Source: an optimization exercise on an open RTL-to-GDS flow (aim: small area, a short achievable clock period and few clock cycles). Production flows keep margins and buffers that such runs may drop. Where RTL was checked, it was by simulation tests only, not by an equivalence proof against the original. Some runs may be left out. An edit can pass the tests and still lose a function that they never use. Only the layout flow was run in run 2; the RTL was not checked for function there. No activity file was given, so power comes from the tool's default toggle rates.

Fig. 1: run 1, wiring heat map
29 x 29 tiles, from white (low) to dark blue (high), scaled to the fullest tile. Values are wire area over tile area, all layers added.
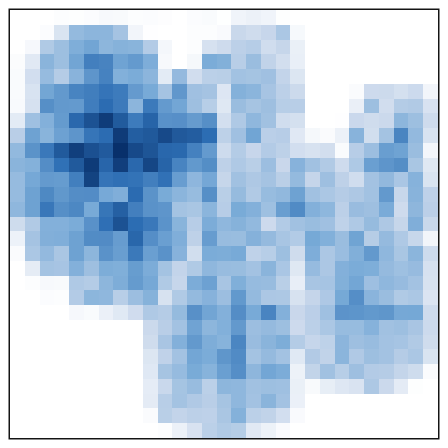
Fig. 2: run 1, path with the least slack
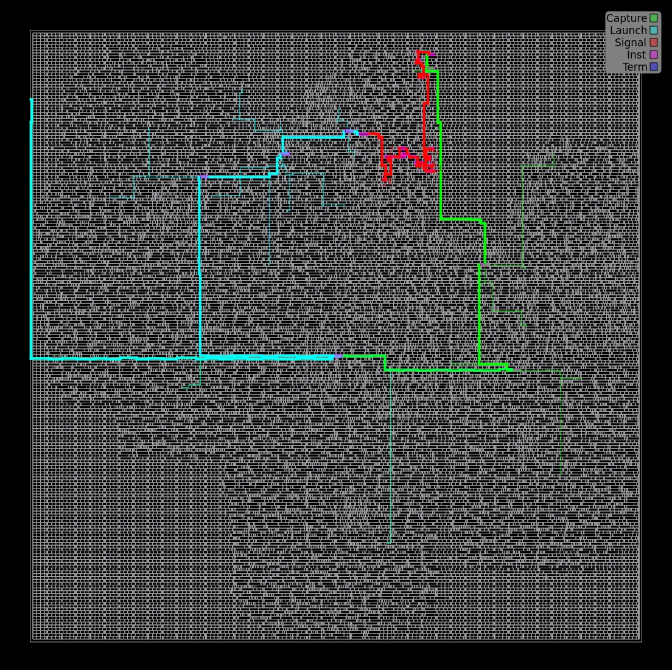
Fig. 3: run 1, clock tree branches
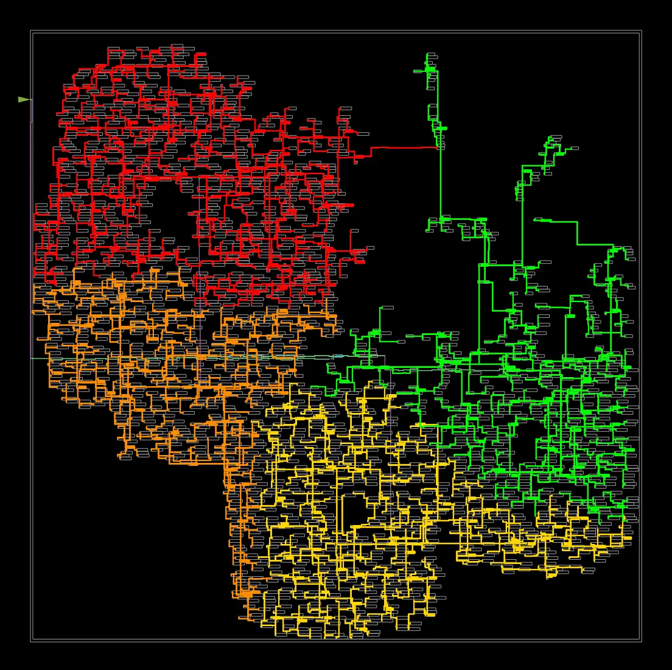
**design.v**
```verilog
module multi_64_33_9_10_16_3(clk, reset, s_data_in_x, s_valid_x, s_ready_x, m_data_out_y, m_valid_y, m_ready_y);
    parameter                      T = 16;
    input                          clk, reset, s_valid_x, m_ready_y;
    input signed [T-1:0]           s_data_in_x;
    output logic                   s_ready_x, m_valid_y;
    output logic signed [T-1:0]    m_data_out_y;
    logic                          m_ready_y1, m_ready_y2;
    logic                          m_valid_y1, m_valid_y2;
    logic signed [T-1:0]           m_data_out_y1, m_data_out_y2;
    layer1_64_33_16_1 l1(.clk(clk), .reset(reset), .s_data_in_x(s_data_in_x), .s_valid_x(s_valid_x), .s_ready_x(s_ready_x),
                       .m_data_out_y(m_data_out_y1), .m_valid_y(m_valid_y1), .m_ready_y(m_ready_y1));
    layer2_32_9_16_1 l2(.clk(clk), .reset(reset), .s_data_in_x(m_data_out_y1), .s_valid_x(m_valid_y1), .s_ready_x(m_ready_y1),
                       .m_data_out_y(m_data_out_y2), .m_valid_y(m_valid_y2), .m_ready_y(m_ready_y2));
    layer3_24_10_16_1 l3(.clk(clk), .reset(reset), .s_data_in_x(m_data_out_y2), .s_valid_x(m_valid_y2), .s_ready_x(m_ready_y2),
                      .m_data_out_y(m_data_out_y), .m_valid_y(m_valid_y), .m_ready_y(m_ready_y));
endmodule
module layer1_64_33_16_1(clk, reset, s_data_in_x, s_valid_x, s_ready_x, m_data_out_y, m_valid_y, m_ready_y);
    parameter                      T = 16, X_COUNT = 64, F_COUNT = 33, ADDR_X = $clog2(X_COUNT), ADDR_F = $clog2(F_COUNT);
    input                          clk, reset, s_valid_x, m_ready_y;
    input signed [T-1:0]           s_data_in_x;
    output logic                   s_ready_x, m_valid_y;
    output logic signed [T-1:0]    m_data_out_y;
    logic [ADDR_X-1:0]             addr_x1;
    logic [ADDR_F-1:0]             addr_f;
    logic                          wr_en_x, clear_acc, en_acc, op_done;
    datapath1 d(.clk(clk), .reset(reset), .s_data_in_x(s_data_in_x), .wr_en_x(wr_en_x), .clear_acc(clear_acc), .en_acc(en_acc),
               .m_data_out_y(m_data_out_y), .m_valid_y(m_valid_y), .m_ready_y(m_ready_y), .op_done(op_done), .addr_f(addr_f),
               .addr_x1(addr_x1));
    ctrlpath1 c(.clk(clk), .reset(reset), .s_valid_x(s_valid_x), .m_ready_y(m_ready_y), .wr_en_x(wr_en_x), .clear_acc(clear_acc),
               .en_acc(en_acc), .s_ready_x(s_ready_x), .m_valid_y(m_valid_y), .op_done(op_done), .addr_f(addr_f),
               .addr_x1(addr_x1));
endmodule
module datapath1 (clk, reset, s_data_in_x, wr_en_x, clear_acc, en_acc, m_data_out_y, m_valid_y, m_ready_y, op_done, addr_f,
                 addr_x1);
    parameter                      T = 16, P = 1, X_COUNT = 64, F_COUNT = 33, ADDR_X = $clog2(X_COUNT), ADDR_F = $clog2(F_COUNT);
    input                          clk, reset, wr_en_x, clear_acc, en_acc;
    input signed [T-1:0]           s_data_in_x;
    input [ADDR_X-1:0]             addr_x1;
    input [ADDR_F-1:0]             addr_f;
    logic signed [T-1:0]           m_data_out_y1;
    logic signed [T-1:0]           s_data_out_f, s_data_out_x1;
    output logic signed [T-1:0]    m_data_out_y;
    input logic                    m_valid_y, m_ready_y;
    logic [P:0]                    counter2;
    output logic                   op_done;
    layer1_64_33_16_1_f_rom rom(.clk(clk), .addr(addr_f), .z(s_data_out_f));
    memory1 #(T, X_COUNT, ADDR_X) x_mem1(.clk(clk), .data_in(s_data_in_x), .data_out(s_data_out_x1), .addr(addr_x1), .wr_en(wr_en_x));
    mac1 m1 (.clk(clk), .en_acc(en_acc), .reset(reset), .clear_acc(clear_acc), .inx(s_data_out_x1), .inf(s_data_out_f), .out(m_data_out_y1),
        	.m_valid_y(m_valid_y));
    always_comb begin
        if((m_valid_y == 1) & (m_ready_y == 1)) begin
            if(counter2 == 0) begin
                m_data_out_y = m_data_out_y1;
            end
            else begin
                m_data_out_y = 0;
            end
        end
        else begin
            m_data_out_y = 0;
        end
    end
    assign op_done = (m_valid_y == 1) & (m_ready_y == 1) & (counter2 == P-1); 
    always_ff @(posedge clk) begin
        if (reset == 1) begin
            counter2 <= 0;
        end
        else if((m_valid_y == 1) & (m_ready_y == 1)) begin
            counter2 <= counter2 + 1;
        end
        else if((m_valid_y == 0) & (m_ready_y == 1)) begin
            counter2 <= 0;
        end
        else if((m_valid_y == 0) & (m_ready_y == 0)) begin
            counter2 <= 0;
        end
    end
endmodule
module ctrlpath1 (clk, reset, s_valid_x, m_ready_y, wr_en_x, clear_acc, en_acc, s_ready_x, m_valid_y, op_done, addr_f,
                 addr_x1);
    parameter                      T = 16, P = 1, X_COUNT = 64, F_COUNT = 33, ADDR_X = $clog2(X_COUNT), ADDR_F = $clog2(F_COUNT),
	                               OP_COUNT = X_COUNT-F_COUNT+1, COUNTER_V = $clog2(OP_COUNT);
    input logic                    clk, reset, s_valid_x, m_ready_y;
    output logic                   s_ready_x, m_valid_y;
    output logic [ADDR_X-1:0]             addr_x1;
    output logic [ADDR_F-1:0]      addr_f;
    output logic                   wr_en_x, clear_acc, en_acc;
    logic                          wr_done_x, loaded_x; 
    logic [COUNTER_V + 1:0]        counter;
    logic [ADDR_F:0]               counter1;
    input logic                    op_done;
    always_ff @(posedge clk) begin
        if (reset == 1) begin
            s_ready_x <= 1;
            addr_x1<= 0;
            addr_f <= 0;
            counter1 <= 0;
            en_acc <= 0;
            counter <= P;
            wr_done_x <= 0;
            m_valid_y <= 0;
        end
        else begin
        if (wr_en_x == 1) begin
            addr_x1 <= addr_x1 + 1;
        end
        if (loaded_x == 1) begin
            addr_x1 <= 0;
            addr_f <= 0;
            counter1 <= 0;
            s_ready_x <= 0;
        end
        if ((s_ready_x == 0) & (m_valid_y == 0)) begin
            if (counter < OP_COUNT+1) begin
                if (counter1 == 1) begin
                    en_acc <= 1;
                end
                else if (counter1 == F_COUNT+1) begin
                    en_acc <= 0;
                end
                if (counter1 < F_COUNT+1) begin
                    addr_x1 <= addr_x1 + 1;
                    addr_f <=  addr_f + 1;
                    counter1 <= counter1 + 1;
                end
                else begin
                    m_valid_y <= 1;
                    counter <= counter + P;
                    addr_x1 <= counter + 0;
                    addr_f <= 0;
                    counter1 <= 0;
                end
            end
            else begin
                addr_x1<= 0;
                addr_f <= 0;
                counter1 <= 0;
                s_ready_x <= 1;
                counter <= P;
            end
        end
        if (clear_acc == 1) begin
            m_valid_y <= 0;
        end
        end
    end
    assign wr_en_x = (s_ready_x == 1) & (s_valid_x == 1);
    assign loaded_x = (addr_x1 == X_COUNT-1) & (wr_en_x == 1);
    assign clear_acc = (m_valid_y == 1) & (m_ready_y == 1) & (op_done == 1);
endmodule
module mac1(clk, en_acc, reset, clear_acc, inx, inf, out, m_valid_y);
    parameter                    T = 16, MAX_VAL = ((1<<(T-1))-1), MIN_VAL = (-1*(1<<(T-1)));
    input                        clk, clear_acc, reset;
    input signed [T-1:0]         inx, inf;
    output logic signed[T-1:0]   out;
    logic signed[T:0]            out_temp;
    logic signed[T-1:0]          mul;
    logic signed[2*T-1:0]        mul_temp;
    input                        en_acc;
    input logic                  m_valid_y;
    always_ff @(posedge clk)
    begin
        mul_temp <= inx * inf;
    end
    always_ff @(posedge clk) begin
        if (reset == 1) begin
           out_temp <= 0;
        end
        else if (clear_acc == 1) begin
           out_temp <= 0;
        end
         else if(en_acc == 1) begin
           out_temp <= mul + out;
        end
    end
    always_comb begin
        if(mul_temp>MAX_VAL) begin
            mul = MAX_VAL;
        end
        else if(mul_temp<MIN_VAL) begin
            mul = MIN_VAL;
        end
        else begin
            mul = mul_temp;
        end
        if(m_valid_y == 1) begin
            if(out_temp < 0) begin
                out = 0;
            end
            else if(out_temp>MAX_VAL) begin
                out = MAX_VAL;
            end
            else begin
                out = out_temp;
            end
        end
        else if(out_temp>MAX_VAL) begin
            out = MAX_VAL;
        end
        else if(out_temp<MIN_VAL)begin 
            out = MIN_VAL;
        end
        else begin
            out = out_temp;
        end
    end
endmodule
module memory1(clk, data_in, data_out, addr, wr_en);
    parameter                   WIDTH=16, SIZE=64, LOGSIZE=6;
    input [WIDTH-1:0]           data_in;
    output logic [WIDTH-1:0]    data_out;
    input [LOGSIZE-1:0]         addr;
    input                       clk, wr_en;
    logic [SIZE-1:0][WIDTH-1:0] mem;
    always_ff @(posedge clk) begin
        data_out <= mem[addr];
        if (wr_en)
            mem[addr] <= data_in;
    end
endmodule
module layer1_64_33_16_1_f_rom(clk, addr, z);
   input clk;
   input [5:0] addr;
   output logic signed [15:0] z;
   always_ff @(posedge clk) begin
      case(addr)
        0: z <= 16'd26;
        1: z <= 16'd236;
        2: z <= -16'd36;
        3: z <= -16'd27;
        4: z <= -16'd93;
        5: z <= 16'd111;
        6: z <= 16'd195;
        7: z <= 16'd114;
        8: z <= 16'd1;
        9: z <= 16'd234;
        10: z <= -16'd202;
        11: z <= -16'd14;
        12: z <= 16'd123;
        13: z <= 16'd236;
        14: z <= 16'd42;
        15: z <= -16'd3;
        16: z <= 16'd175;
        17: z <= -16'd152;
        18: z <= 16'd78;
        19: z <= -16'd210;
        20: z <= -16'd251;
        21: z <= -16'd206;
        22: z <= 16'd90;
        23: z <= 16'd54;
        24: z <= 16'd198;
        25: z <= -16'd30;
        26: z <= 16'd220;
        27: z <= -16'd48;
        28: z <= -16'd8;
        29: z <= 16'd169;
        30: z <= 16'd106;
        31: z <= -16'd238;
        32: z <= 16'd149;
      endcase
   end
endmodule
module layer2_32_9_16_1(clk, reset, s_data_in_x, s_valid_x, s_ready_x, m_data_out_y, m_valid_y, m_ready_y);
    parameter                      T = 16, X_COUNT = 32, F_COUNT = 9, ADDR_X = $clog2(X_COUNT), ADDR_F = $clog2(F_COUNT);
    input                          clk, reset, s_valid_x, m_ready_y;
    input signed [T-1:0]           s_data_in_x;
    output logic                   s_ready_x, m_valid_y;
    output logic signed [T-1:0]    m_data_out_y;
    logic [ADDR_X-1:0]             addr_x1;
    logic [ADDR_F-1:0]             addr_f;
    logic                          wr_en_x, clear_acc, en_acc, op_done;
    datapath2 d(.clk(clk), .reset(reset), .s_data_in_x(s_data_in_x), .wr_en_x(wr_en_x), .clear_acc(clear_acc), .en_acc(en_acc),
               .m_data_out_y(m_data_out_y), .m_valid_y(m_valid_y), .m_ready_y(m_ready_y), .op_done(op_done), .addr_f(addr_f),
               .addr_x1(addr_x1));
    ctrlpath2 c(.clk(clk), .reset(reset), .s_valid_x(s_valid_x), .m_ready_y(m_ready_y), .wr_en_x(wr_en_x), .clear_acc(clear_acc),
               .en_acc(en_acc), .s_ready_x(s_ready_x), .m_valid_y(m_valid_y), .op_done(op_done), .addr_f(addr_f),
               .addr_x1(addr_x1));
endmodule
module datapath2 (clk, reset, s_data_in_x, wr_en_x, clear_acc, en_acc, m_data_out_y, m_valid_y, m_ready_y, op_done, addr_f,
                 addr_x1);
    parameter                      T = 16, P = 1, X_COUNT = 32, F_COUNT = 9, ADDR_X = $clog2(X_COUNT), ADDR_F = $clog2(F_COUNT);
    input                          clk, reset, wr_en_x, clear_acc, en_acc;
    input signed [T-1:0]           s_data_in_x;
    input [ADDR_X-1:0]             addr_x1;
    input [ADDR_F-1:0]             addr_f;
    logic signed [T-1:0]           m_data_out_y1;
    logic signed [T-1:0]           s_data_out_f, s_data_out_x1;
    output logic signed [T-1:0]    m_data_out_y;
    input logic                    m_valid_y, m_ready_y;
    logic [P:0]                    counter2;
    output logic                   op_done;
    layer2_32_9_16_1_f_rom rom(.clk(clk), .addr(addr_f), .z(s_data_out_f));
    memory2 #(T, X_COUNT, ADDR_X) x_mem1(.clk(clk), .data_in(s_data_in_x), .data_out(s_data_out_x1), .addr(addr_x1), .wr_en(wr_en_x));
    mac2 m1 (.clk(clk), .en_acc(en_acc), .reset(reset), .clear_acc(clear_acc), .inx(s_data_out_x1), .inf(s_data_out_f), .out(m_data_out_y1),
        	.m_valid_y(m_valid_y));
    always_comb begin
        if((m_valid_y == 1) & (m_ready_y == 1)) begin
            if(counter2 == 0) begin
                m_data_out_y = m_data_out_y1;
            end
            else begin
                m_data_out_y = 0;
            end
        end
        else begin
            m_data_out_y = 0;
        end
    end
    assign op_done = (m_valid_y == 1) & (m_ready_y == 1) & (counter2 == P-1); 
    always_ff @(posedge clk) begin
        if (reset == 1) begin
            counter2 <= 0;
        end
        else if((m_valid_y == 1) & (m_ready_y == 1)) begin
            counter2 <= counter2 + 1;
        end
        else if((m_valid_y == 0) & (m_ready_y == 1)) begin
            counter2 <= 0;
        end
        else if((m_valid_y == 0) & (m_ready_y == 0)) begin
            counter2 <= 0;
        end
    end
endmodule
module ctrlpath2 (clk, reset, s_valid_x, m_ready_y, wr_en_x, clear_acc, en_acc, s_ready_x, m_valid_y, op_done, addr_f,
                 addr_x1);
    parameter                      T = 16, P = 1, X_COUNT = 32, F_COUNT = 9, ADDR_X = $clog2(X_COUNT), ADDR_F = $clog2(F_COUNT),
	                               OP_COUNT = X_COUNT-F_COUNT+1, COUNTER_V = $clog2(OP_COUNT);
    input logic                    clk, reset, s_valid_x, m_ready_y;
    output logic                   s_ready_x, m_valid_y;
    output logic [ADDR_X-1:0]             addr_x1;
    output logic [ADDR_F-1:0]      addr_f;
    output logic                   wr_en_x, clear_acc, en_acc;
    logic                          wr_done_x, loaded_x; 
    logic [COUNTER_V + 1:0]        counter;
    logic [ADDR_F:0]               counter1;
    input logic                    op_done;
    always_ff @(posedge clk) begin
        if (reset == 1) begin
            s_ready_x <= 1;
            addr_x1<= 0;
            addr_f <= 0;
            counter1 <= 0;
            en_acc <= 0;
            counter <= P;
            wr_done_x <= 0;
            m_valid_y <= 0;
        end
        else begin
        if (wr_en_x == 1) begin
            addr_x1 <= addr_x1 + 1;
        end
        if (loaded_x == 1) begin
            addr_x1 <= 0;
            addr_f <= 0;
            counter1 <= 0;
            s_ready_x <= 0;
        end
        if ((s_ready_x == 0) & (m_valid_y == 0)) begin
            if (counter < OP_COUNT+1) begin
                if (counter1 == 1) begin
                    en_acc <= 1;
                end
                else if (counter1 == F_COUNT+1) begin
                    en_acc <= 0;
                end
                if (counter1 < F_COUNT+1) begin
                    addr_x1 <= addr_x1 + 1;
                    addr_f <=  addr_f + 1;
                    counter1 <= counter1 + 1;
                end
                else begin
                    m_valid_y <= 1;
                    counter <= counter + P;
                    addr_x1 <= counter + 0;
                    addr_f <= 0;
                    counter1 <= 0;
                end
            end
            else begin
                addr_x1<= 0;
                addr_f <= 0;
                counter1 <= 0;
                s_ready_x <= 1;
                counter <= P;
            end
        end
        if (clear_acc == 1) begin
            m_valid_y <= 0;
        end
        end
    end
    assign wr_en_x = (s_ready_x == 1) & (s_valid_x == 1);
    assign loaded_x = (addr_x1 == X_COUNT-1) & (wr_en_x == 1);
    assign clear_acc = (m_valid_y == 1) & (m_ready_y == 1) & (op_done == 1);
endmodule
module mac2(clk, en_acc, reset, clear_acc, inx, inf, out, m_valid_y);
    parameter                    T = 16, MAX_VAL = ((1<<(T-1))-1), MIN_VAL = (-1*(1<<(T-1)));
    input                        clk, clear_acc, reset;
    input signed [T-1:0]         inx, inf;
    output logic signed[T-1:0]   out;
    logic signed[T:0]            out_temp;
    logic signed[T-1:0]          mul;
    logic signed[2*T-1:0]        mul_temp;
    input                        en_acc;
    input logic                  m_valid_y;
    always_ff @(posedge clk)
    begin
        mul_temp <= inx * inf;
    end
    always_ff @(posedge clk) begin
        if (reset == 1) begin
           out_temp <= 0;
        end
        else if (clear_acc == 1) begin
           out_temp <= 0;
        end
         else if(en_acc == 1) begin
           out_temp <= mul + out;
        end
    end
    always_comb begin
        if(mul_temp>MAX_VAL) begin
            mul = MAX_VAL;
        end
        else if(mul_temp<MIN_VAL) begin
            mul = MIN_VAL;
        end
        else begin
            mul = mul_temp;
        end
        if(m_valid_y == 1) begin
            if(out_temp < 0) begin
                out = 0;
            end
            else if(out_temp>MAX_VAL) begin
                out = MAX_VAL;
            end
            else begin
                out = out_temp;
            end
        end
        else if(out_temp>MAX_VAL) begin
            out = MAX_VAL;
        end
        else if(out_temp<MIN_VAL)begin 
            out = MIN_VAL;
        end
        else begin
            out = out_temp;
        end
    end
endmodule
module memory2(clk, data_in, data_out, addr, wr_en);
    parameter                   WIDTH=16, SIZE=64, LOGSIZE=6;
    input [WIDTH-1:0]           data_in;
    output logic [WIDTH-1:0]    data_out;
    input [LOGSIZE-1:0]         addr;
    input                       clk, wr_en;
    logic [SIZE-1:0][WIDTH-1:0] mem;
    always_ff @(posedge clk) begin
        data_out <= mem[addr];
        if (wr_en)
            mem[addr] <= data_in;
    end
endmodule
module layer2_32_9_16_1_f_rom(clk, addr, z);
   input clk;
   input [3:0] addr;
   output logic signed [15:0] z;
   always_ff @(posedge clk) begin
      case(addr)
        0: z <= -16'd186;
        1: z <= -16'd9;
        2: z <= -16'd200;
        3: z <= 16'd181;
        4: z <= -16'd70;
        5: z <= 16'd170;
        6: z <= -16'd74;
        7: z <= -16'd92;
        8: z <= 16'd224;
      endcase
   end
endmodule
module layer3_24_10_16_1(clk, reset, s_data_in_x, s_valid_x, s_ready_x, m_data_out_y, m_valid_y, m_ready_y);
    parameter                      T = 16, X_COUNT = 24, F_COUNT = 10, ADDR_X = $clog2(X_COUNT), ADDR_F = $clog2(F_COUNT);
    input                          clk, reset, s_valid_x, m_ready_y;
    input signed [T-1:0]           s_data_in_x;
    output logic                   s_ready_x, m_valid_y;
    output logic signed [T-1:0]    m_data_out_y;
    logic [ADDR_X-1:0]             addr_x1;
    logic [ADDR_F-1:0]             addr_f;
    logic                          wr_en_x, clear_acc, en_acc, op_done;
    datapath3 d(.clk(clk), .reset(reset), .s_data_in_x(s_data_in_x), .wr_en_x(wr_en_x), .clear_acc(clear_acc), .en_acc(en_acc),
               .m_data_out_y(m_data_out_y), .m_valid_y(m_valid_y), .m_ready_y(m_ready_y), .op_done(op_done), .addr_f(addr_f),
               .addr_x1(addr_x1));
    ctrlpath3 c(.clk(clk), .reset(reset), .s_valid_x(s_valid_x), .m_ready_y(m_ready_y), .wr_en_x(wr_en_x), .clear_acc(clear_acc),
               .en_acc(en_acc), .s_ready_x(s_ready_x), .m_valid_y(m_valid_y), .op_done(op_done), .addr_f(addr_f),
               .addr_x1(addr_x1));
endmodule
module datapath3 (clk, reset, s_data_in_x, wr_en_x, clear_acc, en_acc, m_data_out_y, m_valid_y, m_ready_y, op_done, addr_f,
                 addr_x1);
    parameter                      T = 16, P = 1, X_COUNT = 24, F_COUNT = 10, ADDR_X = $clog2(X_COUNT), ADDR_F = $clog2(F_COUNT);
    input                          clk, reset, wr_en_x, clear_acc, en_acc;
    input signed [T-1:0]           s_data_in_x;
    input [ADDR_X-1:0]             addr_x1;
    input [ADDR_F-1:0]             addr_f;
    logic signed [T-1:0]           m_data_out_y1;
    logic signed [T-1:0]           s_data_out_f, s_data_out_x1;
    output logic signed [T-1:0]    m_data_out_y;
    input logic                    m_valid_y, m_ready_y;
    logic [P:0]                    counter2;
    output logic                   op_done;
    layer3_24_10_16_1_f_rom rom(.clk(clk), .addr(addr_f), .z(s_data_out_f));
    memory3 #(T, X_COUNT, ADDR_X) x_mem1(.clk(clk), .data_in(s_data_in_x), .data_out(s_data_out_x1), .addr(addr_x1), .wr_en(wr_en_x));
    mac3 m1 (.clk(clk), .en_acc(en_acc), .reset(reset), .clear_acc(clear_acc), .inx(s_data_out_x1), .inf(s_data_out_f), .out(m_data_out_y1),
        	.m_valid_y(m_valid_y));
    always_comb begin
        if((m_valid_y == 1) & (m_ready_y == 1)) begin
            if(counter2 == 0) begin
                m_data_out_y = m_data_out_y1;
            end
            else begin
                m_data_out_y = 0;
            end
        end
        else begin
            m_data_out_y = 0;
        end
    end
    assign op_done = (m_valid_y == 1) & (m_ready_y == 1) & (counter2 == P-1); 
    always_ff @(posedge clk) begin
        if (reset == 1) begin
            counter2 <= 0;
        end
        else if((m_valid_y == 1) & (m_ready_y == 1)) begin
            counter2 <= counter2 + 1;
        end
        else if((m_valid_y == 0) & (m_ready_y == 1)) begin
            counter2 <= 0;
        end
        else if((m_valid_y == 0) & (m_ready_y == 0)) begin
            counter2 <= 0;
        end
    end
endmodule
module ctrlpath3 (clk, reset, s_valid_x, m_ready_y, wr_en_x, clear_acc, en_acc, s_ready_x, m_valid_y, op_done, addr_f,
                 addr_x1);
    parameter                      T = 16, P = 1, X_COUNT = 24, F_COUNT = 10, ADDR_X = $clog2(X_COUNT), ADDR_F = $clog2(F_COUNT),
	                               OP_COUNT = X_COUNT-F_COUNT+1, COUNTER_V = $clog2(OP_COUNT);
    input logic                    clk, reset, s_valid_x, m_ready_y;
    output logic                   s_ready_x, m_valid_y;
    output logic [ADDR_X-1:0]             addr_x1;
    output logic [ADDR_F-1:0]      addr_f;
    output logic                   wr_en_x, clear_acc, en_acc;
    logic                          wr_done_x, loaded_x; 
    logic [COUNTER_V + 1:0]        counter;
    logic [ADDR_F:0]               counter1;
    input logic                    op_done;
    always_ff @(posedge clk) begin
        if (reset == 1) begin
            s_ready_x <= 1;
            addr_x1<= 0;
            addr_f <= 0;
            counter1 <= 0;
            en_acc <= 0;
            counter <= P;
            wr_done_x <= 0;
            m_valid_y <= 0;
        end
        else begin
        if (wr_en_x == 1) begin
            addr_x1 <= addr_x1 + 1;
        end
        if (loaded_x == 1) begin
            addr_x1 <= 0;
            addr_f <= 0;
            counter1 <= 0;
            s_ready_x <= 0;
        end
        if ((s_ready_x == 0) & (m_valid_y == 0)) begin
            if (counter < OP_COUNT+1) begin
                if (counter1 == 1) begin
                    en_acc <= 1;
                end
                else if (counter1 == F_COUNT+1) begin
                    en_acc <= 0;
                end
                if (counter1 < F_COUNT+1) begin
                    addr_x1 <= addr_x1 + 1;
                    addr_f <=  addr_f + 1;
                    counter1 <= counter1 + 1;
                end
                else begin
                    m_valid_y <= 1;
                    counter <= counter + P;
                    addr_x1 <= counter + 0;
                    addr_f <= 0;
                    counter1 <= 0;
                end
            end
            else begin
                addr_x1<= 0;
                addr_f <= 0;
                counter1 <= 0;
                s_ready_x <= 1;
                counter <= P;
            end
        end
        if (clear_acc == 1) begin
            m_valid_y <= 0;
        end
        end
    end
    assign wr_en_x = (s_ready_x == 1) & (s_valid_x == 1);
    assign loaded_x = (addr_x1 == X_COUNT-1) & (wr_en_x == 1);
    assign clear_acc = (m_valid_y == 1) & (m_ready_y == 1) & (op_done == 1);
endmodule
module mac3(clk, en_acc, reset, clear_acc, inx, inf, out, m_valid_y);
    parameter                    T = 16, MAX_VAL = ((1<<(T-1))-1), MIN_VAL = (-1*(1<<(T-1)));
    input                        clk, clear_acc, reset;
    input signed [T-1:0]         inx, inf;
    output logic signed[T-1:0]   out;
    logic signed[T:0]            out_temp;
    logic signed[T-1:0]          mul;
    logic signed[2*T-1:0]        mul_temp;
    input                        en_acc;
    input logic                  m_valid_y;
    always_ff @(posedge clk)
    begin
        mul_temp <= inx * inf;
    end
    always_ff @(posedge clk) begin
        if (reset == 1) begin
           out_temp <= 0;
        end
        else if (clear_acc == 1) begin
           out_temp <= 0;
        end
         else if(en_acc == 1) begin
           out_temp <= mul + out;
        end
    end
    always_comb begin
        if(mul_temp>MAX_VAL) begin
            mul = MAX_VAL;
        end
        else if(mul_temp<MIN_VAL) begin
            mul = MIN_VAL;
        end
        else begin
            mul = mul_temp;
        end
        if(m_valid_y == 1) begin
            if(out_temp < 0) begin
                out = 0;
            end
            else if(out_temp>MAX_VAL) begin
                out = MAX_VAL;
            end
            else begin
                out = out_temp;
            end
        end
        else if(out_temp>MAX_VAL) begin
            out = MAX_VAL;
        end
        else if(out_temp<MIN_VAL)begin 
            out = MIN_VAL;
        end
        else begin
            out = out_temp;
        end
    end
endmodule
module memory3(clk, data_in, data_out, addr, wr_en);
    parameter                   WIDTH=16, SIZE=64, LOGSIZE=6;
    input [WIDTH-1:0]           data_in;
    output logic [WIDTH-1:0]    data_out;
    input [LOGSIZE-1:0]         addr;
    input                       clk, wr_en;
    logic [SIZE-1:0][WIDTH-1:0] mem;
    always_ff @(posedge clk) begin
        data_out <= mem[addr];
        if (wr_en)
            mem[addr] <= data_in;
    end
endmodule
module layer3_24_10_16_1_f_rom(clk, addr, z);
   input clk;
   input [3:0] addr;
   output logic signed [15:0] z;
   always_ff @(posedge clk) begin
      case(addr)
        0: z <= 16'd168;
        1: z <= -16'd224;
        2: z <= 16'd204;
        3: z <= -16'd46;
        4: z <= 16'd29;
        5: z <= 16'd123;
        6: z <= 16'd58;
        7: z <= -16'd149;
        8: z <= 16'd169;
        9: z <= 16'd64;
      endcase
   end
endmodule
```
**run.sh**
```bash
#!/bin/bash
# synth_recipe.tcl (not shown) runs the flow's synth.tcl, then flattens the netlist and writes it again
# the make line also repeats each setting of config.mk as NAME=value (left out here)
make -C /OpenROAD-flow-scripts/flow DESIGN_CONFIG=/design/flow/config.mk WORK_HOME=/design/flow/orfs CLKGATE_MAP_FILE= SYNTH_SCRIPT=/design/flow/synth_recipe.tcl finish
```
**config.mk**
```make
export PLATFORM = sky130hd
export DESIGN_NAME = multi_64_33_9_10_16_3
export DESIGN_NICKNAME = multi_64_33_9_10_16_3
export VERILOG_FILES = /design/flow/design.v
export SDC_FILE = /design/flow/constraint.sdc
export NUM_CORES = 4
export LEC_CHECK = 0
export CAP_MARGIN = 20
export CORE_MARGIN = 2
export CORE_UTILIZATION = 40
export PLACE_DENSITY = 0.6
export SLEW_MARGIN = 20
```
**constraint.sdc**
```tcl
create_clock -name core_clock -period 8.0 [get_ports {clk}]
set_input_delay 1.6000 -clock core_clock [delete_from_list [all_inputs] [get_ports {clk}]]
set_output_delay 1.6000 -clock core_clock [all_outputs]
set_load 0.01 [all_outputs]
```
==> results.py, run 1 <==
metrics = {
    "clock_tree": {
        "htreeDepth": 4,
        "post_cts_buffers": 0,
        "ctsHoldBuffers": 0,
        "clk_pin_slew_ns": 0.06,
        "clk_latency_ns": 0.94,
        "ctsResizeCount": 0,
    },
    "floorplanning": {
        "std_cell_rows": 213,
        "core_mm2": 0.336,
        "dieArea_mm2": 0.342,
        "die_w_um": 585,
        "num_io_pins": 38,
        "initial_utilization": 0.401,
        "dieHeight_um": 585,
    },
    "power": {
        "p_int_mw": 21.3,
        "swShare": 0.270,
        "p_seq_mw": 13.2,
        "p_leak_nw": 55.8,
        "p_comb_frac": 0.162,
        "total_power_mw": 29.2,
        "p_clk_mw": 11.2,
        "powerDensity_mw_per_mm2": 198,
        "switchingPower_mw": 7.90,
        "peakVddDrop_mv": 0.211,
        "p_comb_mw": 4.73,
        "power_frac_seq": 0.454,
        "clkPwrFrac": 0.384,
    },
    "finish": {
        "seq_area_mm2": 0.0640,
        "drive_above_1_share": 0.116,
        "synthToLayoutAreaGrowth_pct": 9.12,
        "final_cell_mix": "2011 x nand2_1, 1947 x edfxtp_1, 1548 x o21ai_0",
        "nFillCells": 30800,
        "layout_commonest_cell": "nand2_1",
    },
    "place": {
        "hpwl_mm": 245,
        "io_buffers": 36,
        "place_ws_ns": 1.15,
    },
    "global_route": {
        "grtUsageMet1": 0.283,
        "grt_overflow_total": 0,
        "grt_max_degree": 184,
        "globalRouteMet2Util": 0.361,
        "grt.busiest_layer": "met2",
        "grt_pass1_wl_mm": 570,
        "first_global_vias": 92200,
        "met3_usage": 0.0343,
        "antenna_found_initial": 18,
    },
    "sta": {
        "slew_headroom": 0.248,
        "fin_skew_ns": 0.0839,
        "hold_viol": 0,
        "rsz0062_at_grt": "false",
        "fmax_mhz": 143,
        "slew_viol_final": 0,
        "worstMarginPinSlew_ns": 1.13,
        "period_share": 0.874,
    },
    "drt": {
        "routed_wl_mm": 371,
        "via_per_inst": 5.67,
        "drc": 0,
        "dr.pass1.iters": 6,
        "ant_nets": 0,
        "dr_wl_met3_mm": 28.4,
        "met1_length_mm": 149,
        "top_layer_used": "met5",
        "drt_iter0_markers": 9492,
        "wl_met2_mm": 179,
    },
    "yosys": {
        "synthSimpleGateAreaFrac": 0.100,
        "synth_compound_area_frac": 0.105,
        "synthDominantCellAreaShare": 0.433,
        "synth_xor_area_frac": 0.00980,
        "yosysTopAreaCell": "edfxtp_1",
        "yosysMostFrequentCell": "nand2_1",
        "synth_top_family_by_area": "adder cells",
        "yosysUniqueCellTypes": 89,
        "synthTopCellsByArea": "edfxtp_1 43%, fa_1 11%, mux4_2 10%",
        "synth_edf_count": 1947,
        "synth_flop_cell": "edfxtp_1",
        "yosys_register_bits": 2224,
        "seq_area_frac_synth": 0.475,
        "synth_area_mm2": 0.135,
        "synthMuxAreaShare": 0.116,
    },
    "setup_path": {
        "reg2reg_to": "l1.d.m1.mul_temp[29]$_DFF_P_",
        "crit_required_ns": 8.81,
        "cpPeakStageDelay_ns": 0.63,
        "crit_fanout": 14,
        "r2r_start": "l1.d.rom.z[14]$_DFFE_PP_",
        "start_kind": "register",
        "path_depth": 20,
        "crit_type": "reg -> reg",
        "arrival_ns": 7.80,
        "path_cells": "and2_1, inv_1, fa_1, inv_1, fa_1, fa_1, fa_1, fa_1, inv_1, fa_1, inv_1, ha_1, a21o_1, a21o_1, a211oi_1, o21ai_0, a211oi_1, o31ai_1, o41ai_1, xnor2_1",
        "r2r_setup_slack_ns": 1.01,
        "rr_worst_depth": 20,
        "cp_top_family": "adder cells",
        "cp_common_cell": "fa_1",
        "cp-endpoint": "l1.d.m1.mul_temp[29]$_DFF_P_",
        "critPathBufInv": 4,
    },
    "worst_hold_path": {
        "holdCritPathClass": "reg -> reg",
        "min_from": "l2.c.counter[6]$_SDFFE_PP0P_",
        "hold_path_end": "l2.c.counter[6]$_SDFFE_PP0P_",
    },
    "flow_run": {
        "maxCapViolCount": 0,
    },
    "status": {
        "outcome": "finished clean",
    },
}
Testbench counts for the RTL of run 1, summed over its fixed seeds: cycles 272,296.
About Fig. 1:
mean over tiles: 0.18
densest ninth of the die: left middle
tiles over half the peak: 20%
vias: 90400
Total GRT Usage: 0.215
per-cell routed wire length: 23.3 um

About Fig. 2:
Final Util: 0.438
Post-Layout Cell Count: 15900
final setup margin: 1.01 ns
fin crit period: 6.99 ns

About Fig. 3:
Clock Root Buffer: clkbuf_16
number of CTS-inserted buffers: 244
clock sink count: 2224

-- run 1: cells by family (layout without fill, tap and decap cells) --
group,Yosys count,count (layout)
and+or+nand+nor,3117,3117
AOI/OAI and AO/OA,2393,2393
DFF,2224,2224
buffers and inverters,1779,1642
adders and majority gates,1087,1087
muxes,795,795
xor gates and xnor gates,150,150
other,1,9
-- run 1: sequential cells by signal, summed over array words and instances (netlist names), 16 cells and up --
register and cells:
l2.d.m1.out_temp 17, l1.d.x_mem1.mem 1024, l3.d.m1.mul_temp 32, l1.d.m1.mul_temp 32, l1.d.m1.out_temp 17, l2.d.x_mem1.data_out 16, l2.d.x_mem1.mem 512, l3.d.x_mem1.mem 384
l3.d.x_mem1.data_out 16, l2.d.m1.mul_temp 32, l3.d.m1.out_temp 17, l1.d.x_mem1.data_out 16
-- run 1: through the flow --
step,instance area (um2),std cells
after floorplan,135000,11500
after global placement,139000,15500
after detailed placement,139000,15500
after CTS,147000,15900
after global routing,147000,15900
final,147000,15900
-- run 1: area by class of cell --
type,instances,area share
multi-input combinational,7543,0.435
sequential,2224,0.435
clock buffer,324,0.0461
tap,4515,0.0384
inverter,970,0.0249
timing repair buffer,216,0.0127
clock inverter,132,0.00747
antenna,8,0.000136
Fig. 4: run 1, zoomed window
The bar under the picture is 10 um long. Region (280, 397) to (305, 422) um. Cells in grey, sequential cells in the stronger grey; small squares are vias.
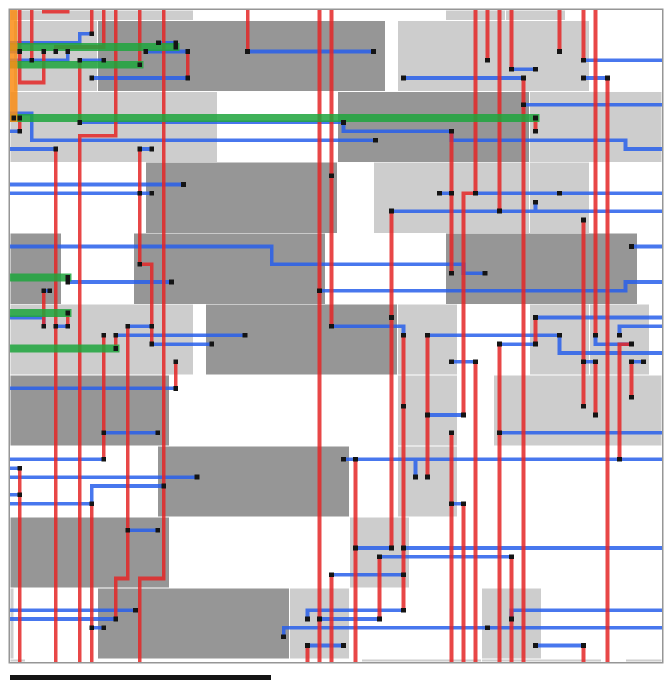

## Run 2: files that changed since run 1, shown whole
==> design.v <==
module multi_64_33_9_10_16_3(clk, reset, s_data_in_x, s_valid_x, s_ready_x, m_data_out_y, m_valid_y, m_ready_y);
    parameter                      T = 16;
    input                          clk, reset, s_valid_x, m_ready_y;
    input signed [T-1:0]           s_data_in_x;
    output logic                   s_ready_x, m_valid_y;
    output logic signed [T-1:0]    m_data_out_y;
    logic [5:0] idx, idx_n;
    logic [3:0] credit, credit_n;
    logic accept, reserve, pop;
    assign accept   = s_valid_x & s_ready_x;
    assign reserve  = accept & (idx >= 6'd49);
    assign pop      = m_valid_y & m_ready_y;
    assign idx_n    = idx + {5'd0, accept};
    assign credit_n = credit - {3'd0, reserve} + {3'd0, pop};
    always_ff @(posedge clk) begin
        if (reset) begin
            idx       <= 6'd0;
            credit    <= 4'd15;
            s_ready_x <= 1'b1;
        end else begin
            idx       <= idx_n;
            credit    <= credit_n;
            s_ready_x <= (idx_n < 6'd49) | (credit_n != 0);
        end
    end
    logic signed [15:0] x0;
    logic v0;
    logic [2:0] t0;
    always_ff @(posedge clk) begin
        x0 <= s_data_in_x;
        t0 <= {idx >= 6'd49, idx >= 6'd40, idx >= 6'd32};
        if (reset) v0 <= 1'b0; else v0 <= accept;
    end
    logic [16:0] l1_m1;
    assign l1_m1 = {{1{x0[15]}}, x0};
    logic [16:0] l1_m3;
    assign l1_m3 = (l1_m1 << 1) + l1_m1;   
    logic [16:0] l1_m7;
    assign l1_m7 = (l1_m1 << 3) - l1_m1;   
    logic [16:0] l1_m9;
    assign l1_m9 = (l1_m1 << 3) + l1_m1;   
    logic [16:0] l1_m15;
    assign l1_m15 = (l1_m1 << 4) - l1_m1;   
    logic [16:0] l1_m13;
    assign l1_m13 = (l1_m3 << 2) + l1_m1;   
    logic [16:0] l1_m19;
    assign l1_m19 = (l1_m1 << 4) + l1_m3;   
    logic [16:0] l1_m21;
    assign l1_m21 = (l1_m3 << 3) - l1_m3;   
    logic [16:0] l1_m27;
    assign l1_m27 = (l1_m7 << 2) - l1_m1;   
    logic [16:0] l1_m39;
    assign l1_m39 = (l1_m1 << 5) + l1_m7;   
    logic [16:0] l1_m45;
    assign l1_m45 = (l1_m3 << 4) - l1_m3;   
    logic [16:0] l1_m53;
    assign l1_m53 = (l1_m7 << 3) - l1_m3;   
    logic [16:0] l1_m55;
    assign l1_m55 = (l1_m1 << 6) - l1_m9;   
    logic [16:0] l1_m57;
    assign l1_m57 = (l1_m7 << 3) + l1_m1;   
    logic [16:0] l1_m59;
    assign l1_m59 = (l1_m15 << 2) - l1_m1;   
    logic [16:0] l1_m93;
    assign l1_m93 = (l1_m3 << 5) - l1_m3;   
    logic [16:0] l1_m99;
    assign l1_m99 = (l1_m3 << 5) + l1_m3;   
    logic [16:0] l1_m103;
    assign l1_m103 = (l1_m3 << 5) + l1_m7;   
    logic [16:0] l1_m105;
    assign l1_m105 = (l1_m3 << 5) + l1_m9;   
    logic [16:0] l1_m111;
    assign l1_m111 = (l1_m7 << 4) - l1_m1;   
    logic [16:0] l1_m117;
    assign l1_m117 = (l1_m15 << 3) - l1_m3;   
    logic [16:0] l1_m119;
    assign l1_m119 = (l1_m1 << 7) - l1_m9;   
    logic [16:0] l1_m123;
    assign l1_m123 = (l1_m15 << 3) + l1_m3;   
    logic [16:0] l1_m195;
    assign l1_m195 = (l1_m3 << 6) + l1_m3;   
    logic [16:0] l1_m101;
    assign l1_m101 = (l1_m1 << 7) - l1_m27;   
    logic [16:0] l1_m149;
    assign l1_m149 = (l1_m1 << 7) + l1_m21;   
    logic [16:0] l1_m169;
    assign l1_m169 = (l1_m21 << 3) + l1_m1;   
    logic [16:0] l1_m175;
    assign l1_m175 = (l1_m1 << 6) + l1_m111;   
    logic [16:0] l1_m251;
    assign l1_m251 = (l1_m1 << 7) + l1_m123;   
    logic [32:0] l1_ovf;
    assign l1_ovf[0] = ($signed(x0) > 16'sd1260) | ($signed(x0) < -16'sd1260);
    assign l1_ovf[1] = ($signed(x0) > 16'sd138) | ($signed(x0) < -16'sd138);
    assign l1_ovf[2] = ($signed(x0) < -16'sd910) | ($signed(x0) > 16'sd910);
    assign l1_ovf[3] = ($signed(x0) < -16'sd1213) | ($signed(x0) > 16'sd1213);
    assign l1_ovf[4] = ($signed(x0) < -16'sd352) | ($signed(x0) > 16'sd352);
    assign l1_ovf[5] = ($signed(x0) > 16'sd295) | ($signed(x0) < -16'sd295);
    assign l1_ovf[6] = ($signed(x0) > 16'sd168) | ($signed(x0) < -16'sd168);
    assign l1_ovf[7] = ($signed(x0) > 16'sd287) | ($signed(x0) < -16'sd287);
    assign l1_ovf[8] = ($signed(x0) > 16'sd32767) | ($signed(x0) < -16'sd32768);
    assign l1_ovf[9] = ($signed(x0) > 16'sd140) | ($signed(x0) < -16'sd140);
    assign l1_ovf[10] = ($signed(x0) < -16'sd162) | ($signed(x0) > 16'sd162);
    assign l1_ovf[11] = ($signed(x0) < -16'sd2340) | ($signed(x0) > 16'sd2340);
    assign l1_ovf[12] = ($signed(x0) > 16'sd266) | ($signed(x0) < -16'sd266);
    assign l1_ovf[13] = ($signed(x0) > 16'sd138) | ($signed(x0) < -16'sd138);
    assign l1_ovf[14] = ($signed(x0) > 16'sd780) | ($signed(x0) < -16'sd780);
    assign l1_ovf[15] = ($signed(x0) < -16'sd10922) | ($signed(x0) > 16'sd10922);
    assign l1_ovf[16] = ($signed(x0) > 16'sd187) | ($signed(x0) < -16'sd187);
    assign l1_ovf[17] = ($signed(x0) < -16'sd215) | ($signed(x0) > 16'sd215);
    assign l1_ovf[18] = ($signed(x0) > 16'sd420) | ($signed(x0) < -16'sd420);
    assign l1_ovf[19] = ($signed(x0) < -16'sd156) | ($signed(x0) > 16'sd156);
    assign l1_ovf[20] = ($signed(x0) < -16'sd130) | ($signed(x0) > 16'sd130);
    assign l1_ovf[21] = ($signed(x0) < -16'sd159) | ($signed(x0) > 16'sd159);
    assign l1_ovf[22] = ($signed(x0) > 16'sd364) | ($signed(x0) < -16'sd364);
    assign l1_ovf[23] = ($signed(x0) > 16'sd606) | ($signed(x0) < -16'sd606);
    assign l1_ovf[24] = ($signed(x0) > 16'sd165) | ($signed(x0) < -16'sd165);
    assign l1_ovf[25] = ($signed(x0) < -16'sd1092) | ($signed(x0) > 16'sd1092);
    assign l1_ovf[26] = ($signed(x0) > 16'sd148) | ($signed(x0) < -16'sd148);
    assign l1_ovf[27] = ($signed(x0) < -16'sd682) | ($signed(x0) > 16'sd682);
    assign l1_ovf[28] = ($signed(x0) < -16'sd4095) | ($signed(x0) > 16'sd4096);
    assign l1_ovf[29] = ($signed(x0) > 16'sd193) | ($signed(x0) < -16'sd193);
    assign l1_ovf[30] = ($signed(x0) > 16'sd309) | ($signed(x0) < -16'sd309);
    assign l1_ovf[31] = ($signed(x0) < -16'sd137) | ($signed(x0) > 16'sd137);
    assign l1_ovf[32] = ($signed(x0) > 16'sd219) | ($signed(x0) < -16'sd219);
    logic [16:0] l1_q1, l1_q3, l1_q7, l1_q9, l1_q13, l1_q15, l1_q19, l1_q21, l1_q27, l1_q39, l1_q45, l1_q53, l1_q55, l1_q57, l1_q59, l1_q93, l1_q99, l1_q101, l1_q103, l1_q105, l1_q111, l1_q117, l1_q119, l1_q123, l1_q149, l1_q169, l1_q175, l1_q195, l1_q251;
    logic [32:0] l1_ovf_q;
    logic l1_neg_q, l1_v_q;
    logic [2:0] l1_t_q;
    always_ff @(posedge clk) begin
        l1_q1 <= l1_m1;
        l1_q3 <= l1_m3;
        l1_q7 <= l1_m7;
        l1_q9 <= l1_m9;
        l1_q13 <= l1_m13;
        l1_q15 <= l1_m15;
        l1_q19 <= l1_m19;
        l1_q21 <= l1_m21;
        l1_q27 <= l1_m27;
        l1_q39 <= l1_m39;
        l1_q45 <= l1_m45;
        l1_q53 <= l1_m53;
        l1_q55 <= l1_m55;
        l1_q57 <= l1_m57;
        l1_q59 <= l1_m59;
        l1_q93 <= l1_m93;
        l1_q99 <= l1_m99;
        l1_q101 <= l1_m101;
        l1_q103 <= l1_m103;
        l1_q105 <= l1_m105;
        l1_q111 <= l1_m111;
        l1_q117 <= l1_m117;
        l1_q119 <= l1_m119;
        l1_q123 <= l1_m123;
        l1_q149 <= l1_m149;
        l1_q169 <= l1_m169;
        l1_q175 <= l1_m175;
        l1_q195 <= l1_m195;
        l1_q251 <= l1_m251;
        l1_ovf_q <= l1_ovf;
        l1_neg_q <= x0[15];
        l1_t_q <= t0;
        if (reset) l1_v_q <= 1'b0; else l1_v_q <= v0;
    end
    logic signed [15:0] l1_s [0:31];
    logic [14:0] l1_y;
    wire [16:0] l1_sum0 = 17'd0 + (l1_ovf_q[0] ? (l1_neg_q ? 17'h18000 : 17'h07fff) : (l1_q13 << 1));
    wire [16:0] l1_sum1 = {l1_s[0][15], l1_s[0]} + (l1_ovf_q[1] ? (l1_neg_q ? 17'h18000 : 17'h07fff) : (l1_q59 << 2));
    wire [16:0] l1_sum2 = {l1_s[1][15], l1_s[1]} - (l1_ovf_q[2] ? (l1_neg_q ? 17'h18001 : 17'h08000) : (l1_q9 << 2));
    wire [16:0] l1_sum3 = {l1_s[2][15], l1_s[2]} - (l1_ovf_q[3] ? (l1_neg_q ? 17'h18001 : 17'h08000) : l1_q27);
    wire [16:0] l1_sum4 = {l1_s[3][15], l1_s[3]} - (l1_ovf_q[4] ? (l1_neg_q ? 17'h18001 : 17'h08000) : l1_q93);
    wire [16:0] l1_sum5 = {l1_s[4][15], l1_s[4]} + (l1_ovf_q[5] ? (l1_neg_q ? 17'h18000 : 17'h07fff) : l1_q111);
    wire [16:0] l1_sum6 = {l1_s[5][15], l1_s[5]} + (l1_ovf_q[6] ? (l1_neg_q ? 17'h18000 : 17'h07fff) : l1_q195);
    wire [16:0] l1_sum7 = {l1_s[6][15], l1_s[6]} + (l1_ovf_q[7] ? (l1_neg_q ? 17'h18000 : 17'h07fff) : (l1_q57 << 1));
    wire [16:0] l1_sum8 = {l1_s[7][15], l1_s[7]} + (l1_ovf_q[8] ? (l1_neg_q ? 17'h18000 : 17'h07fff) : l1_q1);
    wire [16:0] l1_sum9 = {l1_s[8][15], l1_s[8]} + (l1_ovf_q[9] ? (l1_neg_q ? 17'h18000 : 17'h07fff) : (l1_q117 << 1));
    wire [16:0] l1_sum10 = {l1_s[9][15], l1_s[9]} - (l1_ovf_q[10] ? (l1_neg_q ? 17'h18001 : 17'h08000) : (l1_q101 << 1));
    wire [16:0] l1_sum11 = {l1_s[10][15], l1_s[10]} - (l1_ovf_q[11] ? (l1_neg_q ? 17'h18001 : 17'h08000) : (l1_q7 << 1));
    wire [16:0] l1_sum12 = {l1_s[11][15], l1_s[11]} + (l1_ovf_q[12] ? (l1_neg_q ? 17'h18000 : 17'h07fff) : l1_q123);
    wire [16:0] l1_sum13 = {l1_s[12][15], l1_s[12]} + (l1_ovf_q[13] ? (l1_neg_q ? 17'h18000 : 17'h07fff) : (l1_q59 << 2));
    wire [16:0] l1_sum14 = {l1_s[13][15], l1_s[13]} + (l1_ovf_q[14] ? (l1_neg_q ? 17'h18000 : 17'h07fff) : (l1_q21 << 1));
    wire [16:0] l1_sum15 = {l1_s[14][15], l1_s[14]} - (l1_ovf_q[15] ? (l1_neg_q ? 17'h18001 : 17'h08000) : l1_q3);
    wire [16:0] l1_sum16 = {l1_s[15][15], l1_s[15]} + (l1_ovf_q[16] ? (l1_neg_q ? 17'h18000 : 17'h07fff) : l1_q175);
    wire [16:0] l1_sum17 = {l1_s[16][15], l1_s[16]} - (l1_ovf_q[17] ? (l1_neg_q ? 17'h18001 : 17'h08000) : (l1_q19 << 3));
    wire [16:0] l1_sum18 = {l1_s[17][15], l1_s[17]} + (l1_ovf_q[18] ? (l1_neg_q ? 17'h18000 : 17'h07fff) : (l1_q39 << 1));
    wire [16:0] l1_sum19 = {l1_s[18][15], l1_s[18]} - (l1_ovf_q[19] ? (l1_neg_q ? 17'h18001 : 17'h08000) : (l1_q105 << 1));
    wire [16:0] l1_sum20 = {l1_s[19][15], l1_s[19]} - (l1_ovf_q[20] ? (l1_neg_q ? 17'h18001 : 17'h08000) : l1_q251);
    wire [16:0] l1_sum21 = {l1_s[20][15], l1_s[20]} - (l1_ovf_q[21] ? (l1_neg_q ? 17'h18001 : 17'h08000) : (l1_q103 << 1));
    wire [16:0] l1_sum22 = {l1_s[21][15], l1_s[21]} + (l1_ovf_q[22] ? (l1_neg_q ? 17'h18000 : 17'h07fff) : (l1_q45 << 1));
    wire [16:0] l1_sum23 = {l1_s[22][15], l1_s[22]} + (l1_ovf_q[23] ? (l1_neg_q ? 17'h18000 : 17'h07fff) : (l1_q27 << 1));
    wire [16:0] l1_sum24 = {l1_s[23][15], l1_s[23]} + (l1_ovf_q[24] ? (l1_neg_q ? 17'h18000 : 17'h07fff) : (l1_q99 << 1));
    wire [16:0] l1_sum25 = {l1_s[24][15], l1_s[24]} - (l1_ovf_q[25] ? (l1_neg_q ? 17'h18001 : 17'h08000) : (l1_q15 << 1));
    wire [16:0] l1_sum26 = {l1_s[25][15], l1_s[25]} + (l1_ovf_q[26] ? (l1_neg_q ? 17'h18000 : 17'h07fff) : (l1_q55 << 2));
    wire [16:0] l1_sum27 = {l1_s[26][15], l1_s[26]} - (l1_ovf_q[27] ? (l1_neg_q ? 17'h18001 : 17'h08000) : (l1_q3 << 4));
    wire [16:0] l1_sum28 = {l1_s[27][15], l1_s[27]} - (l1_ovf_q[28] ? (l1_neg_q ? 17'h18001 : 17'h08000) : (l1_q1 << 3));
    wire [16:0] l1_sum29 = {l1_s[28][15], l1_s[28]} + (l1_ovf_q[29] ? (l1_neg_q ? 17'h18000 : 17'h07fff) : l1_q169);
    wire [16:0] l1_sum30 = {l1_s[29][15], l1_s[29]} + (l1_ovf_q[30] ? (l1_neg_q ? 17'h18000 : 17'h07fff) : (l1_q53 << 1));
    wire [16:0] l1_sum31 = {l1_s[30][15], l1_s[30]} - (l1_ovf_q[31] ? (l1_neg_q ? 17'h18001 : 17'h08000) : (l1_q119 << 1));
    wire [16:0] l1_sum32 = {l1_s[31][15], l1_s[31]} + (l1_ovf_q[32] ? (l1_neg_q ? 17'h18000 : 17'h07fff) : l1_q149);
    always_ff @(posedge clk) begin
        if (l1_v_q) begin
            l1_s[0] <= (l1_sum0[16] != l1_sum0[15]) ? {l1_sum0[16], {15{~l1_sum0[16]}}} : l1_sum0[15:0];
            l1_s[1] <= (l1_sum1[16] != l1_sum1[15]) ? {l1_sum1[16], {15{~l1_sum1[16]}}} : l1_sum1[15:0];
            l1_s[2] <= (l1_sum2[16] != l1_sum2[15]) ? {l1_sum2[16], {15{~l1_sum2[16]}}} : l1_sum2[15:0];
            l1_s[3] <= (l1_sum3[16] != l1_sum3[15]) ? {l1_sum3[16], {15{~l1_sum3[16]}}} : l1_sum3[15:0];
            l1_s[4] <= (l1_sum4[16] != l1_sum4[15]) ? {l1_sum4[16], {15{~l1_sum4[16]}}} : l1_sum4[15:0];
            l1_s[5] <= (l1_sum5[16] != l1_sum5[15]) ? {l1_sum5[16], {15{~l1_sum5[16]}}} : l1_sum5[15:0];
            l1_s[6] <= (l1_sum6[16] != l1_sum6[15]) ? {l1_sum6[16], {15{~l1_sum6[16]}}} : l1_sum6[15:0];
            l1_s[7] <= (l1_sum7[16] != l1_sum7[15]) ? {l1_sum7[16], {15{~l1_sum7[16]}}} : l1_sum7[15:0];
            l1_s[8] <= (l1_sum8[16] != l1_sum8[15]) ? {l1_sum8[16], {15{~l1_sum8[16]}}} : l1_sum8[15:0];
            l1_s[9] <= (l1_sum9[16] != l1_sum9[15]) ? {l1_sum9[16], {15{~l1_sum9[16]}}} : l1_sum9[15:0];
            l1_s[10] <= (l1_sum10[16] != l1_sum10[15]) ? {l1_sum10[16], {15{~l1_sum10[16]}}} : l1_sum10[15:0];
            l1_s[11] <= (l1_sum11[16] != l1_sum11[15]) ? {l1_sum11[16], {15{~l1_sum11[16]}}} : l1_sum11[15:0];
            l1_s[12] <= (l1_sum12[16] != l1_sum12[15]) ? {l1_sum12[16], {15{~l1_sum12[16]}}} : l1_sum12[15:0];
            l1_s[13] <= (l1_sum13[16] != l1_sum13[15]) ? {l1_sum13[16], {15{~l1_sum13[16]}}} : l1_sum13[15:0];
            l1_s[14] <= (l1_sum14[16] != l1_sum14[15]) ? {l1_sum14[16], {15{~l1_sum14[16]}}} : l1_sum14[15:0];
            l1_s[15] <= (l1_sum15[16] != l1_sum15[15]) ? {l1_sum15[16], {15{~l1_sum15[16]}}} : l1_sum15[15:0];
            l1_s[16] <= (l1_sum16[16] != l1_sum16[15]) ? {l1_sum16[16], {15{~l1_sum16[16]}}} : l1_sum16[15:0];
            l1_s[17] <= (l1_sum17[16] != l1_sum17[15]) ? {l1_sum17[16], {15{~l1_sum17[16]}}} : l1_sum17[15:0];
            l1_s[18] <= (l1_sum18[16] != l1_sum18[15]) ? {l1_sum18[16], {15{~l1_sum18[16]}}} : l1_sum18[15:0];
            l1_s[19] <= (l1_sum19[16] != l1_sum19[15]) ? {l1_sum19[16], {15{~l1_sum19[16]}}} : l1_sum19[15:0];
            l1_s[20] <= (l1_sum20[16] != l1_sum20[15]) ? {l1_sum20[16], {15{~l1_sum20[16]}}} : l1_sum20[15:0];
            l1_s[21] <= (l1_sum21[16] != l1_sum21[15]) ? {l1_sum21[16], {15{~l1_sum21[16]}}} : l1_sum21[15:0];
            l1_s[22] <= (l1_sum22[16] != l1_sum22[15]) ? {l1_sum22[16], {15{~l1_sum22[16]}}} : l1_sum22[15:0];
            l1_s[23] <= (l1_sum23[16] != l1_sum23[15]) ? {l1_sum23[16], {15{~l1_sum23[16]}}} : l1_sum23[15:0];
            l1_s[24] <= (l1_sum24[16] != l1_sum24[15]) ? {l1_sum24[16], {15{~l1_sum24[16]}}} : l1_sum24[15:0];
            l1_s[25] <= (l1_sum25[16] != l1_sum25[15]) ? {l1_sum25[16], {15{~l1_sum25[16]}}} : l1_sum25[15:0];
            l1_s[26] <= (l1_sum26[16] != l1_sum26[15]) ? {l1_sum26[16], {15{~l1_sum26[16]}}} : l1_sum26[15:0];
            l1_s[27] <= (l1_sum27[16] != l1_sum27[15]) ? {l1_sum27[16], {15{~l1_sum27[16]}}} : l1_sum27[15:0];
            l1_s[28] <= (l1_sum28[16] != l1_sum28[15]) ? {l1_sum28[16], {15{~l1_sum28[16]}}} : l1_sum28[15:0];
            l1_s[29] <= (l1_sum29[16] != l1_sum29[15]) ? {l1_sum29[16], {15{~l1_sum29[16]}}} : l1_sum29[15:0];
            l1_s[30] <= (l1_sum30[16] != l1_sum30[15]) ? {l1_sum30[16], {15{~l1_sum30[16]}}} : l1_sum30[15:0];
            l1_s[31] <= (l1_sum31[16] != l1_sum31[15]) ? {l1_sum31[16], {15{~l1_sum31[16]}}} : l1_sum31[15:0];
            l1_y <= (l1_sum32[16] ? 15'd0 : (l1_sum32[15] ? 15'h7fff : l1_sum32[14:0]));
        end
    end
    logic l1_vo;
    logic [2:0] l1_to;
    always_ff @(posedge clk) begin
        l1_to <= l1_t_q;
        if (reset) l1_vo <= 1'b0; else l1_vo <= l1_v_q & l1_t_q[0];
    end
    logic [16:0] l2_m1;
    assign l2_m1 = {2'd0, l1_y};
    logic [16:0] l2_m7;
    assign l2_m7 = (l2_m1 << 3) - l2_m1;   
    logic [16:0] l2_m9;
    assign l2_m9 = (l2_m1 << 3) + l2_m1;   
    logic [16:0] l2_m23;
    assign l2_m23 = (l2_m1 << 5) - l2_m9;   
    logic [16:0] l2_m25;
    assign l2_m25 = (l2_m1 << 4) + l2_m9;   
    logic [16:0] l2_m35;
    assign l2_m35 = (l2_m9 << 2) - l2_m1;   
    logic [16:0] l2_m37;
    assign l2_m37 = (l2_m9 << 2) + l2_m1;   
    logic [16:0] l2_m85;
    assign l2_m85 = (l2_m23 << 2) - l2_m7;   
    logic [16:0] l2_m93;
    assign l2_m93 = (l2_m1 << 7) - l2_m35;   
    logic [16:0] l2_m181;
    assign l2_m181 = (l2_m9 << 4) + l2_m37;   
    logic [8:0] l2_ovf;
    assign l2_ovf[0] = (l1_y > 15'd176);
    assign l2_ovf[1] = (l1_y > 15'd3640);
    assign l2_ovf[2] = (l1_y > 15'd163);
    assign l2_ovf[3] = (l1_y > 15'd181);
    assign l2_ovf[4] = (l1_y > 15'd468);
    assign l2_ovf[5] = (l1_y > 15'd192);
    assign l2_ovf[6] = (l1_y > 15'd442);
    assign l2_ovf[7] = (l1_y > 15'd356);
    assign l2_ovf[8] = (l1_y > 15'd146);
    logic [16:0] l2_q7, l2_q9, l2_q23, l2_q25, l2_q35, l2_q37, l2_q85, l2_q93, l2_q181;
    logic [8:0] l2_ovf_q;
    logic l2_neg_q, l2_v_q;
    logic [2:0] l2_t_q;
    always_ff @(posedge clk) begin
        l2_q7 <= l2_m7;
        l2_q9 <= l2_m9;
        l2_q23 <= l2_m23;
        l2_q25 <= l2_m25;
        l2_q35 <= l2_m35;
        l2_q37 <= l2_m37;
        l2_q85 <= l2_m85;
        l2_q93 <= l2_m93;
        l2_q181 <= l2_m181;
        l2_ovf_q <= l2_ovf;
        l2_neg_q <= 1'b0;
        l2_t_q <= l1_to;
        if (reset) l2_v_q <= 1'b0; else l2_v_q <= l1_vo;
    end
    logic signed [15:0] l2_s [0:7];
    logic [14:0] l2_y;
    wire [16:0] l2_sum0 = 17'd0 - (l2_ovf_q[0] ? (l2_neg_q ? 17'h18001 : 17'h08000) : (l2_q93 << 1));
    wire [16:0] l2_sum1 = {l2_s[0][15], l2_s[0]} - (l2_ovf_q[1] ? (l2_neg_q ? 17'h18001 : 17'h08000) : l2_q9);
    wire [16:0] l2_sum2 = {l2_s[1][15], l2_s[1]} - (l2_ovf_q[2] ? (l2_neg_q ? 17'h18001 : 17'h08000) : (l2_q25 << 3));
    wire [16:0] l2_sum3 = {l2_s[2][15], l2_s[2]} + (l2_ovf_q[3] ? (l2_neg_q ? 17'h18000 : 17'h07fff) : l2_q181);
    wire [16:0] l2_sum4 = {l2_s[3][15], l2_s[3]} - (l2_ovf_q[4] ? (l2_neg_q ? 17'h18001 : 17'h08000) : (l2_q35 << 1));
    wire [16:0] l2_sum5 = {l2_s[4][15], l2_s[4]} + (l2_ovf_q[5] ? (l2_neg_q ? 17'h18000 : 17'h07fff) : (l2_q85 << 1));
    wire [16:0] l2_sum6 = {l2_s[5][15], l2_s[5]} - (l2_ovf_q[6] ? (l2_neg_q ? 17'h18001 : 17'h08000) : (l2_q37 << 1));
    wire [16:0] l2_sum7 = {l2_s[6][15], l2_s[6]} - (l2_ovf_q[7] ? (l2_neg_q ? 17'h18001 : 17'h08000) : (l2_q23 << 2));
    wire [16:0] l2_sum8 = {l2_s[7][15], l2_s[7]} + (l2_ovf_q[8] ? (l2_neg_q ? 17'h18000 : 17'h07fff) : (l2_q7 << 5));
    always_ff @(posedge clk) begin
        if (l2_v_q) begin
            l2_s[0] <= (l2_sum0[16] != l2_sum0[15]) ? {l2_sum0[16], {15{~l2_sum0[16]}}} : l2_sum0[15:0];
            l2_s[1] <= (l2_sum1[16] != l2_sum1[15]) ? {l2_sum1[16], {15{~l2_sum1[16]}}} : l2_sum1[15:0];
            l2_s[2] <= (l2_sum2[16] != l2_sum2[15]) ? {l2_sum2[16], {15{~l2_sum2[16]}}} : l2_sum2[15:0];
            l2_s[3] <= (l2_sum3[16] != l2_sum3[15]) ? {l2_sum3[16], {15{~l2_sum3[16]}}} : l2_sum3[15:0];
            l2_s[4] <= (l2_sum4[16] != l2_sum4[15]) ? {l2_sum4[16], {15{~l2_sum4[16]}}} : l2_sum4[15:0];
            l2_s[5] <= (l2_sum5[16] != l2_sum5[15]) ? {l2_sum5[16], {15{~l2_sum5[16]}}} : l2_sum5[15:0];
            l2_s[6] <= (l2_sum6[16] != l2_sum6[15]) ? {l2_sum6[16], {15{~l2_sum6[16]}}} : l2_sum6[15:0];
            l2_s[7] <= (l2_sum7[16] != l2_sum7[15]) ? {l2_sum7[16], {15{~l2_sum7[16]}}} : l2_sum7[15:0];
            l2_y <= (l2_sum8[16] ? 15'd0 : (l2_sum8[15] ? 15'h7fff : l2_sum8[14:0]));
        end
    end
    logic l2_vo;
    logic [2:0] l2_to;
    always_ff @(posedge clk) begin
        l2_to <= l2_t_q;
        if (reset) l2_vo <= 1'b0; else l2_vo <= l2_v_q & l2_t_q[1];
    end
    logic [16:0] l3_m1;
    assign l3_m1 = {2'd0, l2_y};
    logic [16:0] l3_m7;
    assign l3_m7 = (l3_m1 << 3) - l3_m1;   
    logic [16:0] l3_m21;
    assign l3_m21 = (l3_m7 << 1) + l3_m7;   
    logic [16:0] l3_m23;
    assign l3_m23 = (l3_m1 << 4) + l3_m7;   
    logic [16:0] l3_m29;
    assign l3_m29 = (l3_m7 << 2) + l3_m1;   
    logic [16:0] l3_m51;
    assign l3_m51 = (l3_m29 << 1) - l3_m7;   
    logic [16:0] l3_m123;
    assign l3_m123 = (l3_m29 << 2) + l3_m7;   
    logic [16:0] l3_m149;
    assign l3_m149 = (l3_m1 << 7) + l3_m21;   
    logic [16:0] l3_m169;
    assign l3_m169 = (l3_m21 << 3) + l3_m1;   
    logic [9:0] l3_ovf;
    assign l3_ovf[0] = (l2_y > 15'd195);
    assign l3_ovf[1] = (l2_y > 15'd146);
    assign l3_ovf[2] = (l2_y > 15'd160);
    assign l3_ovf[3] = (l2_y > 15'd712);
    assign l3_ovf[4] = (l2_y > 15'd1129);
    assign l3_ovf[5] = (l2_y > 15'd266);
    assign l3_ovf[6] = (l2_y > 15'd564);
    assign l3_ovf[7] = (l2_y > 15'd219);
    assign l3_ovf[8] = (l2_y > 15'd193);
    assign l3_ovf[9] = (l2_y > 15'd511);
    logic [16:0] l3_q1, l3_q7, l3_q21, l3_q23, l3_q29, l3_q51, l3_q123, l3_q149, l3_q169;
    logic [9:0] l3_ovf_q;
    logic l3_neg_q, l3_v_q;
    logic [2:0] l3_t_q;
    always_ff @(posedge clk) begin
        l3_q1 <= l3_m1;
        l3_q7 <= l3_m7;
        l3_q21 <= l3_m21;
        l3_q23 <= l3_m23;
        l3_q29 <= l3_m29;
        l3_q51 <= l3_m51;
        l3_q123 <= l3_m123;
        l3_q149 <= l3_m149;
        l3_q169 <= l3_m169;
        l3_ovf_q <= l3_ovf;
        l3_neg_q <= 1'b0;
        l3_t_q <= l2_to;
        if (reset) l3_v_q <= 1'b0; else l3_v_q <= l2_vo;
    end
    logic signed [15:0] l3_s [0:8];
    logic [14:0] l3_y;
    wire [16:0] l3_sum0 = 17'd0 + (l3_ovf_q[0] ? (l3_neg_q ? 17'h18000 : 17'h07fff) : (l3_q21 << 3));
    wire [16:0] l3_sum1 = {l3_s[0][15], l3_s[0]} - (l3_ovf_q[1] ? (l3_neg_q ? 17'h18001 : 17'h08000) : (l3_q7 << 5));
    wire [16:0] l3_sum2 = {l3_s[1][15], l3_s[1]} + (l3_ovf_q[2] ? (l3_neg_q ? 17'h18000 : 17'h07fff) : (l3_q51 << 2));
    wire [16:0] l3_sum3 = {l3_s[2][15], l3_s[2]} - (l3_ovf_q[3] ? (l3_neg_q ? 17'h18001 : 17'h08000) : (l3_q23 << 1));
    wire [16:0] l3_sum4 = {l3_s[3][15], l3_s[3]} + (l3_ovf_q[4] ? (l3_neg_q ? 17'h18000 : 17'h07fff) : l3_q29);
    wire [16:0] l3_sum5 = {l3_s[4][15], l3_s[4]} + (l3_ovf_q[5] ? (l3_neg_q ? 17'h18000 : 17'h07fff) : l3_q123);
    wire [16:0] l3_sum6 = {l3_s[5][15], l3_s[5]} + (l3_ovf_q[6] ? (l3_neg_q ? 17'h18000 : 17'h07fff) : (l3_q29 << 1));
    wire [16:0] l3_sum7 = {l3_s[6][15], l3_s[6]} - (l3_ovf_q[7] ? (l3_neg_q ? 17'h18001 : 17'h08000) : l3_q149);
    wire [16:0] l3_sum8 = {l3_s[7][15], l3_s[7]} + (l3_ovf_q[8] ? (l3_neg_q ? 17'h18000 : 17'h07fff) : l3_q169);
    wire [16:0] l3_sum9 = {l3_s[8][15], l3_s[8]} + (l3_ovf_q[9] ? (l3_neg_q ? 17'h18000 : 17'h07fff) : (l3_q1 << 6));
    always_ff @(posedge clk) begin
        if (l3_v_q) begin
            l3_s[0] <= (l3_sum0[16] != l3_sum0[15]) ? {l3_sum0[16], {15{~l3_sum0[16]}}} : l3_sum0[15:0];
            l3_s[1] <= (l3_sum1[16] != l3_sum1[15]) ? {l3_sum1[16], {15{~l3_sum1[16]}}} : l3_sum1[15:0];
            l3_s[2] <= (l3_sum2[16] != l3_sum2[15]) ? {l3_sum2[16], {15{~l3_sum2[16]}}} : l3_sum2[15:0];
            l3_s[3] <= (l3_sum3[16] != l3_sum3[15]) ? {l3_sum3[16], {15{~l3_sum3[16]}}} : l3_sum3[15:0];
            l3_s[4] <= (l3_sum4[16] != l3_sum4[15]) ? {l3_sum4[16], {15{~l3_sum4[16]}}} : l3_sum4[15:0];
            l3_s[5] <= (l3_sum5[16] != l3_sum5[15]) ? {l3_sum5[16], {15{~l3_sum5[16]}}} : l3_sum5[15:0];
            l3_s[6] <= (l3_sum6[16] != l3_sum6[15]) ? {l3_sum6[16], {15{~l3_sum6[16]}}} : l3_sum6[15:0];
            l3_s[7] <= (l3_sum7[16] != l3_sum7[15]) ? {l3_sum7[16], {15{~l3_sum7[16]}}} : l3_sum7[15:0];
            l3_s[8] <= (l3_sum8[16] != l3_sum8[15]) ? {l3_sum8[16], {15{~l3_sum8[16]}}} : l3_sum8[15:0];
        end
    end
    wire [14:0] res = (l3_sum9[16] ? 15'd0 : (l3_sum9[15] ? 15'h7fff : l3_sum9[14:0]));
    wire res_wr = l3_v_q & l3_t_q[2];
    logic [14:0] q [0:14];
    logic [14:0] qv;
    logic [14:0] qv_s;
    assign qv_s = pop ? {1'b0, qv[14:1]} : qv;
    always_ff @(posedge clk) begin
        if (res_wr & ~qv_s[0]) q[0] <= res;
        else if (pop) q[0] <= q[1];
        if (res_wr & qv_s[0] & ~qv_s[1]) q[1] <= res;
        else if (pop) q[1] <= q[2];
        if (res_wr & qv_s[1] & ~qv_s[2]) q[2] <= res;
        else if (pop) q[2] <= q[3];
        if (res_wr & qv_s[2] & ~qv_s[3]) q[3] <= res;
        else if (pop) q[3] <= q[4];
        if (res_wr & qv_s[3] & ~qv_s[4]) q[4] <= res;
        else if (pop) q[4] <= q[5];
        if (res_wr & qv_s[4] & ~qv_s[5]) q[5] <= res;
        else if (pop) q[5] <= q[6];
        if (res_wr & qv_s[5] & ~qv_s[6]) q[6] <= res;
        else if (pop) q[6] <= q[7];
        if (res_wr & qv_s[6] & ~qv_s[7]) q[7] <= res;
        else if (pop) q[7] <= q[8];
        if (res_wr & qv_s[7] & ~qv_s[8]) q[8] <= res;
        else if (pop) q[8] <= q[9];
        if (res_wr & qv_s[8] & ~qv_s[9]) q[9] <= res;
        else if (pop) q[9] <= q[10];
        if (res_wr & qv_s[9] & ~qv_s[10]) q[10] <= res;
        else if (pop) q[10] <= q[11];
        if (res_wr & qv_s[10] & ~qv_s[11]) q[11] <= res;
        else if (pop) q[11] <= q[12];
        if (res_wr & qv_s[11] & ~qv_s[12]) q[12] <= res;
        else if (pop) q[12] <= q[13];
        if (res_wr & qv_s[12] & ~qv_s[13]) q[13] <= res;
        else if (pop) q[13] <= q[14];
        if (res_wr & qv_s[13] & ~qv_s[14]) q[14] <= res;
        else if (pop) q[14] <= q[14];
        if (reset) qv <= '0;
        else qv <= res_wr ? {qv_s[13:0], 1'b1} : qv_s;
    end
    logic [3:0] rel;
    always_ff @(posedge clk) begin
        if (reset) rel <= '0;
        else rel <= rel + ((accept && idx == 6'd63) ? 4'd15 : 4'd0) - {3'd0, pop};
    end
    assign m_valid_y = qv[0] & (rel != '0);
    assign m_data_out_y = {1'b0, q[0]};
endmodule
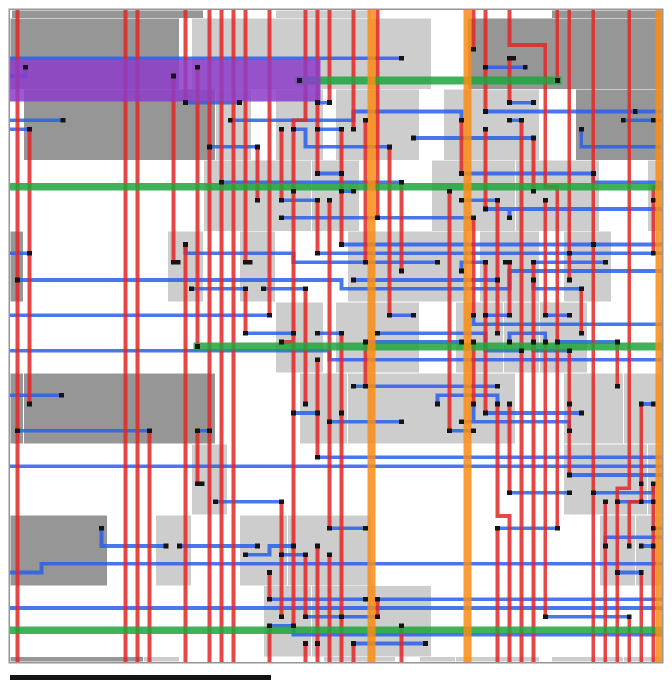
Fig. 5. Zoomed window (run 2).
The bar under the picture is 10 um long. Region (258, 367) to (283, 392) um. Cells in grey, sequential cells in the stronger grey; small squares are vias.
| colour | layer |
|---|---|
| orange | metal 4 |
| purple | metal 5 |
| blue | metal 1 |
| green | metal 3 |
| red | metal 2 |
sequential cells in the window: 5
most frequent: o21ai_0 (7), inv_1 (5), dfxtp_1 (4)
netlist names of flops here include: l1_q55 (4), l1_s (1)
cells with their middle in the window: 37

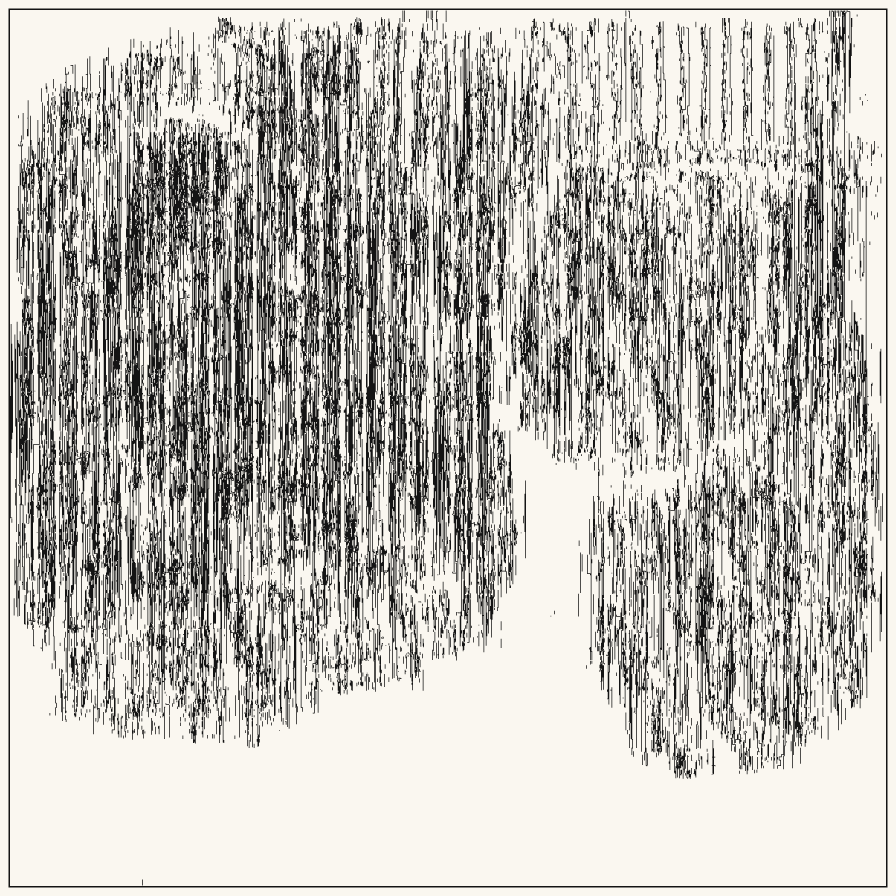
Fig. 6. M2 wires (run 2).
share of all routed wire: 46%
longest straight run: 166 um
nets with wire on the layer: 10953
wire length on this layer: 164 mm
main direction: vertical

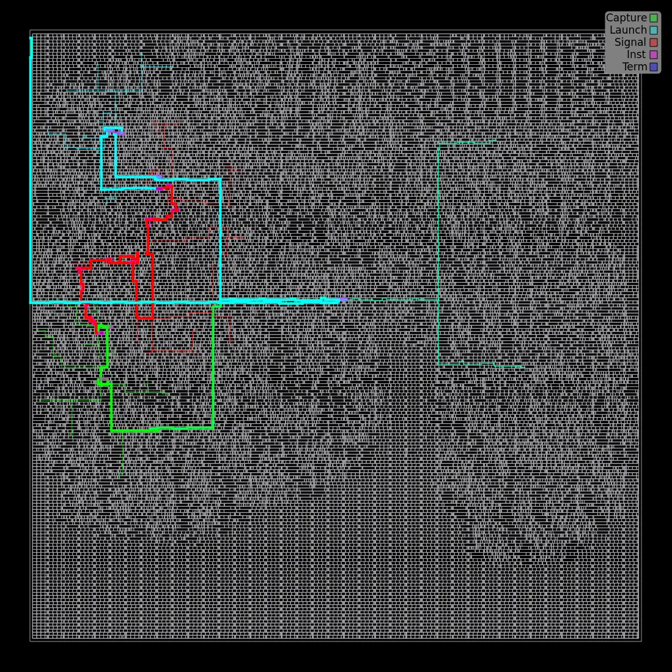
Fig. 7. Path with the least slack (run 2).
Final Util: 0.442
Setup TNS Final: 0 ns

==> run 2 against run 1 <==
- still clean
- synthesized cell count up 6.0%
- combinational power up 130%
- die area down 14%
- hold slack worse by 0.15 ns
- non-clock buffer count down 56
- register-to-register slack better by 0.56 ns
- wire length down 2.9%
- final cell count up 1.8%
- critical path depth up 6
- global-route usage up 2.3 points
- clock power down 15%
- first-iteration DRC count down 28%
- critical path type unchanged
==> results.py, run 2 <==
metrics = {
    "status": {
        "outcome": "finished clean",
    },
    "finish": {
        "reg_top3": "l1_s x512, q x225, l3_s x140",
        "synthToLayoutAreaGrowth_pct": 10.0,
        "nClkBuffers": 273,
        "final_cell_mix": "1292 x ha_1, 1164 x o21ai_0, 1148 x a21oi_1",
        "layout_commonest_cell": "ha_1",
        "clock_cell_area_share": 0.0530,
        "diodes": 25,
        "drive_above_1_share": 0.0600,
        "seq_area_frac": 0.354,
        "nFlopsAndLatches": 1735,
        "seq_area_mm2": 0.0451,
        "stdcell_count": 16200,
        "regMostFlops": "l1_s",
        "biggestCellCategory": "multi-input combinational cells",
        "nFillCells": 27800,
        "num-nonclk-inverters": 883,
        "multi_input_area_share": 0.519,
        "largest_reg_flops": 512,
        "buffers": 160,
        "bufAreaShareNonClock": 0.0104,
    },
    "sta": {
        "slew_headroom": 0.154,
        "fmax_mhz": 155,
        "rsz0062_at_grt": "false",
        "period_share": 0.804,
        "setup_ws_ns": 1.57,
        "worstMarginPinSlew_ns": 1.26,
        "slew_viol_final": 0,
        "hold_viol": 0,
    },
    "yosys": {
        "yosysTopAreaCell": "edfxtp_1",
        "synthMuxAreaShare": 0.00399,
        "seq_area_frac_synth": 0.389,
        "synth_area_mm2": 0.116,
        "synthSimpleGateAreaFrac": 0.118,
        "synth_xor_area_frac": 0.0987,
        "synth_flop_cell": "edfxtp_1",
        "synthDominantCellAreaShare": 0.268,
        "yosysUniqueCellTypes": 113,
        "synth_top_family_by_area": "compound AO/OA/AOI/OAI gates",
        "synth_compound_area_frac": 0.191,
        "synth_edf_count": 1035,
    },
    "clock_tree": {
        "ctsHoldBuffers": 0,
        "cts_buffers": 202,
        "clk_pin_slew_ns": 0.07,
        "cts.sink_count": 1735,
        "cts_root_buffer": "clkbuf_16",
        "ctsResizeCount": 0,
        "htreeDepth": 4,
    },
    "drt": {
        "wl_met2_mm": 164,
        "met1_length_mm": 153,
        "via_per_inst": 5.43,
        "drt_iter0_markers": 6805,
        "num_vias": 88000,
        "top_layer_used": "met5",
        "drc": 0,
        "wire_per_inst_um": 22.2,
        "routed_wl_mm": 360,
        "dr_wl_met3_mm": 19.9,
        "ant_nets": 0,
        "dr.pass1.iters": 9,
    },
    "power": {
        "p_leak_nw": 51.8,
        "p_int_mw": 20.7,
        "peakVddDrop_mv": 0.188,
        "p_comb_mw": 11.0,
        "clkPwrFrac": 0.291,
        "swShare": 0.364,
        "switchingPower_mw": 11.8,
        "total_power_mw": 32.6,
    },
    "setup_path": {
        "r2r_start": "x0[1]$_DFF_P_",
        "rr_worst_depth": 26,
        "r2r_setup_slack_ns": 1.57,
        "cp_top_family": "compound AO/OA/AOI/OAI gates",
        "critPathBufInv": 3,
        "arrival_ns": 7.25,
        "cp_common_cell": "a21oi_1",
        "start_kind": "register",
        "reg2reg_to": "l1_q251[16]$_DFF_P_",
    },
    "global_route": {
        "grt_max_degree": 168,
        "met3_usage": 0.0383,
        "track_usage": 0.238,
        "grt.busiest_layer": "met2",
        "grt_overflow_total": 0,
        "grt_pass1_wl_mm": 529,
        "first_global_vias": 83700,
    },
    "floorplanning": {
        "dieHeight_um": 542,
        "std_cell_rows": 197,
        "num_io_pins": 38,
        "taps": 3781,
    },
    "worst_hold_path": {
        "hold_path_end": "l1_t_q[1]$_DFF_P_",
        "min_from": "t0[1]$_DFF_P_",
        "holdCritPathClass": "reg -> reg",
    },
    "place": {
        "io_buffers": 36,
        "dp.cells": 15800,
        "hpwl_mm": 280,
        "place_ws_ns": 1.72,
    },
    "flow_run": {
        "maxCapViolCount": 0,
    },
}
run 2: cell count changes in the layout (fill, tap and decap cells not counted), sizes merged, moves of 378 or more:
| cell | delta |
|---|---|
| nand2 | -1164 |
| a21oi | +968 |
| mux4 | -599 |
| fa | -689 |
| xnor2 | +756 |
| edfxtp | -912 |
| ha | +965 |
| xor2 | +378 |
| dfxtp | +423 |
run 2: worst max path at each step:
stage,end,slack [ns],depth (start not counted)
3_5_place_dp,l1_q251[16]$_DFF_P_,1.72,26
4_1_cts,l1_q251[16]$_DFF_P_,1.71,26
5_1_grt,l1_q149[16]$_DFF_P_,1.27,25
3_3_place_gp,l1_q251[16]$_DFF_P_,1.75,26
6_report,l1_q251[16]$_DFF_P_,1.57,26
2_1_floorplan,l1_s[0][0]$_DFFE_PP_,0.92,0
run 2: stage by stage:
| step | hold WS [ns] | area [um2] | utilization |
|---|---|---|---|
| 5_1_grt | 0.328 | 127000 | 0.442 |
| 2_1_floorplan | 0.310 | 116000 | - |
| 3_3_place_gp | 0.311 | 121000 | 0.419 |
| 3_5_place_dp | 0.313 | 121000 | 0.419 |
| 4_1_cts | 0.326 | 127000 | 0.442 |
| 6_report | 0.325 | 127000 | 0.442 |
Fig. 8: run 2, wiring heat map
27 x 27 tiles, from white (low) to dark blue (high), scaled to the fullest tile. Values are wire area over tile area, all layers added.
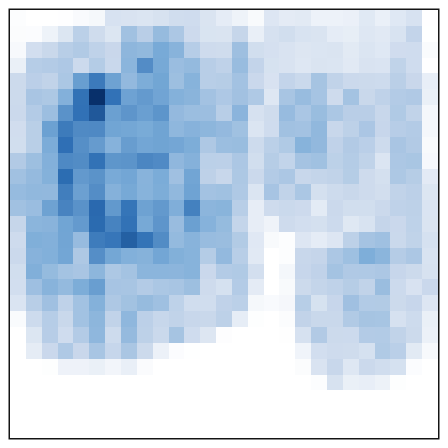

## Run 3: large edit since run 2, in outline
design.v: 442 -> 495 lines; modules unchanged: 0
  multi_64_33_9_10_16_3: edited, 442 -> 495 lines
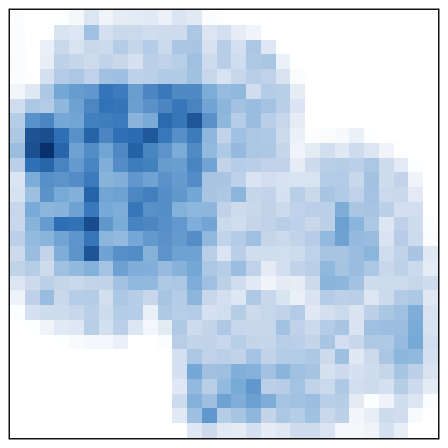
Fig. 9. Wiring heat map (run 3).
29 x 29 tiles, from white (low) to dark blue (high), scaled to the fullest tile. Values are wire area over tile area, all layers added.
nearly empty tiles: 23%
tiles over half the peak: 15%
fullest tile: 0.71
mean over tiles: 0.19
emptiest ninth of the die: top right
densest ninth of the die: left middle
vias: 100000
drt total wl: 387 mm
Total GRT Usage: 0.226
per-cell routed wire length: 21.1 um

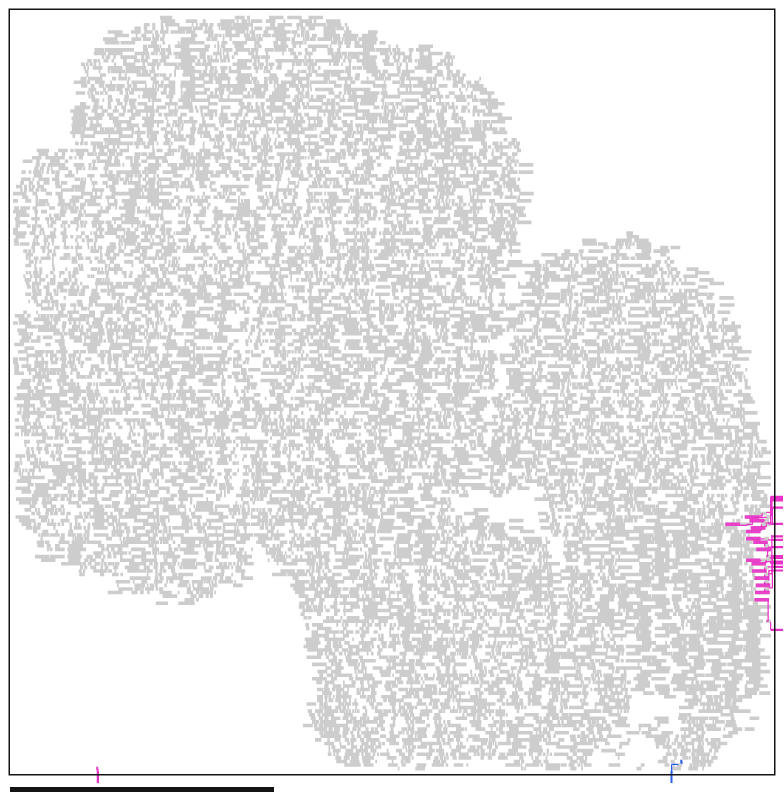
Fig. 10. Port wiring (run 3).
The bar under the picture is 200 um long.
| colour | port | bits | direction | edge | end cells | buffers | wire |
|---|---|---|---|---|---|---|---|
| blue | m_ready_y | 1 | input | bottom | 1 | 1 | 13.6 um |
| magenta | m_data_out_y | 16 | output | 15 right, 1 bottom | 16 | 15 | 275 um |
I/O Pins: 38
I/O Buffers: 36

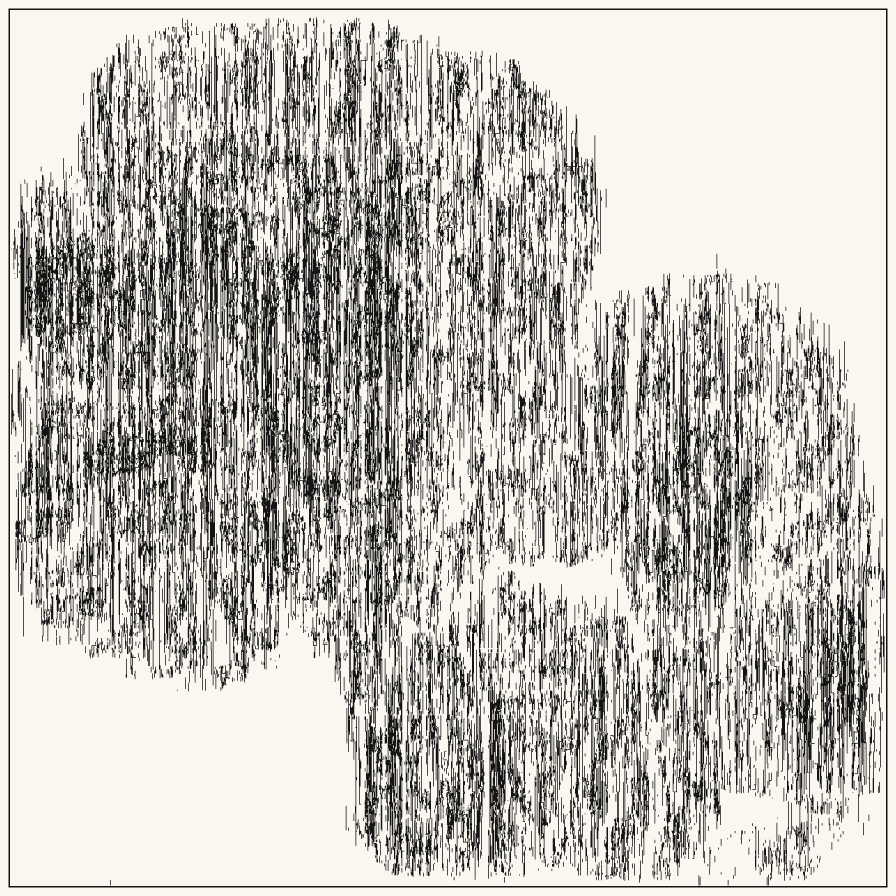
Fig. 11. M2 wires (run 3).
main direction: vertical
nets with wire on the layer: 12542
wire length on this layer: 174 mm
longest straight run: 177 um

==> run 3 against run 2 <==
- area after synthesis up 14%
- combinational power decreased by 7%
- final cell count up 13%
- global-route usage decreased by 1.2 points
==> results.py, run 3 <==
metrics = {
    "sta": {
        "period_share": 0.519,
        "slew_viol_final": 0,
        "tns_ns": 0,
        "post-route-min-period_ns": 4.15,
        "slew_headroom": 0.190,
        "setup_ws_ns": 3.85,
        "setup_viol_count_final": 0,
        "fmax_mhz": 241,
        "worstMarginPinSlew_ns": 1.21,
        "hold_viol": 0,
        "rsz0062_at_grt": "false",
    },
    "setup_path": {
        "critPathBufInv": 2,
        "rr_worst_depth": 12,
        "path_depth": 12,
        "arrival_ns": 4.77,
        "start_kind": "register",
        "cp_top_family": "compound AO/OA/AOI/OAI gates",
        "r2r_start": "l1_s[5][0]$_DFFE_PP_",
        "r2r_setup_slack_ns": 3.85,
        "reg2reg_to": "l1_s[6][8]$_DFFE_PP_",
        "crit_required_ns": 8.62,
    },
    "drt": {
        "drc": 0,
        "dr.pass1.iters": 6,
        "ant_nets": 0,
        "drt_iter0_markers": 8639,
        "via_per_inst": 5.47,
    },
    "yosys": {
        "synth_area_mm2": 0.132,
        "yosysUniqueCellTypes": 110,
        "synth_edf_count": 1035,
        "seq_area_frac_synth": 0.405,
        "synthDominantCellAreaShare": 0.236,
        "yosysTopAreaCell": "edfxtp_1",
    },
    "finish": {
        "drive_above_1_share": 0.0599,
        "diodes": 16,
        "largest_reg_flops": 512,
        "layout_commonest_cell": "ha_1",
        "buffers": 163,
        "bufAreaShareNonClock": 0.00937,
        "seq_area_frac": 0.367,
        "multi_input_area_share": 0.500,
        "final_cell_mix": "1463 x ha_1, 1222 x a21oi_1, 1138 x inv_1",
        "clock_cell_area_share": 0.0569,
        "biggestCellCategory": "multi-input combinational cells",
        "regMostFlops": "l1_s",
        "seq_area_mm2": 0.0535,
        "synthToLayoutAreaGrowth_pct": 10.6,
        "nFlopsAndLatches": 2153,
        "nClkBuffers": 329,
        "num-nonclk-inverters": 1141,
        "nFillCells": 31400,
    },
    "flow_run": {
        "maxCapViolCount": 0,
    },
    "clock_tree": {
        "clk_pin_slew_ns": 0.06,
        "ctsResizeCount": 0,
        "ctsHoldBuffers": 0,
        "cts_root_buffer": "clkbuf_16",
        "cts.sink_count": 2153,
        "htreeDepth": 4,
        "cts_buffers": 243,
    },
    "place": {
        "hpwl_mm": 288,
        "place_ws_ns": 3.13,
    },
    "worst_hold_path": {
        "hold_path_end": "l1_t_b[2]$_DFF_P_",
        "min_from": "t0[2]$_DFF_P_",
        "holdCritPathClass": "reg -> reg",
    },
    "power": {
        "total_power_mw": 34.8,
        "peakVddDrop_mv": 0.211,
        "p_leak_nw": 58.5,
    },
    "global_route": {
        "grt_max_degree": 166,
        "grt_pass1_wl_mm": 580,
    },
    "floorplanning": {
        "taps": 4346,
        "initial_utilization": 0.403,
        "dieHeight_um": 578,
    },
    "status": {
        "outcome": "finished clean",
    },
}
Testbench counts for the RTL of run 3, summed over its fixed seeds: cycles 12,408.
-- run 3: cells by family (layout without fill, tap and decap cells) --
group                      Yosys count  count (layout)  synth area share
AOI/OAI and AO/OA                 3962            3962             0.185
and+or+nand+nor                   3151            3151             0.116
DFF                               2153            2153             0.405
adders and majority gates         1664            1664             0.160
buffers and inverters             1464            1762            0.0422
xor gates and xnor gates          1136            1136            0.0756
muxes                              120             120            0.0151
other                                1              17         0.0000284
-- run 3: where the power goes --
group          internal, mW  switching (mW)  total (mW)
Combinational          4.07            6.09        10.2
Clock                  6.88            4.79        11.7
Sequential             12.4           0.590        13.0
Total                  23.3            11.5        34.8
-- run 3: metal layers --
layer  global-route usage  part of all wire  up-vias
met5                    0           0.00018        -
met4               0.0966             0.047        8
met3               0.0351             0.066      731
met2                0.365              0.45     2932
met1                0.300              0.44    47300
li1                     -                 -    49100
-- run 3: metrics by stage --
stage,cells,hold slack [ns],util,area (um2)
floorplan,13700,0.310,-,132000
global placement,17800,0.312,0.420,137000
detailed placement,17800,0.312,0.420,138000
CTS,18300,0.327,0.445,146000
global route,18300,0.332,0.445,146000
finish,18300,0.326,0.445,146000
Fig. 12: run 3, clock tree branches
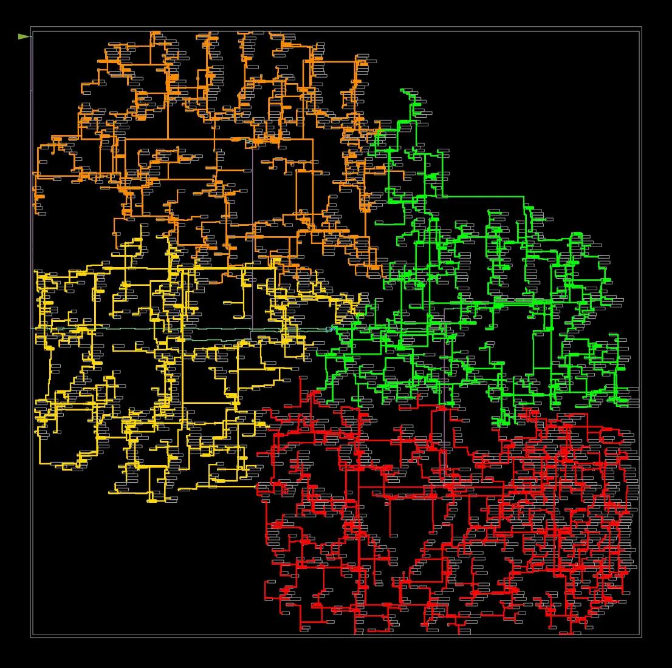

==> inputs of run 4 (changes only) <==
--- a/config.mk
+++ b/config.mk
@@ -9,4 +9,5 @@
 export CORE_MARGIN = 2
 export CORE_UTILIZATION = 40
 export PLACE_DENSITY = 0.6
+export SETUP_SLACK_MARGIN = 4
 export SLEW_MARGIN = 20
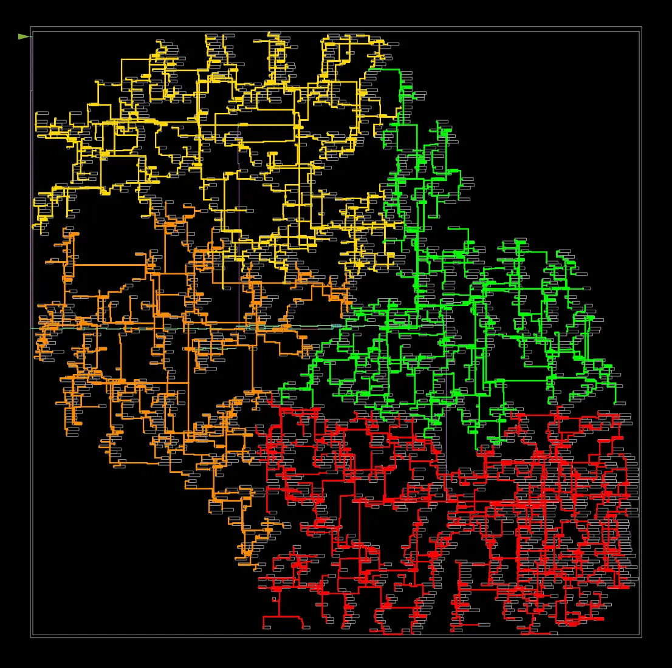
Fig. 13. Clock tree branches (run 4).
H-tree depth: 4
clock sink count: 2153

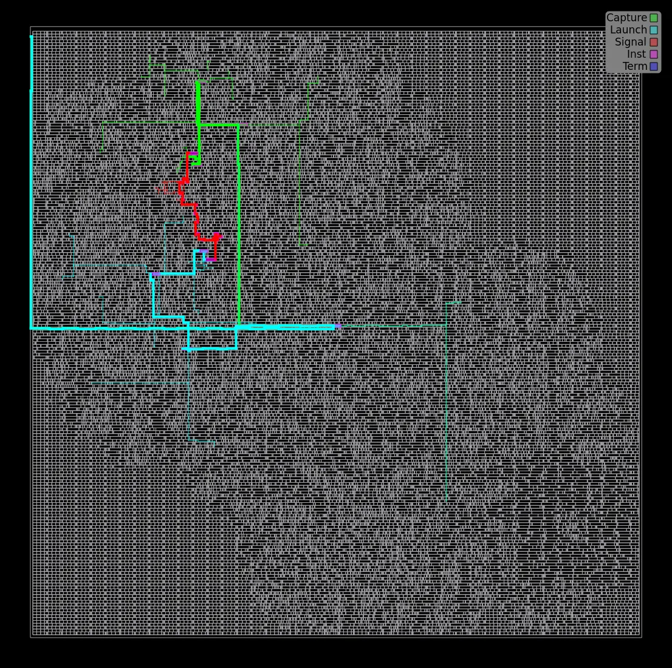
Fig. 14. Path with the least slack (run 4).
final setup margin: 4.16 ns
fin crit period: 3.84 ns

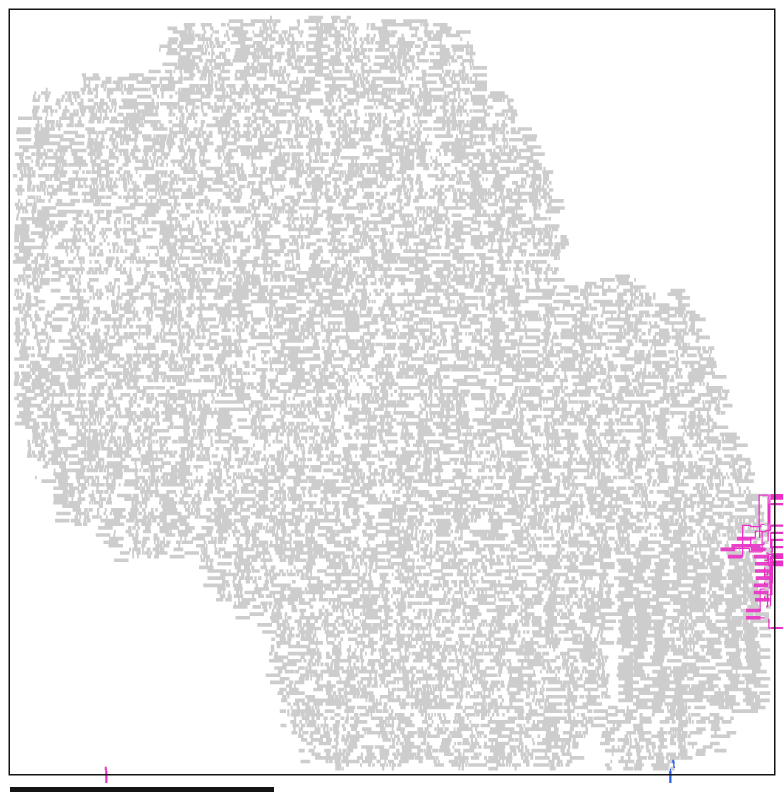
Fig. 15. Port wiring (run 4).
The bar under the picture is 200 um long.
| colour | port | bits | direction | edge | end cells | buffers | wire |
|---|---|---|---|---|---|---|---|
| magenta | m_data_out_y | 16 | output | 15 right, 1 bottom | 16 | 15 | 517 um |
| blue | m_ready_y | 1 | input | bottom | 1 | 1 | 8.40 um |

==> run 4 against run 3 <==
- still clean on timing, DRC and antenna
- hold slack lost 0.022 ns
- sequential share of layout area hardly changed
- combinational power about the same
- design area hardly changed
- first-iteration DRC count shrank 6.8%
- global-route usage fell by 0.21 points
- highest routed layer unchanged
==> results.py, run 4 <==
metrics = {
    "finish": {
        "final_cell_mix": "1461 x ha_1, 1222 x a21oi_1, 1136 x inv_1",
        "fin_area_mm2": 0.146,
        "multiInputGateArea_mm2": 0.0731,
        "drive_above_1_share": 0.0625,
        "synthToLayoutAreaGrowth_pct": 10.7,
        "layout_commonest_cell": "ha_1",
        "nFillCells": 31200,
        "final_util": 0.446,
        "regMostFlops": "l1_s",
        "reg_top3": "l1_s x512, mem x210, l3_s x140",
        "seq_area_mm2": 0.0535,
        "largest_reg_flops": 512,
        "stdcell_count": 18300,
    },
    "global_route": {
        "track_usage": 0.224,
        "grt_max_degree": 159,
        "grt_pass1_wl_mm": 576,
    },
    "power": {
        "power_frac_seq": 0.374,
        "p_seq_mw": 13.0,
        "p_clk_mw": 11.6,
        "clkPwrFrac": 0.333,
        "p_comb_frac": 0.292,
        "p_int_mw": 23.2,
        "p_comb_mw": 10.2,
        "peakVddDrop_mv": 0.237,
        "total_power_mw": 34.8,
        "p_leak_nw": 58.5,
        "switchingPower_mw": 11.5,
        "swShare": 0.331,
        "power_leader": "registers",
    },
    "floorplanning": {
        "initial_utilization": 0.403,
        "dieHeight_um": 578,
        "die_w_um": 578,
        "dieArea_mm2": 0.334,
        "num_io_pins": 38,
    },
    "sta": {
        "fmax_mhz": 261,
        "hold_viol": 0,
        "timing.hold.ws_ns": 0.304,
        "period_share": 0.479,
        "slew_headroom": 0.176,
        "setup_viol_count_final": 0,
        "rsz0062_at_grt": "false",
        "slew_viol_final": 0,
        "tns_ns": 0,
        "worstMarginPinSlew_ns": 1.22,
    },
    "drt": {
        "ant_nets": 0,
        "drt_iter0_markers": 8051,
        "dr.pass1.iters": 6,
        "wire_per_inst_um": 21.1,
        "via_per_inst": 5.48,
        "drc": 0,
        "num_vias": 100000,
        "routed_wl_mm": 385,
    },
    "setup_path": {
        "path_cells": "ha_1, inv_1, fa_1, nor2b_1, o31a_1, o211ai_1, a21boi_1, or2_2, a31oi_1, nand2b_1, o21ai_0, o22ai_1",
        "reg2reg_to": "l1_s[14][0]$_DFFE_PP_",
        "crit_fanout": 11,
        "crit_required_ns": 8.60,
        "critPathBufInv": 1,
        "rr_worst_depth": 12,
        "cpPeakStageDelay_ns": 0.73,
        "r2r_start": "l1_s[13][0]$_DFFE_PP_",
        "arrival_ns": 4.44,
        "start_kind": "register",
        "r2r_setup_slack_ns": 4.16,
        "cp_top_family": "compound AO/OA/AOI/OAI gates",
        "path_depth": 12,
    },
    "yosys": {
        "ys_warn_count": 4,
        "yosysTopAreaCell": "edfxtp_1",
        "seq_area_frac_synth": 0.405,
        "async_reset_ff_frac": 0,
        "synthDominantCellAreaShare": 0.236,
        "yosysUniqueCellTypes": 110,
        "yosysMostFrequentCell": "ha_1",
        "synth_area_per_cell_um2": 9.66,
        "synth_edf_count": 1035,
        "synth_area_mm2": 0.132,
    },
    "place": {
        "dp.cells": 17800,
        "hpwl_mm": 287,
        "place_area_mm2": 0.137,
        "io_buffers": 36,
        "place_ws_ns": 3.12,
    },
    "flow_run": {
        "maxCapViolCount": 0,
    },
    "worst_hold_path": {
        "hold_path_end": "l3_s[0][12]$_DFFE_PP_",
        "holdCritPathClass": "reg -> reg",
        "min_from": "l3_op0[12]$_SDFF_PP1_",
    },
    "status": {
        "outcome": "finished clean",
    },
    "clock_tree": {
        "cts_root_buffer": "clkbuf_16",
        "clk_pin_slew_ns": 0.06,
        "ctsHoldBuffers": 0,
        "cts_buffers": 241,
        "clk_latency_ns": 0.99,
        "ctsResizeCount": 12,
    },
}
## run 4: cell counts after synthesis
Identical to the previous run, type by type.
## run 4: metal layers
| metal | part of all wire | up-vias | global-route usage | wire length (um) |
|---|---|---|---|---|
| li1 | - | 49100 | - | - |
| met3 | 0.065 | 770 | 0.0324 | 25100 |
| met5 | 0.00022 | - | 0 | 86 |
| met2 | 0.45 | 2979 | 0.362 | 172000 |
| met1 | 0.44 | 47400 | 0.300 | 170000 |
| met4 | 0.046 | 14 | 0.0923 | 17900 |
## run 4: final cells by class
class / count / share of cell area
multi-input combinational: 10000 / 0.501
clock buffer: 337 / 0.0488
inverter: 1141 / 0.0294
clock inverter: 115 / 0.00818
antenna: 9 / 0.000154
sequential: 2153 / 0.366
timing repair buffer: 159 / 0.00918
tap: 4346 / 0.0373
## run 4: logic make-up after synthesis
kind of cell	synth area share
buffers and inverters	0.0422
XOR/XNOR	0.0756
multiplexers	0.0151
AO/OA/AOI/OAI	0.185
other	0.0000284
AND/OR/NAND/NOR	0.116
flip-flops	0.405
adder cells (fa/ha/maj)	0.160
Fig. 16: run 4, zoomed window
The bar under the picture is 10 um long. Region (277, 392) to (302, 417) um. Cells in grey, sequential cells in the stronger grey; small squares are vias.
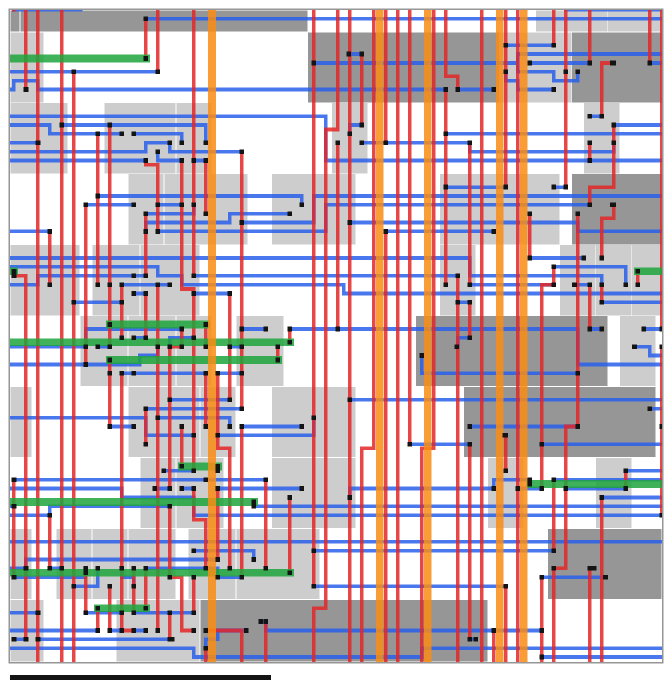

==> inputs of run 5 (changes only) <==
--- a/config.mk
+++ b/config.mk
@@ -9,5 +9,5 @@
 export CORE_MARGIN = 2
 export CORE_UTILIZATION = 40
 export PLACE_DENSITY = 0.6
-export SETUP_SLACK_MARGIN = 4
+export SETUP_SLACK_MARGIN = 5
 export SLEW_MARGIN = 20
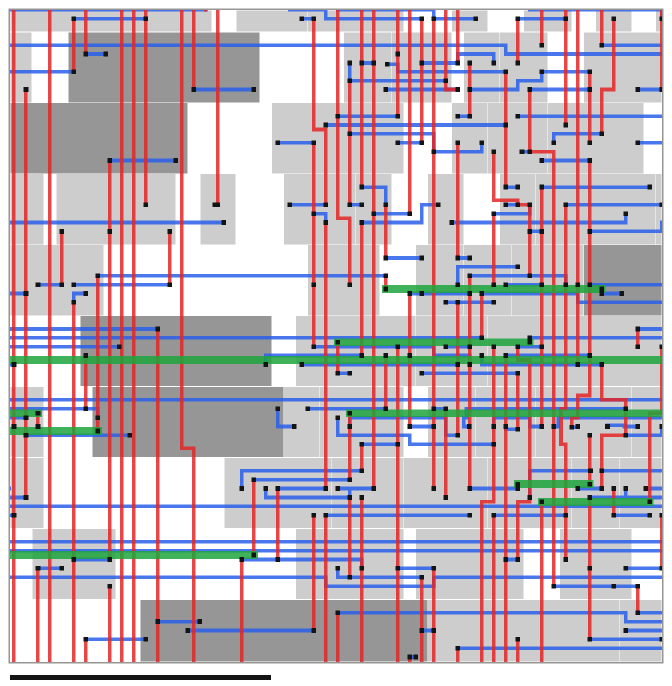
Fig. 17. Zoomed window (run 5).
The bar under the picture is 10 um long. Region (277, 392) to (302, 417) um. Cells in grey, sequential cells in the stronger grey; small squares are vias.
| colour | layer |
|---|---|
| blue | metal 1 |
| green | metal 3 |
| red | metal 2 |
cells with their middle in the window: 47
most frequent: a21oi_1 (4), ha_1 (4)
sequential cells in the window: 5
netlist names of flops here include: l1_op25 (2), l1_s (2)

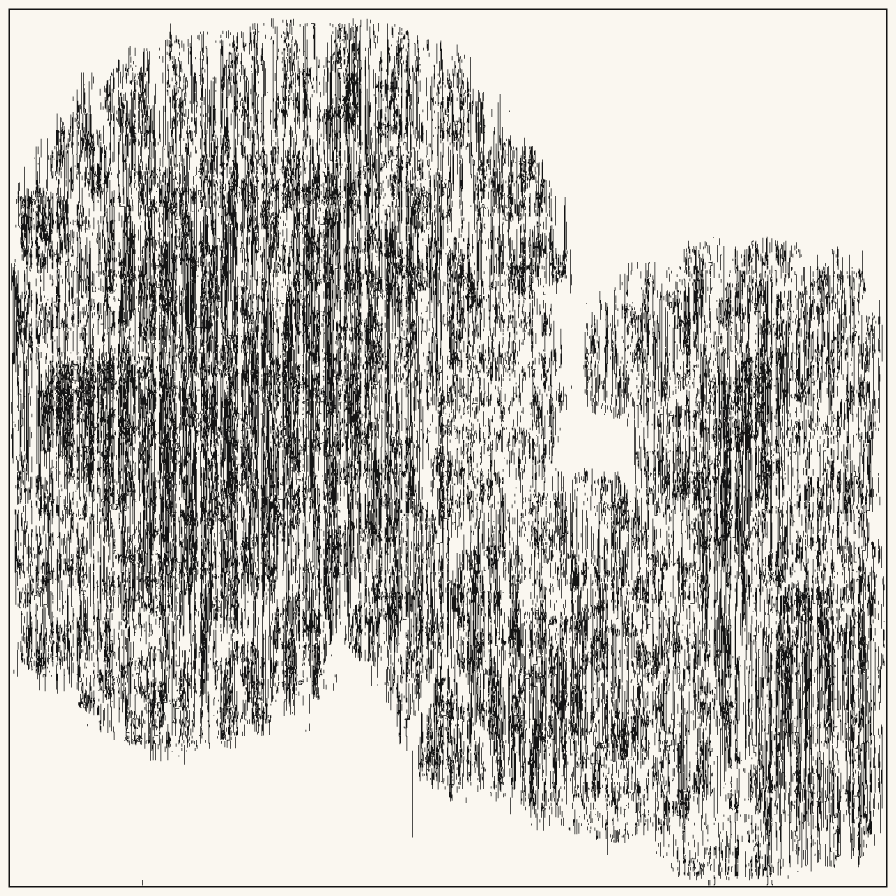
Fig. 18. M2 wires (run 5).
longest straight run: 179 um
share of all routed wire: 46%
wire length on this layer: 185 mm

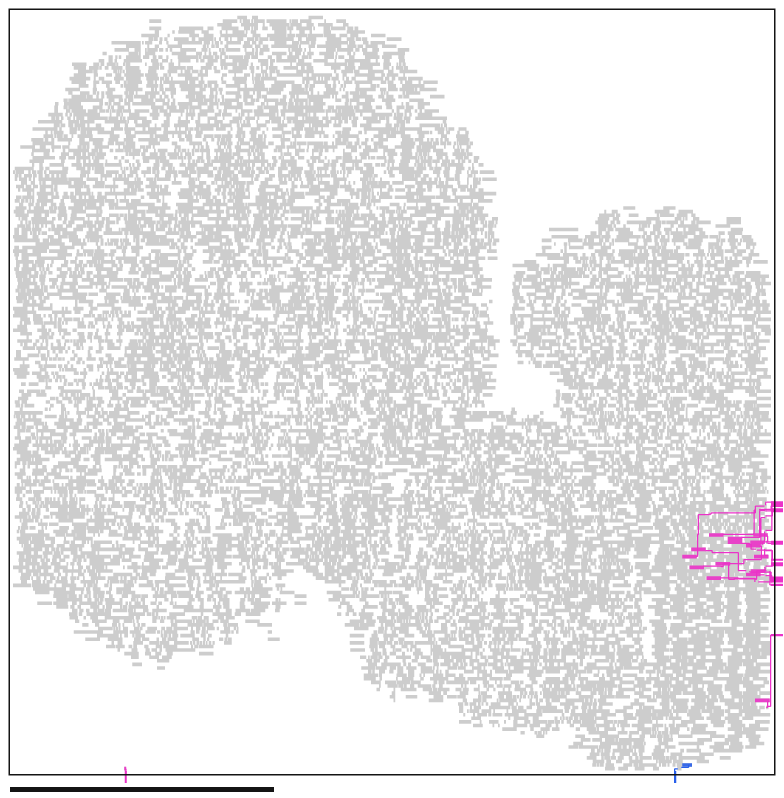
Fig. 19. Port wiring (run 5).
The bar under the picture is 200 um long.
| colour | port | bits | direction | edge | end cells | buffers | wire |
|---|---|---|---|---|---|---|---|
| blue | m_ready_y | 1 | input | bottom | 1 | 1 | 13.9 um |
| magenta | m_data_out_y | 16 | output | 15 right, 1 bottom | 16 | 15 | 674 um |

==> run 5 against run 4 <==
- area after synthesis unchanged
- fmax increased by 18%
- design area increased by 8.1%
- sequential cell count unchanged
- final cell count increased by 3.3%
- still clean on timing, DRC and antenna
- hold slack got worse by 0.0066 ns
- sequential share of layout area decreased by 2.7 points
- highest routed layer unchanged
- die area unchanged
- clock-buffer cell count decreased by 16
- sequential power about the same
- first-iteration DRC count increased by 2.1%
==> results.py, run 5 <==
metrics = {
    "finish": {
        "bufAreaShareNonClock": 0.0421,
        "biggestCellCategory": "multi-input combinational cells",
        "num-nonclk-inverters": 1142,
        "multi_input_area_share": 0.503,
        "layout_commonest_cell": "ha_1",
        "clock_cell_area_share": 0.0526,
        "seq_area_frac": 0.340,
        "seq_area_mm2": 0.0536,
        "final_nets": 15900,
        "multi_input_comb_cells": 10100,
        "largest_reg_flops": 512,
        "buffers": 716,
        "reg_top3": "l1_s x512, mem x210, l3_s x140",
        "final_cell_mix": "1387 x ha_1, 1081 x inv_1, 1059 x dfxtp_1",
        "multiInputGateArea_mm2": 0.0794,
        "drive_above_1_share": 0.175,
        "regMostFlops": "l1_s",
        "final_util": 0.482,
        "diodes": 12,
        "synthToLayoutAreaGrowth_pct": 19.7,
    },
    "drt": {
        "met1_length_mm": 170,
        "drt_iter0_markers": 8218,
        "dr.pass1.iters": 6,
        "ant_nets": 0,
        "dr_wl_met3_mm": 26.9,
        "via_per_inst": 5.51,
        "wl_met2_mm": 185,
        "top_layer_used": "met5",
        "num_vias": 104000,
        "drc": 0,
    },
    "yosys": {
        "yosysUniqueCellTypes": 110,
        "seq_area_frac_synth": 0.405,
        "synth_commonest_cells": "1463 x ha_1, 1222 x a21oi_1, 1138 x inv_1",
        "yosysMostFrequentCell": "ha_1",
        "synth_area_per_cell_um2": 9.66,
        "yosysTopAreaCell": "edfxtp_1",
        "ys_warn_count": 4,
        "synth_area_mm2": 0.132,
        "synthDominantCellAreaShare": 0.236,
        "synth_edf_count": 1035,
    },
    "floorplanning": {
        "die_w_um": 578,
        "taps": 4346,
        "dieHeight_um": 578,
        "num_io_pins": 38,
        "dieArea_mm2": 0.334,
    },
    "sta": {
        "rsz0062_at_grt": "true",
        "worstMarginPinSlew_ns": 1.28,
        "setup_viol_count_final": 0,
        "slew_headroom": 0.145,
        "post-route-min-period_ns": 3.24,
        "tns_ns": 0,
        "fmax_mhz": 309,
        "period_share": 0.405,
        "hold_viol": 0,
    },
    "global_route": {
        "grt.busiest_layer": "met2",
        "grt_pass1_wl_mm": 593,
        "globalRouteMet2Util": 0.376,
        "track_usage": 0.230,
        "met3_usage": 0.0390,
        "grt_max_degree": 152,
    },
    "setup_path": {
        "cp_top_family": "simple AND/OR/NAND/NOR gates",
        "rr_worst_depth": 12,
        "path_depth": 12,
        "path_cells": "ha_4, or4_4, o21ai_4, a211oi_2, o31a_1, or4_4, a31oi_4, xnor2_4, nor2_4, buf_6, buf_12, a21oi_2",
        "r2r_start": "l1_s[1][5]$_DFFE_PP_",
        "cpPeakStageDelay_ns": 0.53,
        "reg2reg_to": "l1_s[2][3]$_DFFE_PP_",
        "arrival_ns": 3.90,
        "r2r_setup_slack_ns": 4.76,
        "critPathLaunch": "l1_s[1][5]$_DFFE_PP_",
        "crit_required_ns": 8.66,
        "crit_fanout": 5,
    },
    "worst_hold_path": {
        "holdCritPathClass": "reg -> reg",
        "min_from": "t0[1]$_DFF_P_",
        "hold_path_end": "l1_t_b[1]$_DFF_P_",
    },
    "flow_run": {
        "maxCapViolCount": 0,
    },
    "power": {
        "switchingPower_mw": 12.3,
        "p_clk_mw": 11.6,
        "clkPwrFrac": 0.319,
        "power_frac_seq": 0.358,
        "p_leak_nw": 62.8,
        "p_comb_frac": 0.323,
        "power_leader": "registers",
        "total_power_mw": 36.4,
        "p_seq_mw": 13.0,
        "swShare": 0.337,
        "peakVddDrop_mv": 0.222,
    },
    "clock_tree": {
        "htreeDepth": 4,
        "clk_latency_ns": 0.96,
        "cts_buffers": 238,
        "ctsHoldBuffers": 0,
        "clk_pin_slew_ns": 0.07,
        "cts.sink_count": 2153,
        "cts_root_buffer": "clkbuf_16",
    },
    "place": {
        "io_buffers": 36,
    },
    "status": {
        "outcome": "finished clean",
    },
}
==> run 5: metrics by stage <==
stage               instances  setup slack [ns]  hold WS, ns  cell area (um2)
CTS                     18600              4.74        0.302           152000
global route            18900              4.64        0.326           158000
detailed placement      17800              3.64        0.312           138000
finish                  18900              4.76        0.298           158000
global placement        17800              3.66        0.312           138000
floorplan               13700              3.69        0.310           132000
==> run 5: cells by family (layout without fill, tap and decap cells) <==
| logic type | Yosys count | in the layout | share of synthesized area |
|---|---|---|---|
| AND/OR/NAND/NOR | 3151 | 3192 | 0.116 |
| other | 1 | 13 | 0.0000284 |
| multiplexers | 120 | 120 | 0.0151 |
| AO/OA/AOI/OAI | 3962 | 3964 | 0.185 |
| flip-flops | 2153 | 2153 | 0.405 |
| buffers and inverters | 1464 | 2309 | 0.0422 |
| XOR/XNOR | 1136 | 1138 | 0.0756 |
| adder cells (fa/ha/maj) | 1664 | 1664 | 0.160 |
==> run 5: what timing repair did <==
| action | in CTS | in global routing |
|---|---|---|
| resized for setup | 852 | 1015 |
| pin swaps | 241 | 479 |
| gates cloned | 39 | 18 |
| buffers inserted | 308 | 253 |
| endpoints found under the setup margin | 1322 | 1162 |
Fig. 20: run 5, path with the least slack
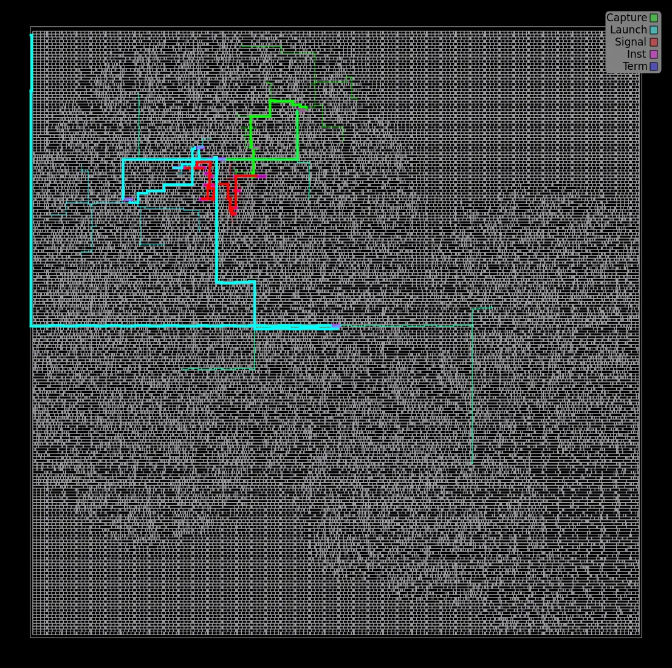

==> inputs of run 6 (changes only) <==
--- a/config.mk
+++ b/config.mk
@@ -7,7 +7,10 @@
 export LEC_CHECK = 0
 export CAP_MARGIN = 20
 export CORE_MARGIN = 2
-export CORE_UTILIZATION = 40
-export PLACE_DENSITY = 0.6
+export CORE_UTILIZATION = 55
+export CTS_BUF_LIST = sky130_fd_sc_hd__clkbuf_16
+export CTS_CLUSTER_DIAMETER = 80
+export CTS_CLUSTER_SIZE = 30
+export PLACE_DENSITY = 0.7
 export SETUP_SLACK_MARGIN = 5
 export SLEW_MARGIN = 20
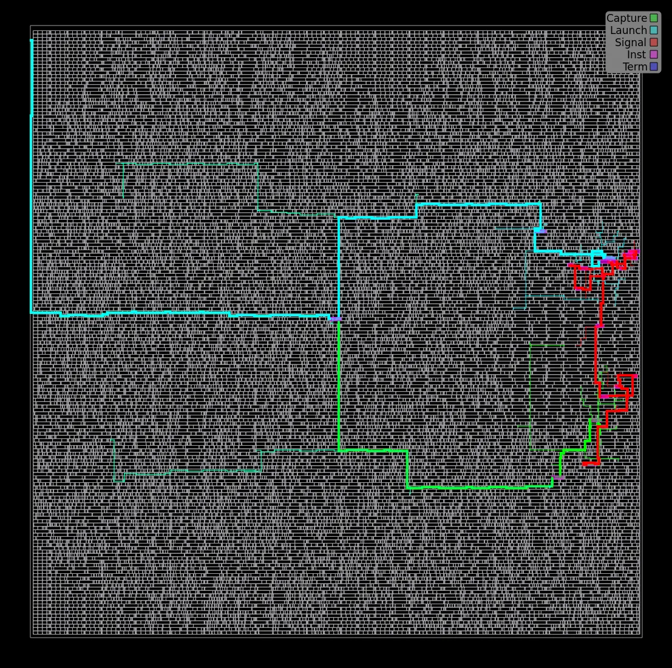
Fig. 21. Path with the least slack (run 6).
Post-Layout Cell Count: 17500
fin crit period: 3.27 ns
Final Util: 0.643

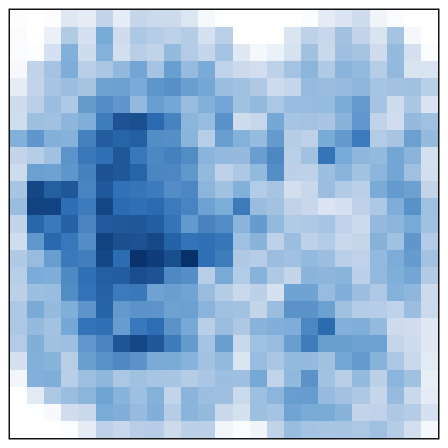
Fig. 22. Wiring heat map (run 6).
25 x 25 tiles, from white (low) to dark blue (high), scaled to the fullest tile. Values are wire area over tile area, all layers added.
tiles over half the peak: 30%
mean over tiles: 0.28
nearly empty tiles: 3.8%

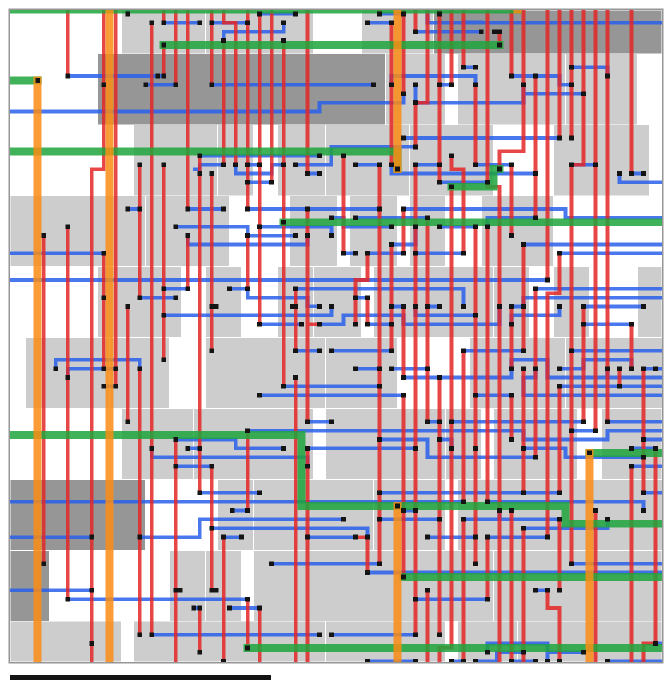
Fig. 23. Zoomed window (run 6).
The bar under the picture is 10 um long. Region (234, 333) to (259, 358) um. Cells in grey, sequential cells in the stronger grey; small squares are vias.
| colour | layer |
|---|---|
| blue | metal 1 |
| orange | metal 4 |
| red | metal 2 |
| green | metal 3 |
sequential cells in the window: 3
cells with their middle in the window: 53
most frequent: inv_1 (5), ha_1 (5), xnor2_1 (4)
netlist names of flops here include: l1_s (2), l1_op24 (1)

==> run 6 against run 5 <==
- global-route usage up 9.1 points
- design area is 3.0% lower
- area after synthesis is the same
- clock power down about 30%
- synthesized cell count stayed put
- critical path depth up 1
- combinational power about the same
- register-to-register slack worse by 0.03 ns
- sequential power hardly changed
- critical endpoint is now mem[4][3]$_DFFE_PP_
==> results.py, run 6 <==
metrics = {
    "status": {
        "outcome": "finished clean",
    },
    "clock_tree": {
        "cts_root_buffer": "clkbuf_16",
        "htreeDepth": 4,
        "cts_buffers": 132,
        "clk_pin_slew_ns": 0.11,
        "clk_latency_ns": 0.85,
        "cts.sink_count": 2153,
        "ctsHoldBuffers": 0,
    },
    "yosys": {
        "synthSimpleGateAreaFrac": 0.116,
        "synth_top_family_by_area": "compound AO/OA/AOI/OAI gates",
        "yosysUniqueCellTypes": 110,
        "synth_edf_count": 1035,
        "synth_area_mm2": 0.132,
        "yosysMostFrequentCell": "ha_1",
        "synthMuxAreaShare": 0.0151,
        "synthDominantCellAreaShare": 0.236,
        "synthAdderAreaFrac": 0.160,
        "seq_area_frac_synth": 0.405,
        "synth_xor_area_frac": 0.0756,
        "synth_compound_area_frac": 0.185,
        "ys_warn_count": 4,
        "synth_area_per_cell_um2": 9.66,
        "yosysTopAreaCell": "edfxtp_1",
    },
    "finish": {
        "largest_reg_flops": 512,
        "synthToLayoutAreaGrowth_pct": 16.1,
        "regMostFlops": "l1_s",
        "drive_above_1_share": 0.167,
        "final_nets": 15800,
        "fin_area_mm2": 0.153,
        "layout_commonest_cell": "ha_1",
    },
    "setup_path": {
        "rr_worst_depth": 13,
        "crit_required_ns": 8.67,
        "r2r_setup_slack_ns": 4.73,
    },
    "place": {
        "dp.cells": 16600,
        "place_ws_ns": 3.54,
        "io_buffers": 36,
    },
    "power": {
        "total_power_mw": 33.3,
        "p_leak_nw": 61.1,
    },
    "sta": {
        "fmax_mhz": 306,
        "slew_headroom": 0.0836,
        "rsz0062_at_grt": "true",
        "period_share": 0.409,
        "timing.hold.ws_ns": 0.310,
        "tns_ns": 0,
    },
    "floorplanning": {
        "dieHeight_um": 494,
        "num_io_pins": 38,
        "initial_utilization": 0.554,
        "core_mm2": 0.238,
    },
    "drt": {
        "dr_wl_met3_mm": 27.5,
        "wire_per_inst_um": 23.6,
        "met1_length_mm": 165,
        "drt_iter0_markers": 9937,
        "top_layer_used": "met5",
        "wl_met2_mm": 191,
        "num_vias": 107000,
        "via_per_inst": 6.10,
    },
    "worst_hold_path": {
        "hold_path_end": "l1_t_o[0]$_DFF_P_",
        "holdCritPathClass": "reg -> reg",
        "min_from": "l1_t_b[0]$_DFF_P_",
    },
    "flow_run": {
        "maxCapViolCount": 0,
    },
    "global_route": {
        "globalRouteMet2Util": 0.523,
        "grt.busiest_layer": "met2",
        "grt_max_degree": 150,
        "met3_usage": 0.0494,
    },
}
[run 6: where the power goes]
group	internal, mW	switching, mW
Clock	3.66	4.44
Combinational	5.06	7.06
Sequential	12.4	0.671
[run 6: worst max-delay path: stages (launching register included)]
cell and delay [ns]:
dfxtp_4 0.39, buf_12 0.13, ha_4 0.21, a211oi_2 0.19, o21bai_1 0.13, a211oi_2 0.28
o21ai_2 0.11, o311a_1 0.34, or4_4 0.58, buf_12 0.16, nand3_4 0.16, buf_12 0.14
nor2_4 0.05, nor2_4 0.23
[run 6: repair_timing]
| action | CTS | global route |
|---|---|---|
| cloned | 32 | 27 |
| buffers inserted | 288 | 270 |
| gates resized for setup | 926 | 950 |
| endpoints found under the setup margin | 1317 | 1115 |
| pin swaps | 250 | 500 |
[run 6: final cells by class]
class,count,area [um2],area share
tap,3167,3960,0.0259
timing repair buffer,692,6540,0.0427
inverter,1141,4410,0.0288
sequential,2153,53600,0.350
multi-input combinational,10100,79600,0.520
antenna,12,30.0,0.000196
timing repair inverter,1,11.3,0.0000735
clock inverter,101,1340,0.00876
clock buffer,145,3630,0.0237

==> layout pictures side by side <==
Clock tree branches.
image #1
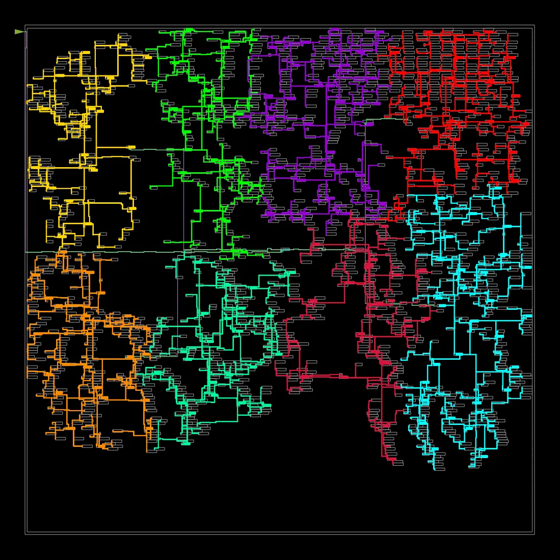
image #2
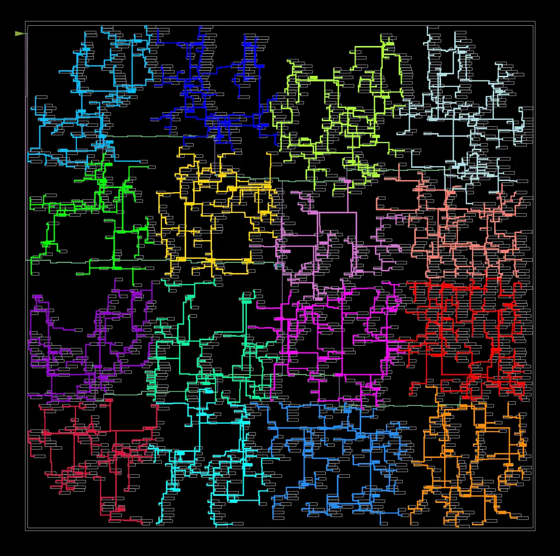
image #3
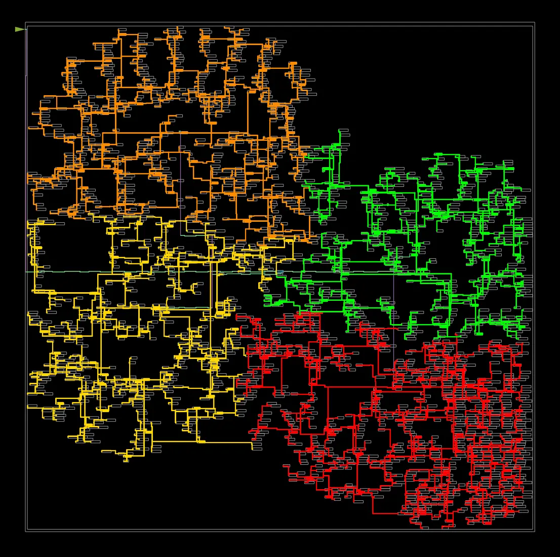
Of these, fewest sequential cells: image #1
Image #2 comes from run 6.
Image #3 comes from run 5.
Image #1 comes from run 2.


==> notes/layouts.md <==
Pictures saved along the way, in no particular order.

M2 wires.
shot_01.png
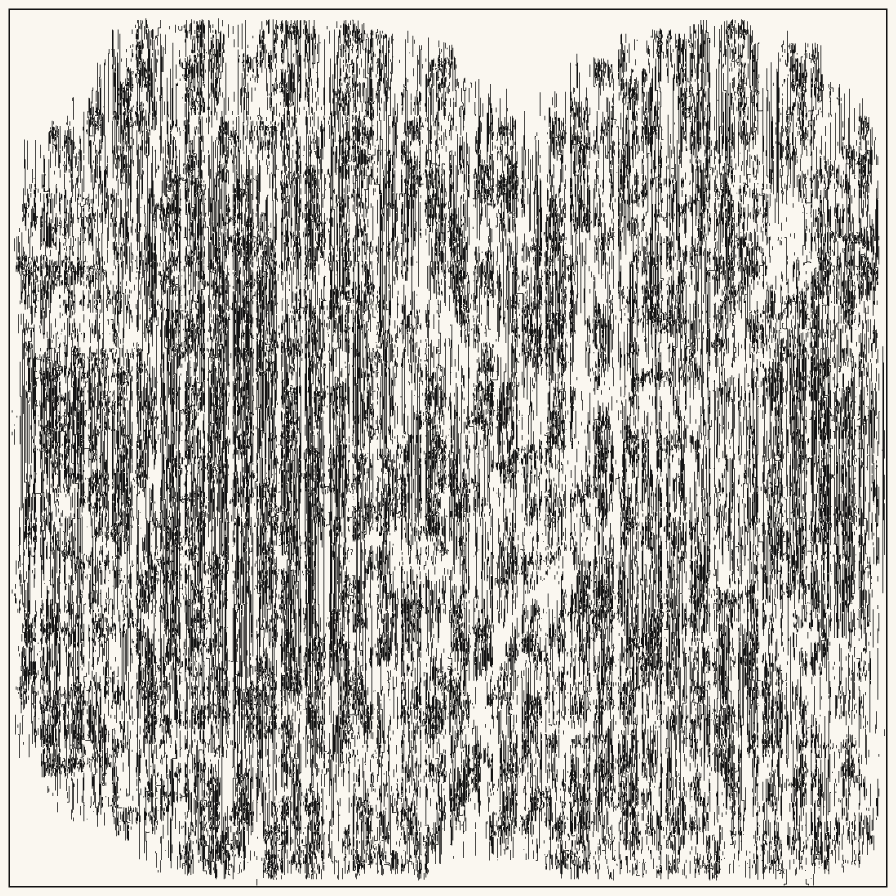
shot_02.png
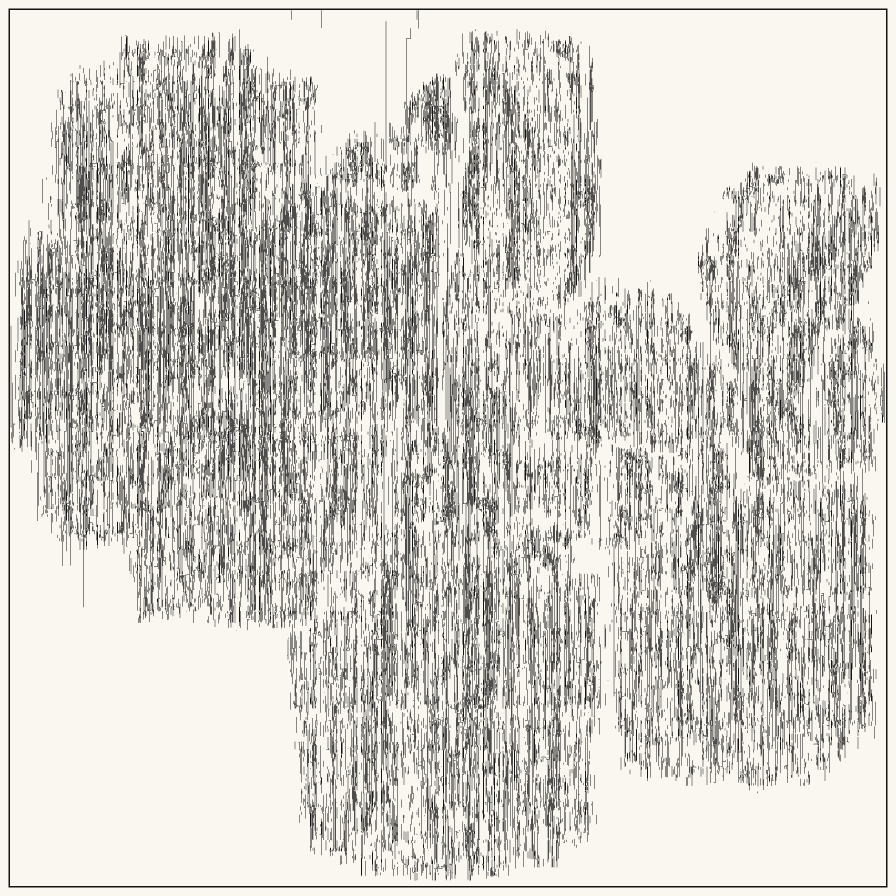
- shot_02.png = run 1
- shot_01.png = run 6

port drivers added, routing unchanged:
The results above use ideal ports. As a check the final layouts listed here were re-extracted and re-timed, cells and wires unchanged. Step 1 (the two cells are an assumption about what drives the block):
set clk [get_ports {clk}]
set_driving_cell -lib_cell sky130_fd_sc_hd__clkbuf_16 $clk
set_driving_cell -lib_cell sky130_fd_sc_hd__buf_2 [delete_from_list [all_inputs] $clk]
Step 2 moves the port delays by t, midway between the first and last clock arrival at a register: inputs arrive t later, outputs are due t later. That takes back most of the time a late clock gives input paths. Three values: ideal ports, drivers, drivers and shift; two values: the first two.
run | t, ns | slack for setup (ns) | worst setup path after step 2 | clock arrival spread, ns
run 1 | 1.009 | 1.012 / 1.012 / 1.012 | register to register | 0.107 / 0.108
run 2 | 0.976 | 1.568 / 1.568 / 1.568 | register to register | 0.088 / 0.088
run 3 | 1.028 | 3.851 / 3.851 / 3.188 | input to register | 0.107 / 0.108
run 4 | 1.031 | 4.165 / 4.165 / 3.328 | input to register | 0.132 / 0.132
run 5 | 1.018 | 4.761 / 4.714 / 4.165 | input to register | 0.120 / 0.120
run 6 | 0.924 | 4.729 / 4.729 / 4.205 | input to register | 0.044 / 0.044
After both steps setup and hold are still met in every run listed. The setup slack of run 4, which loses most, moves by 0.000 ns with the drivers and by -0.837 ns with both steps.
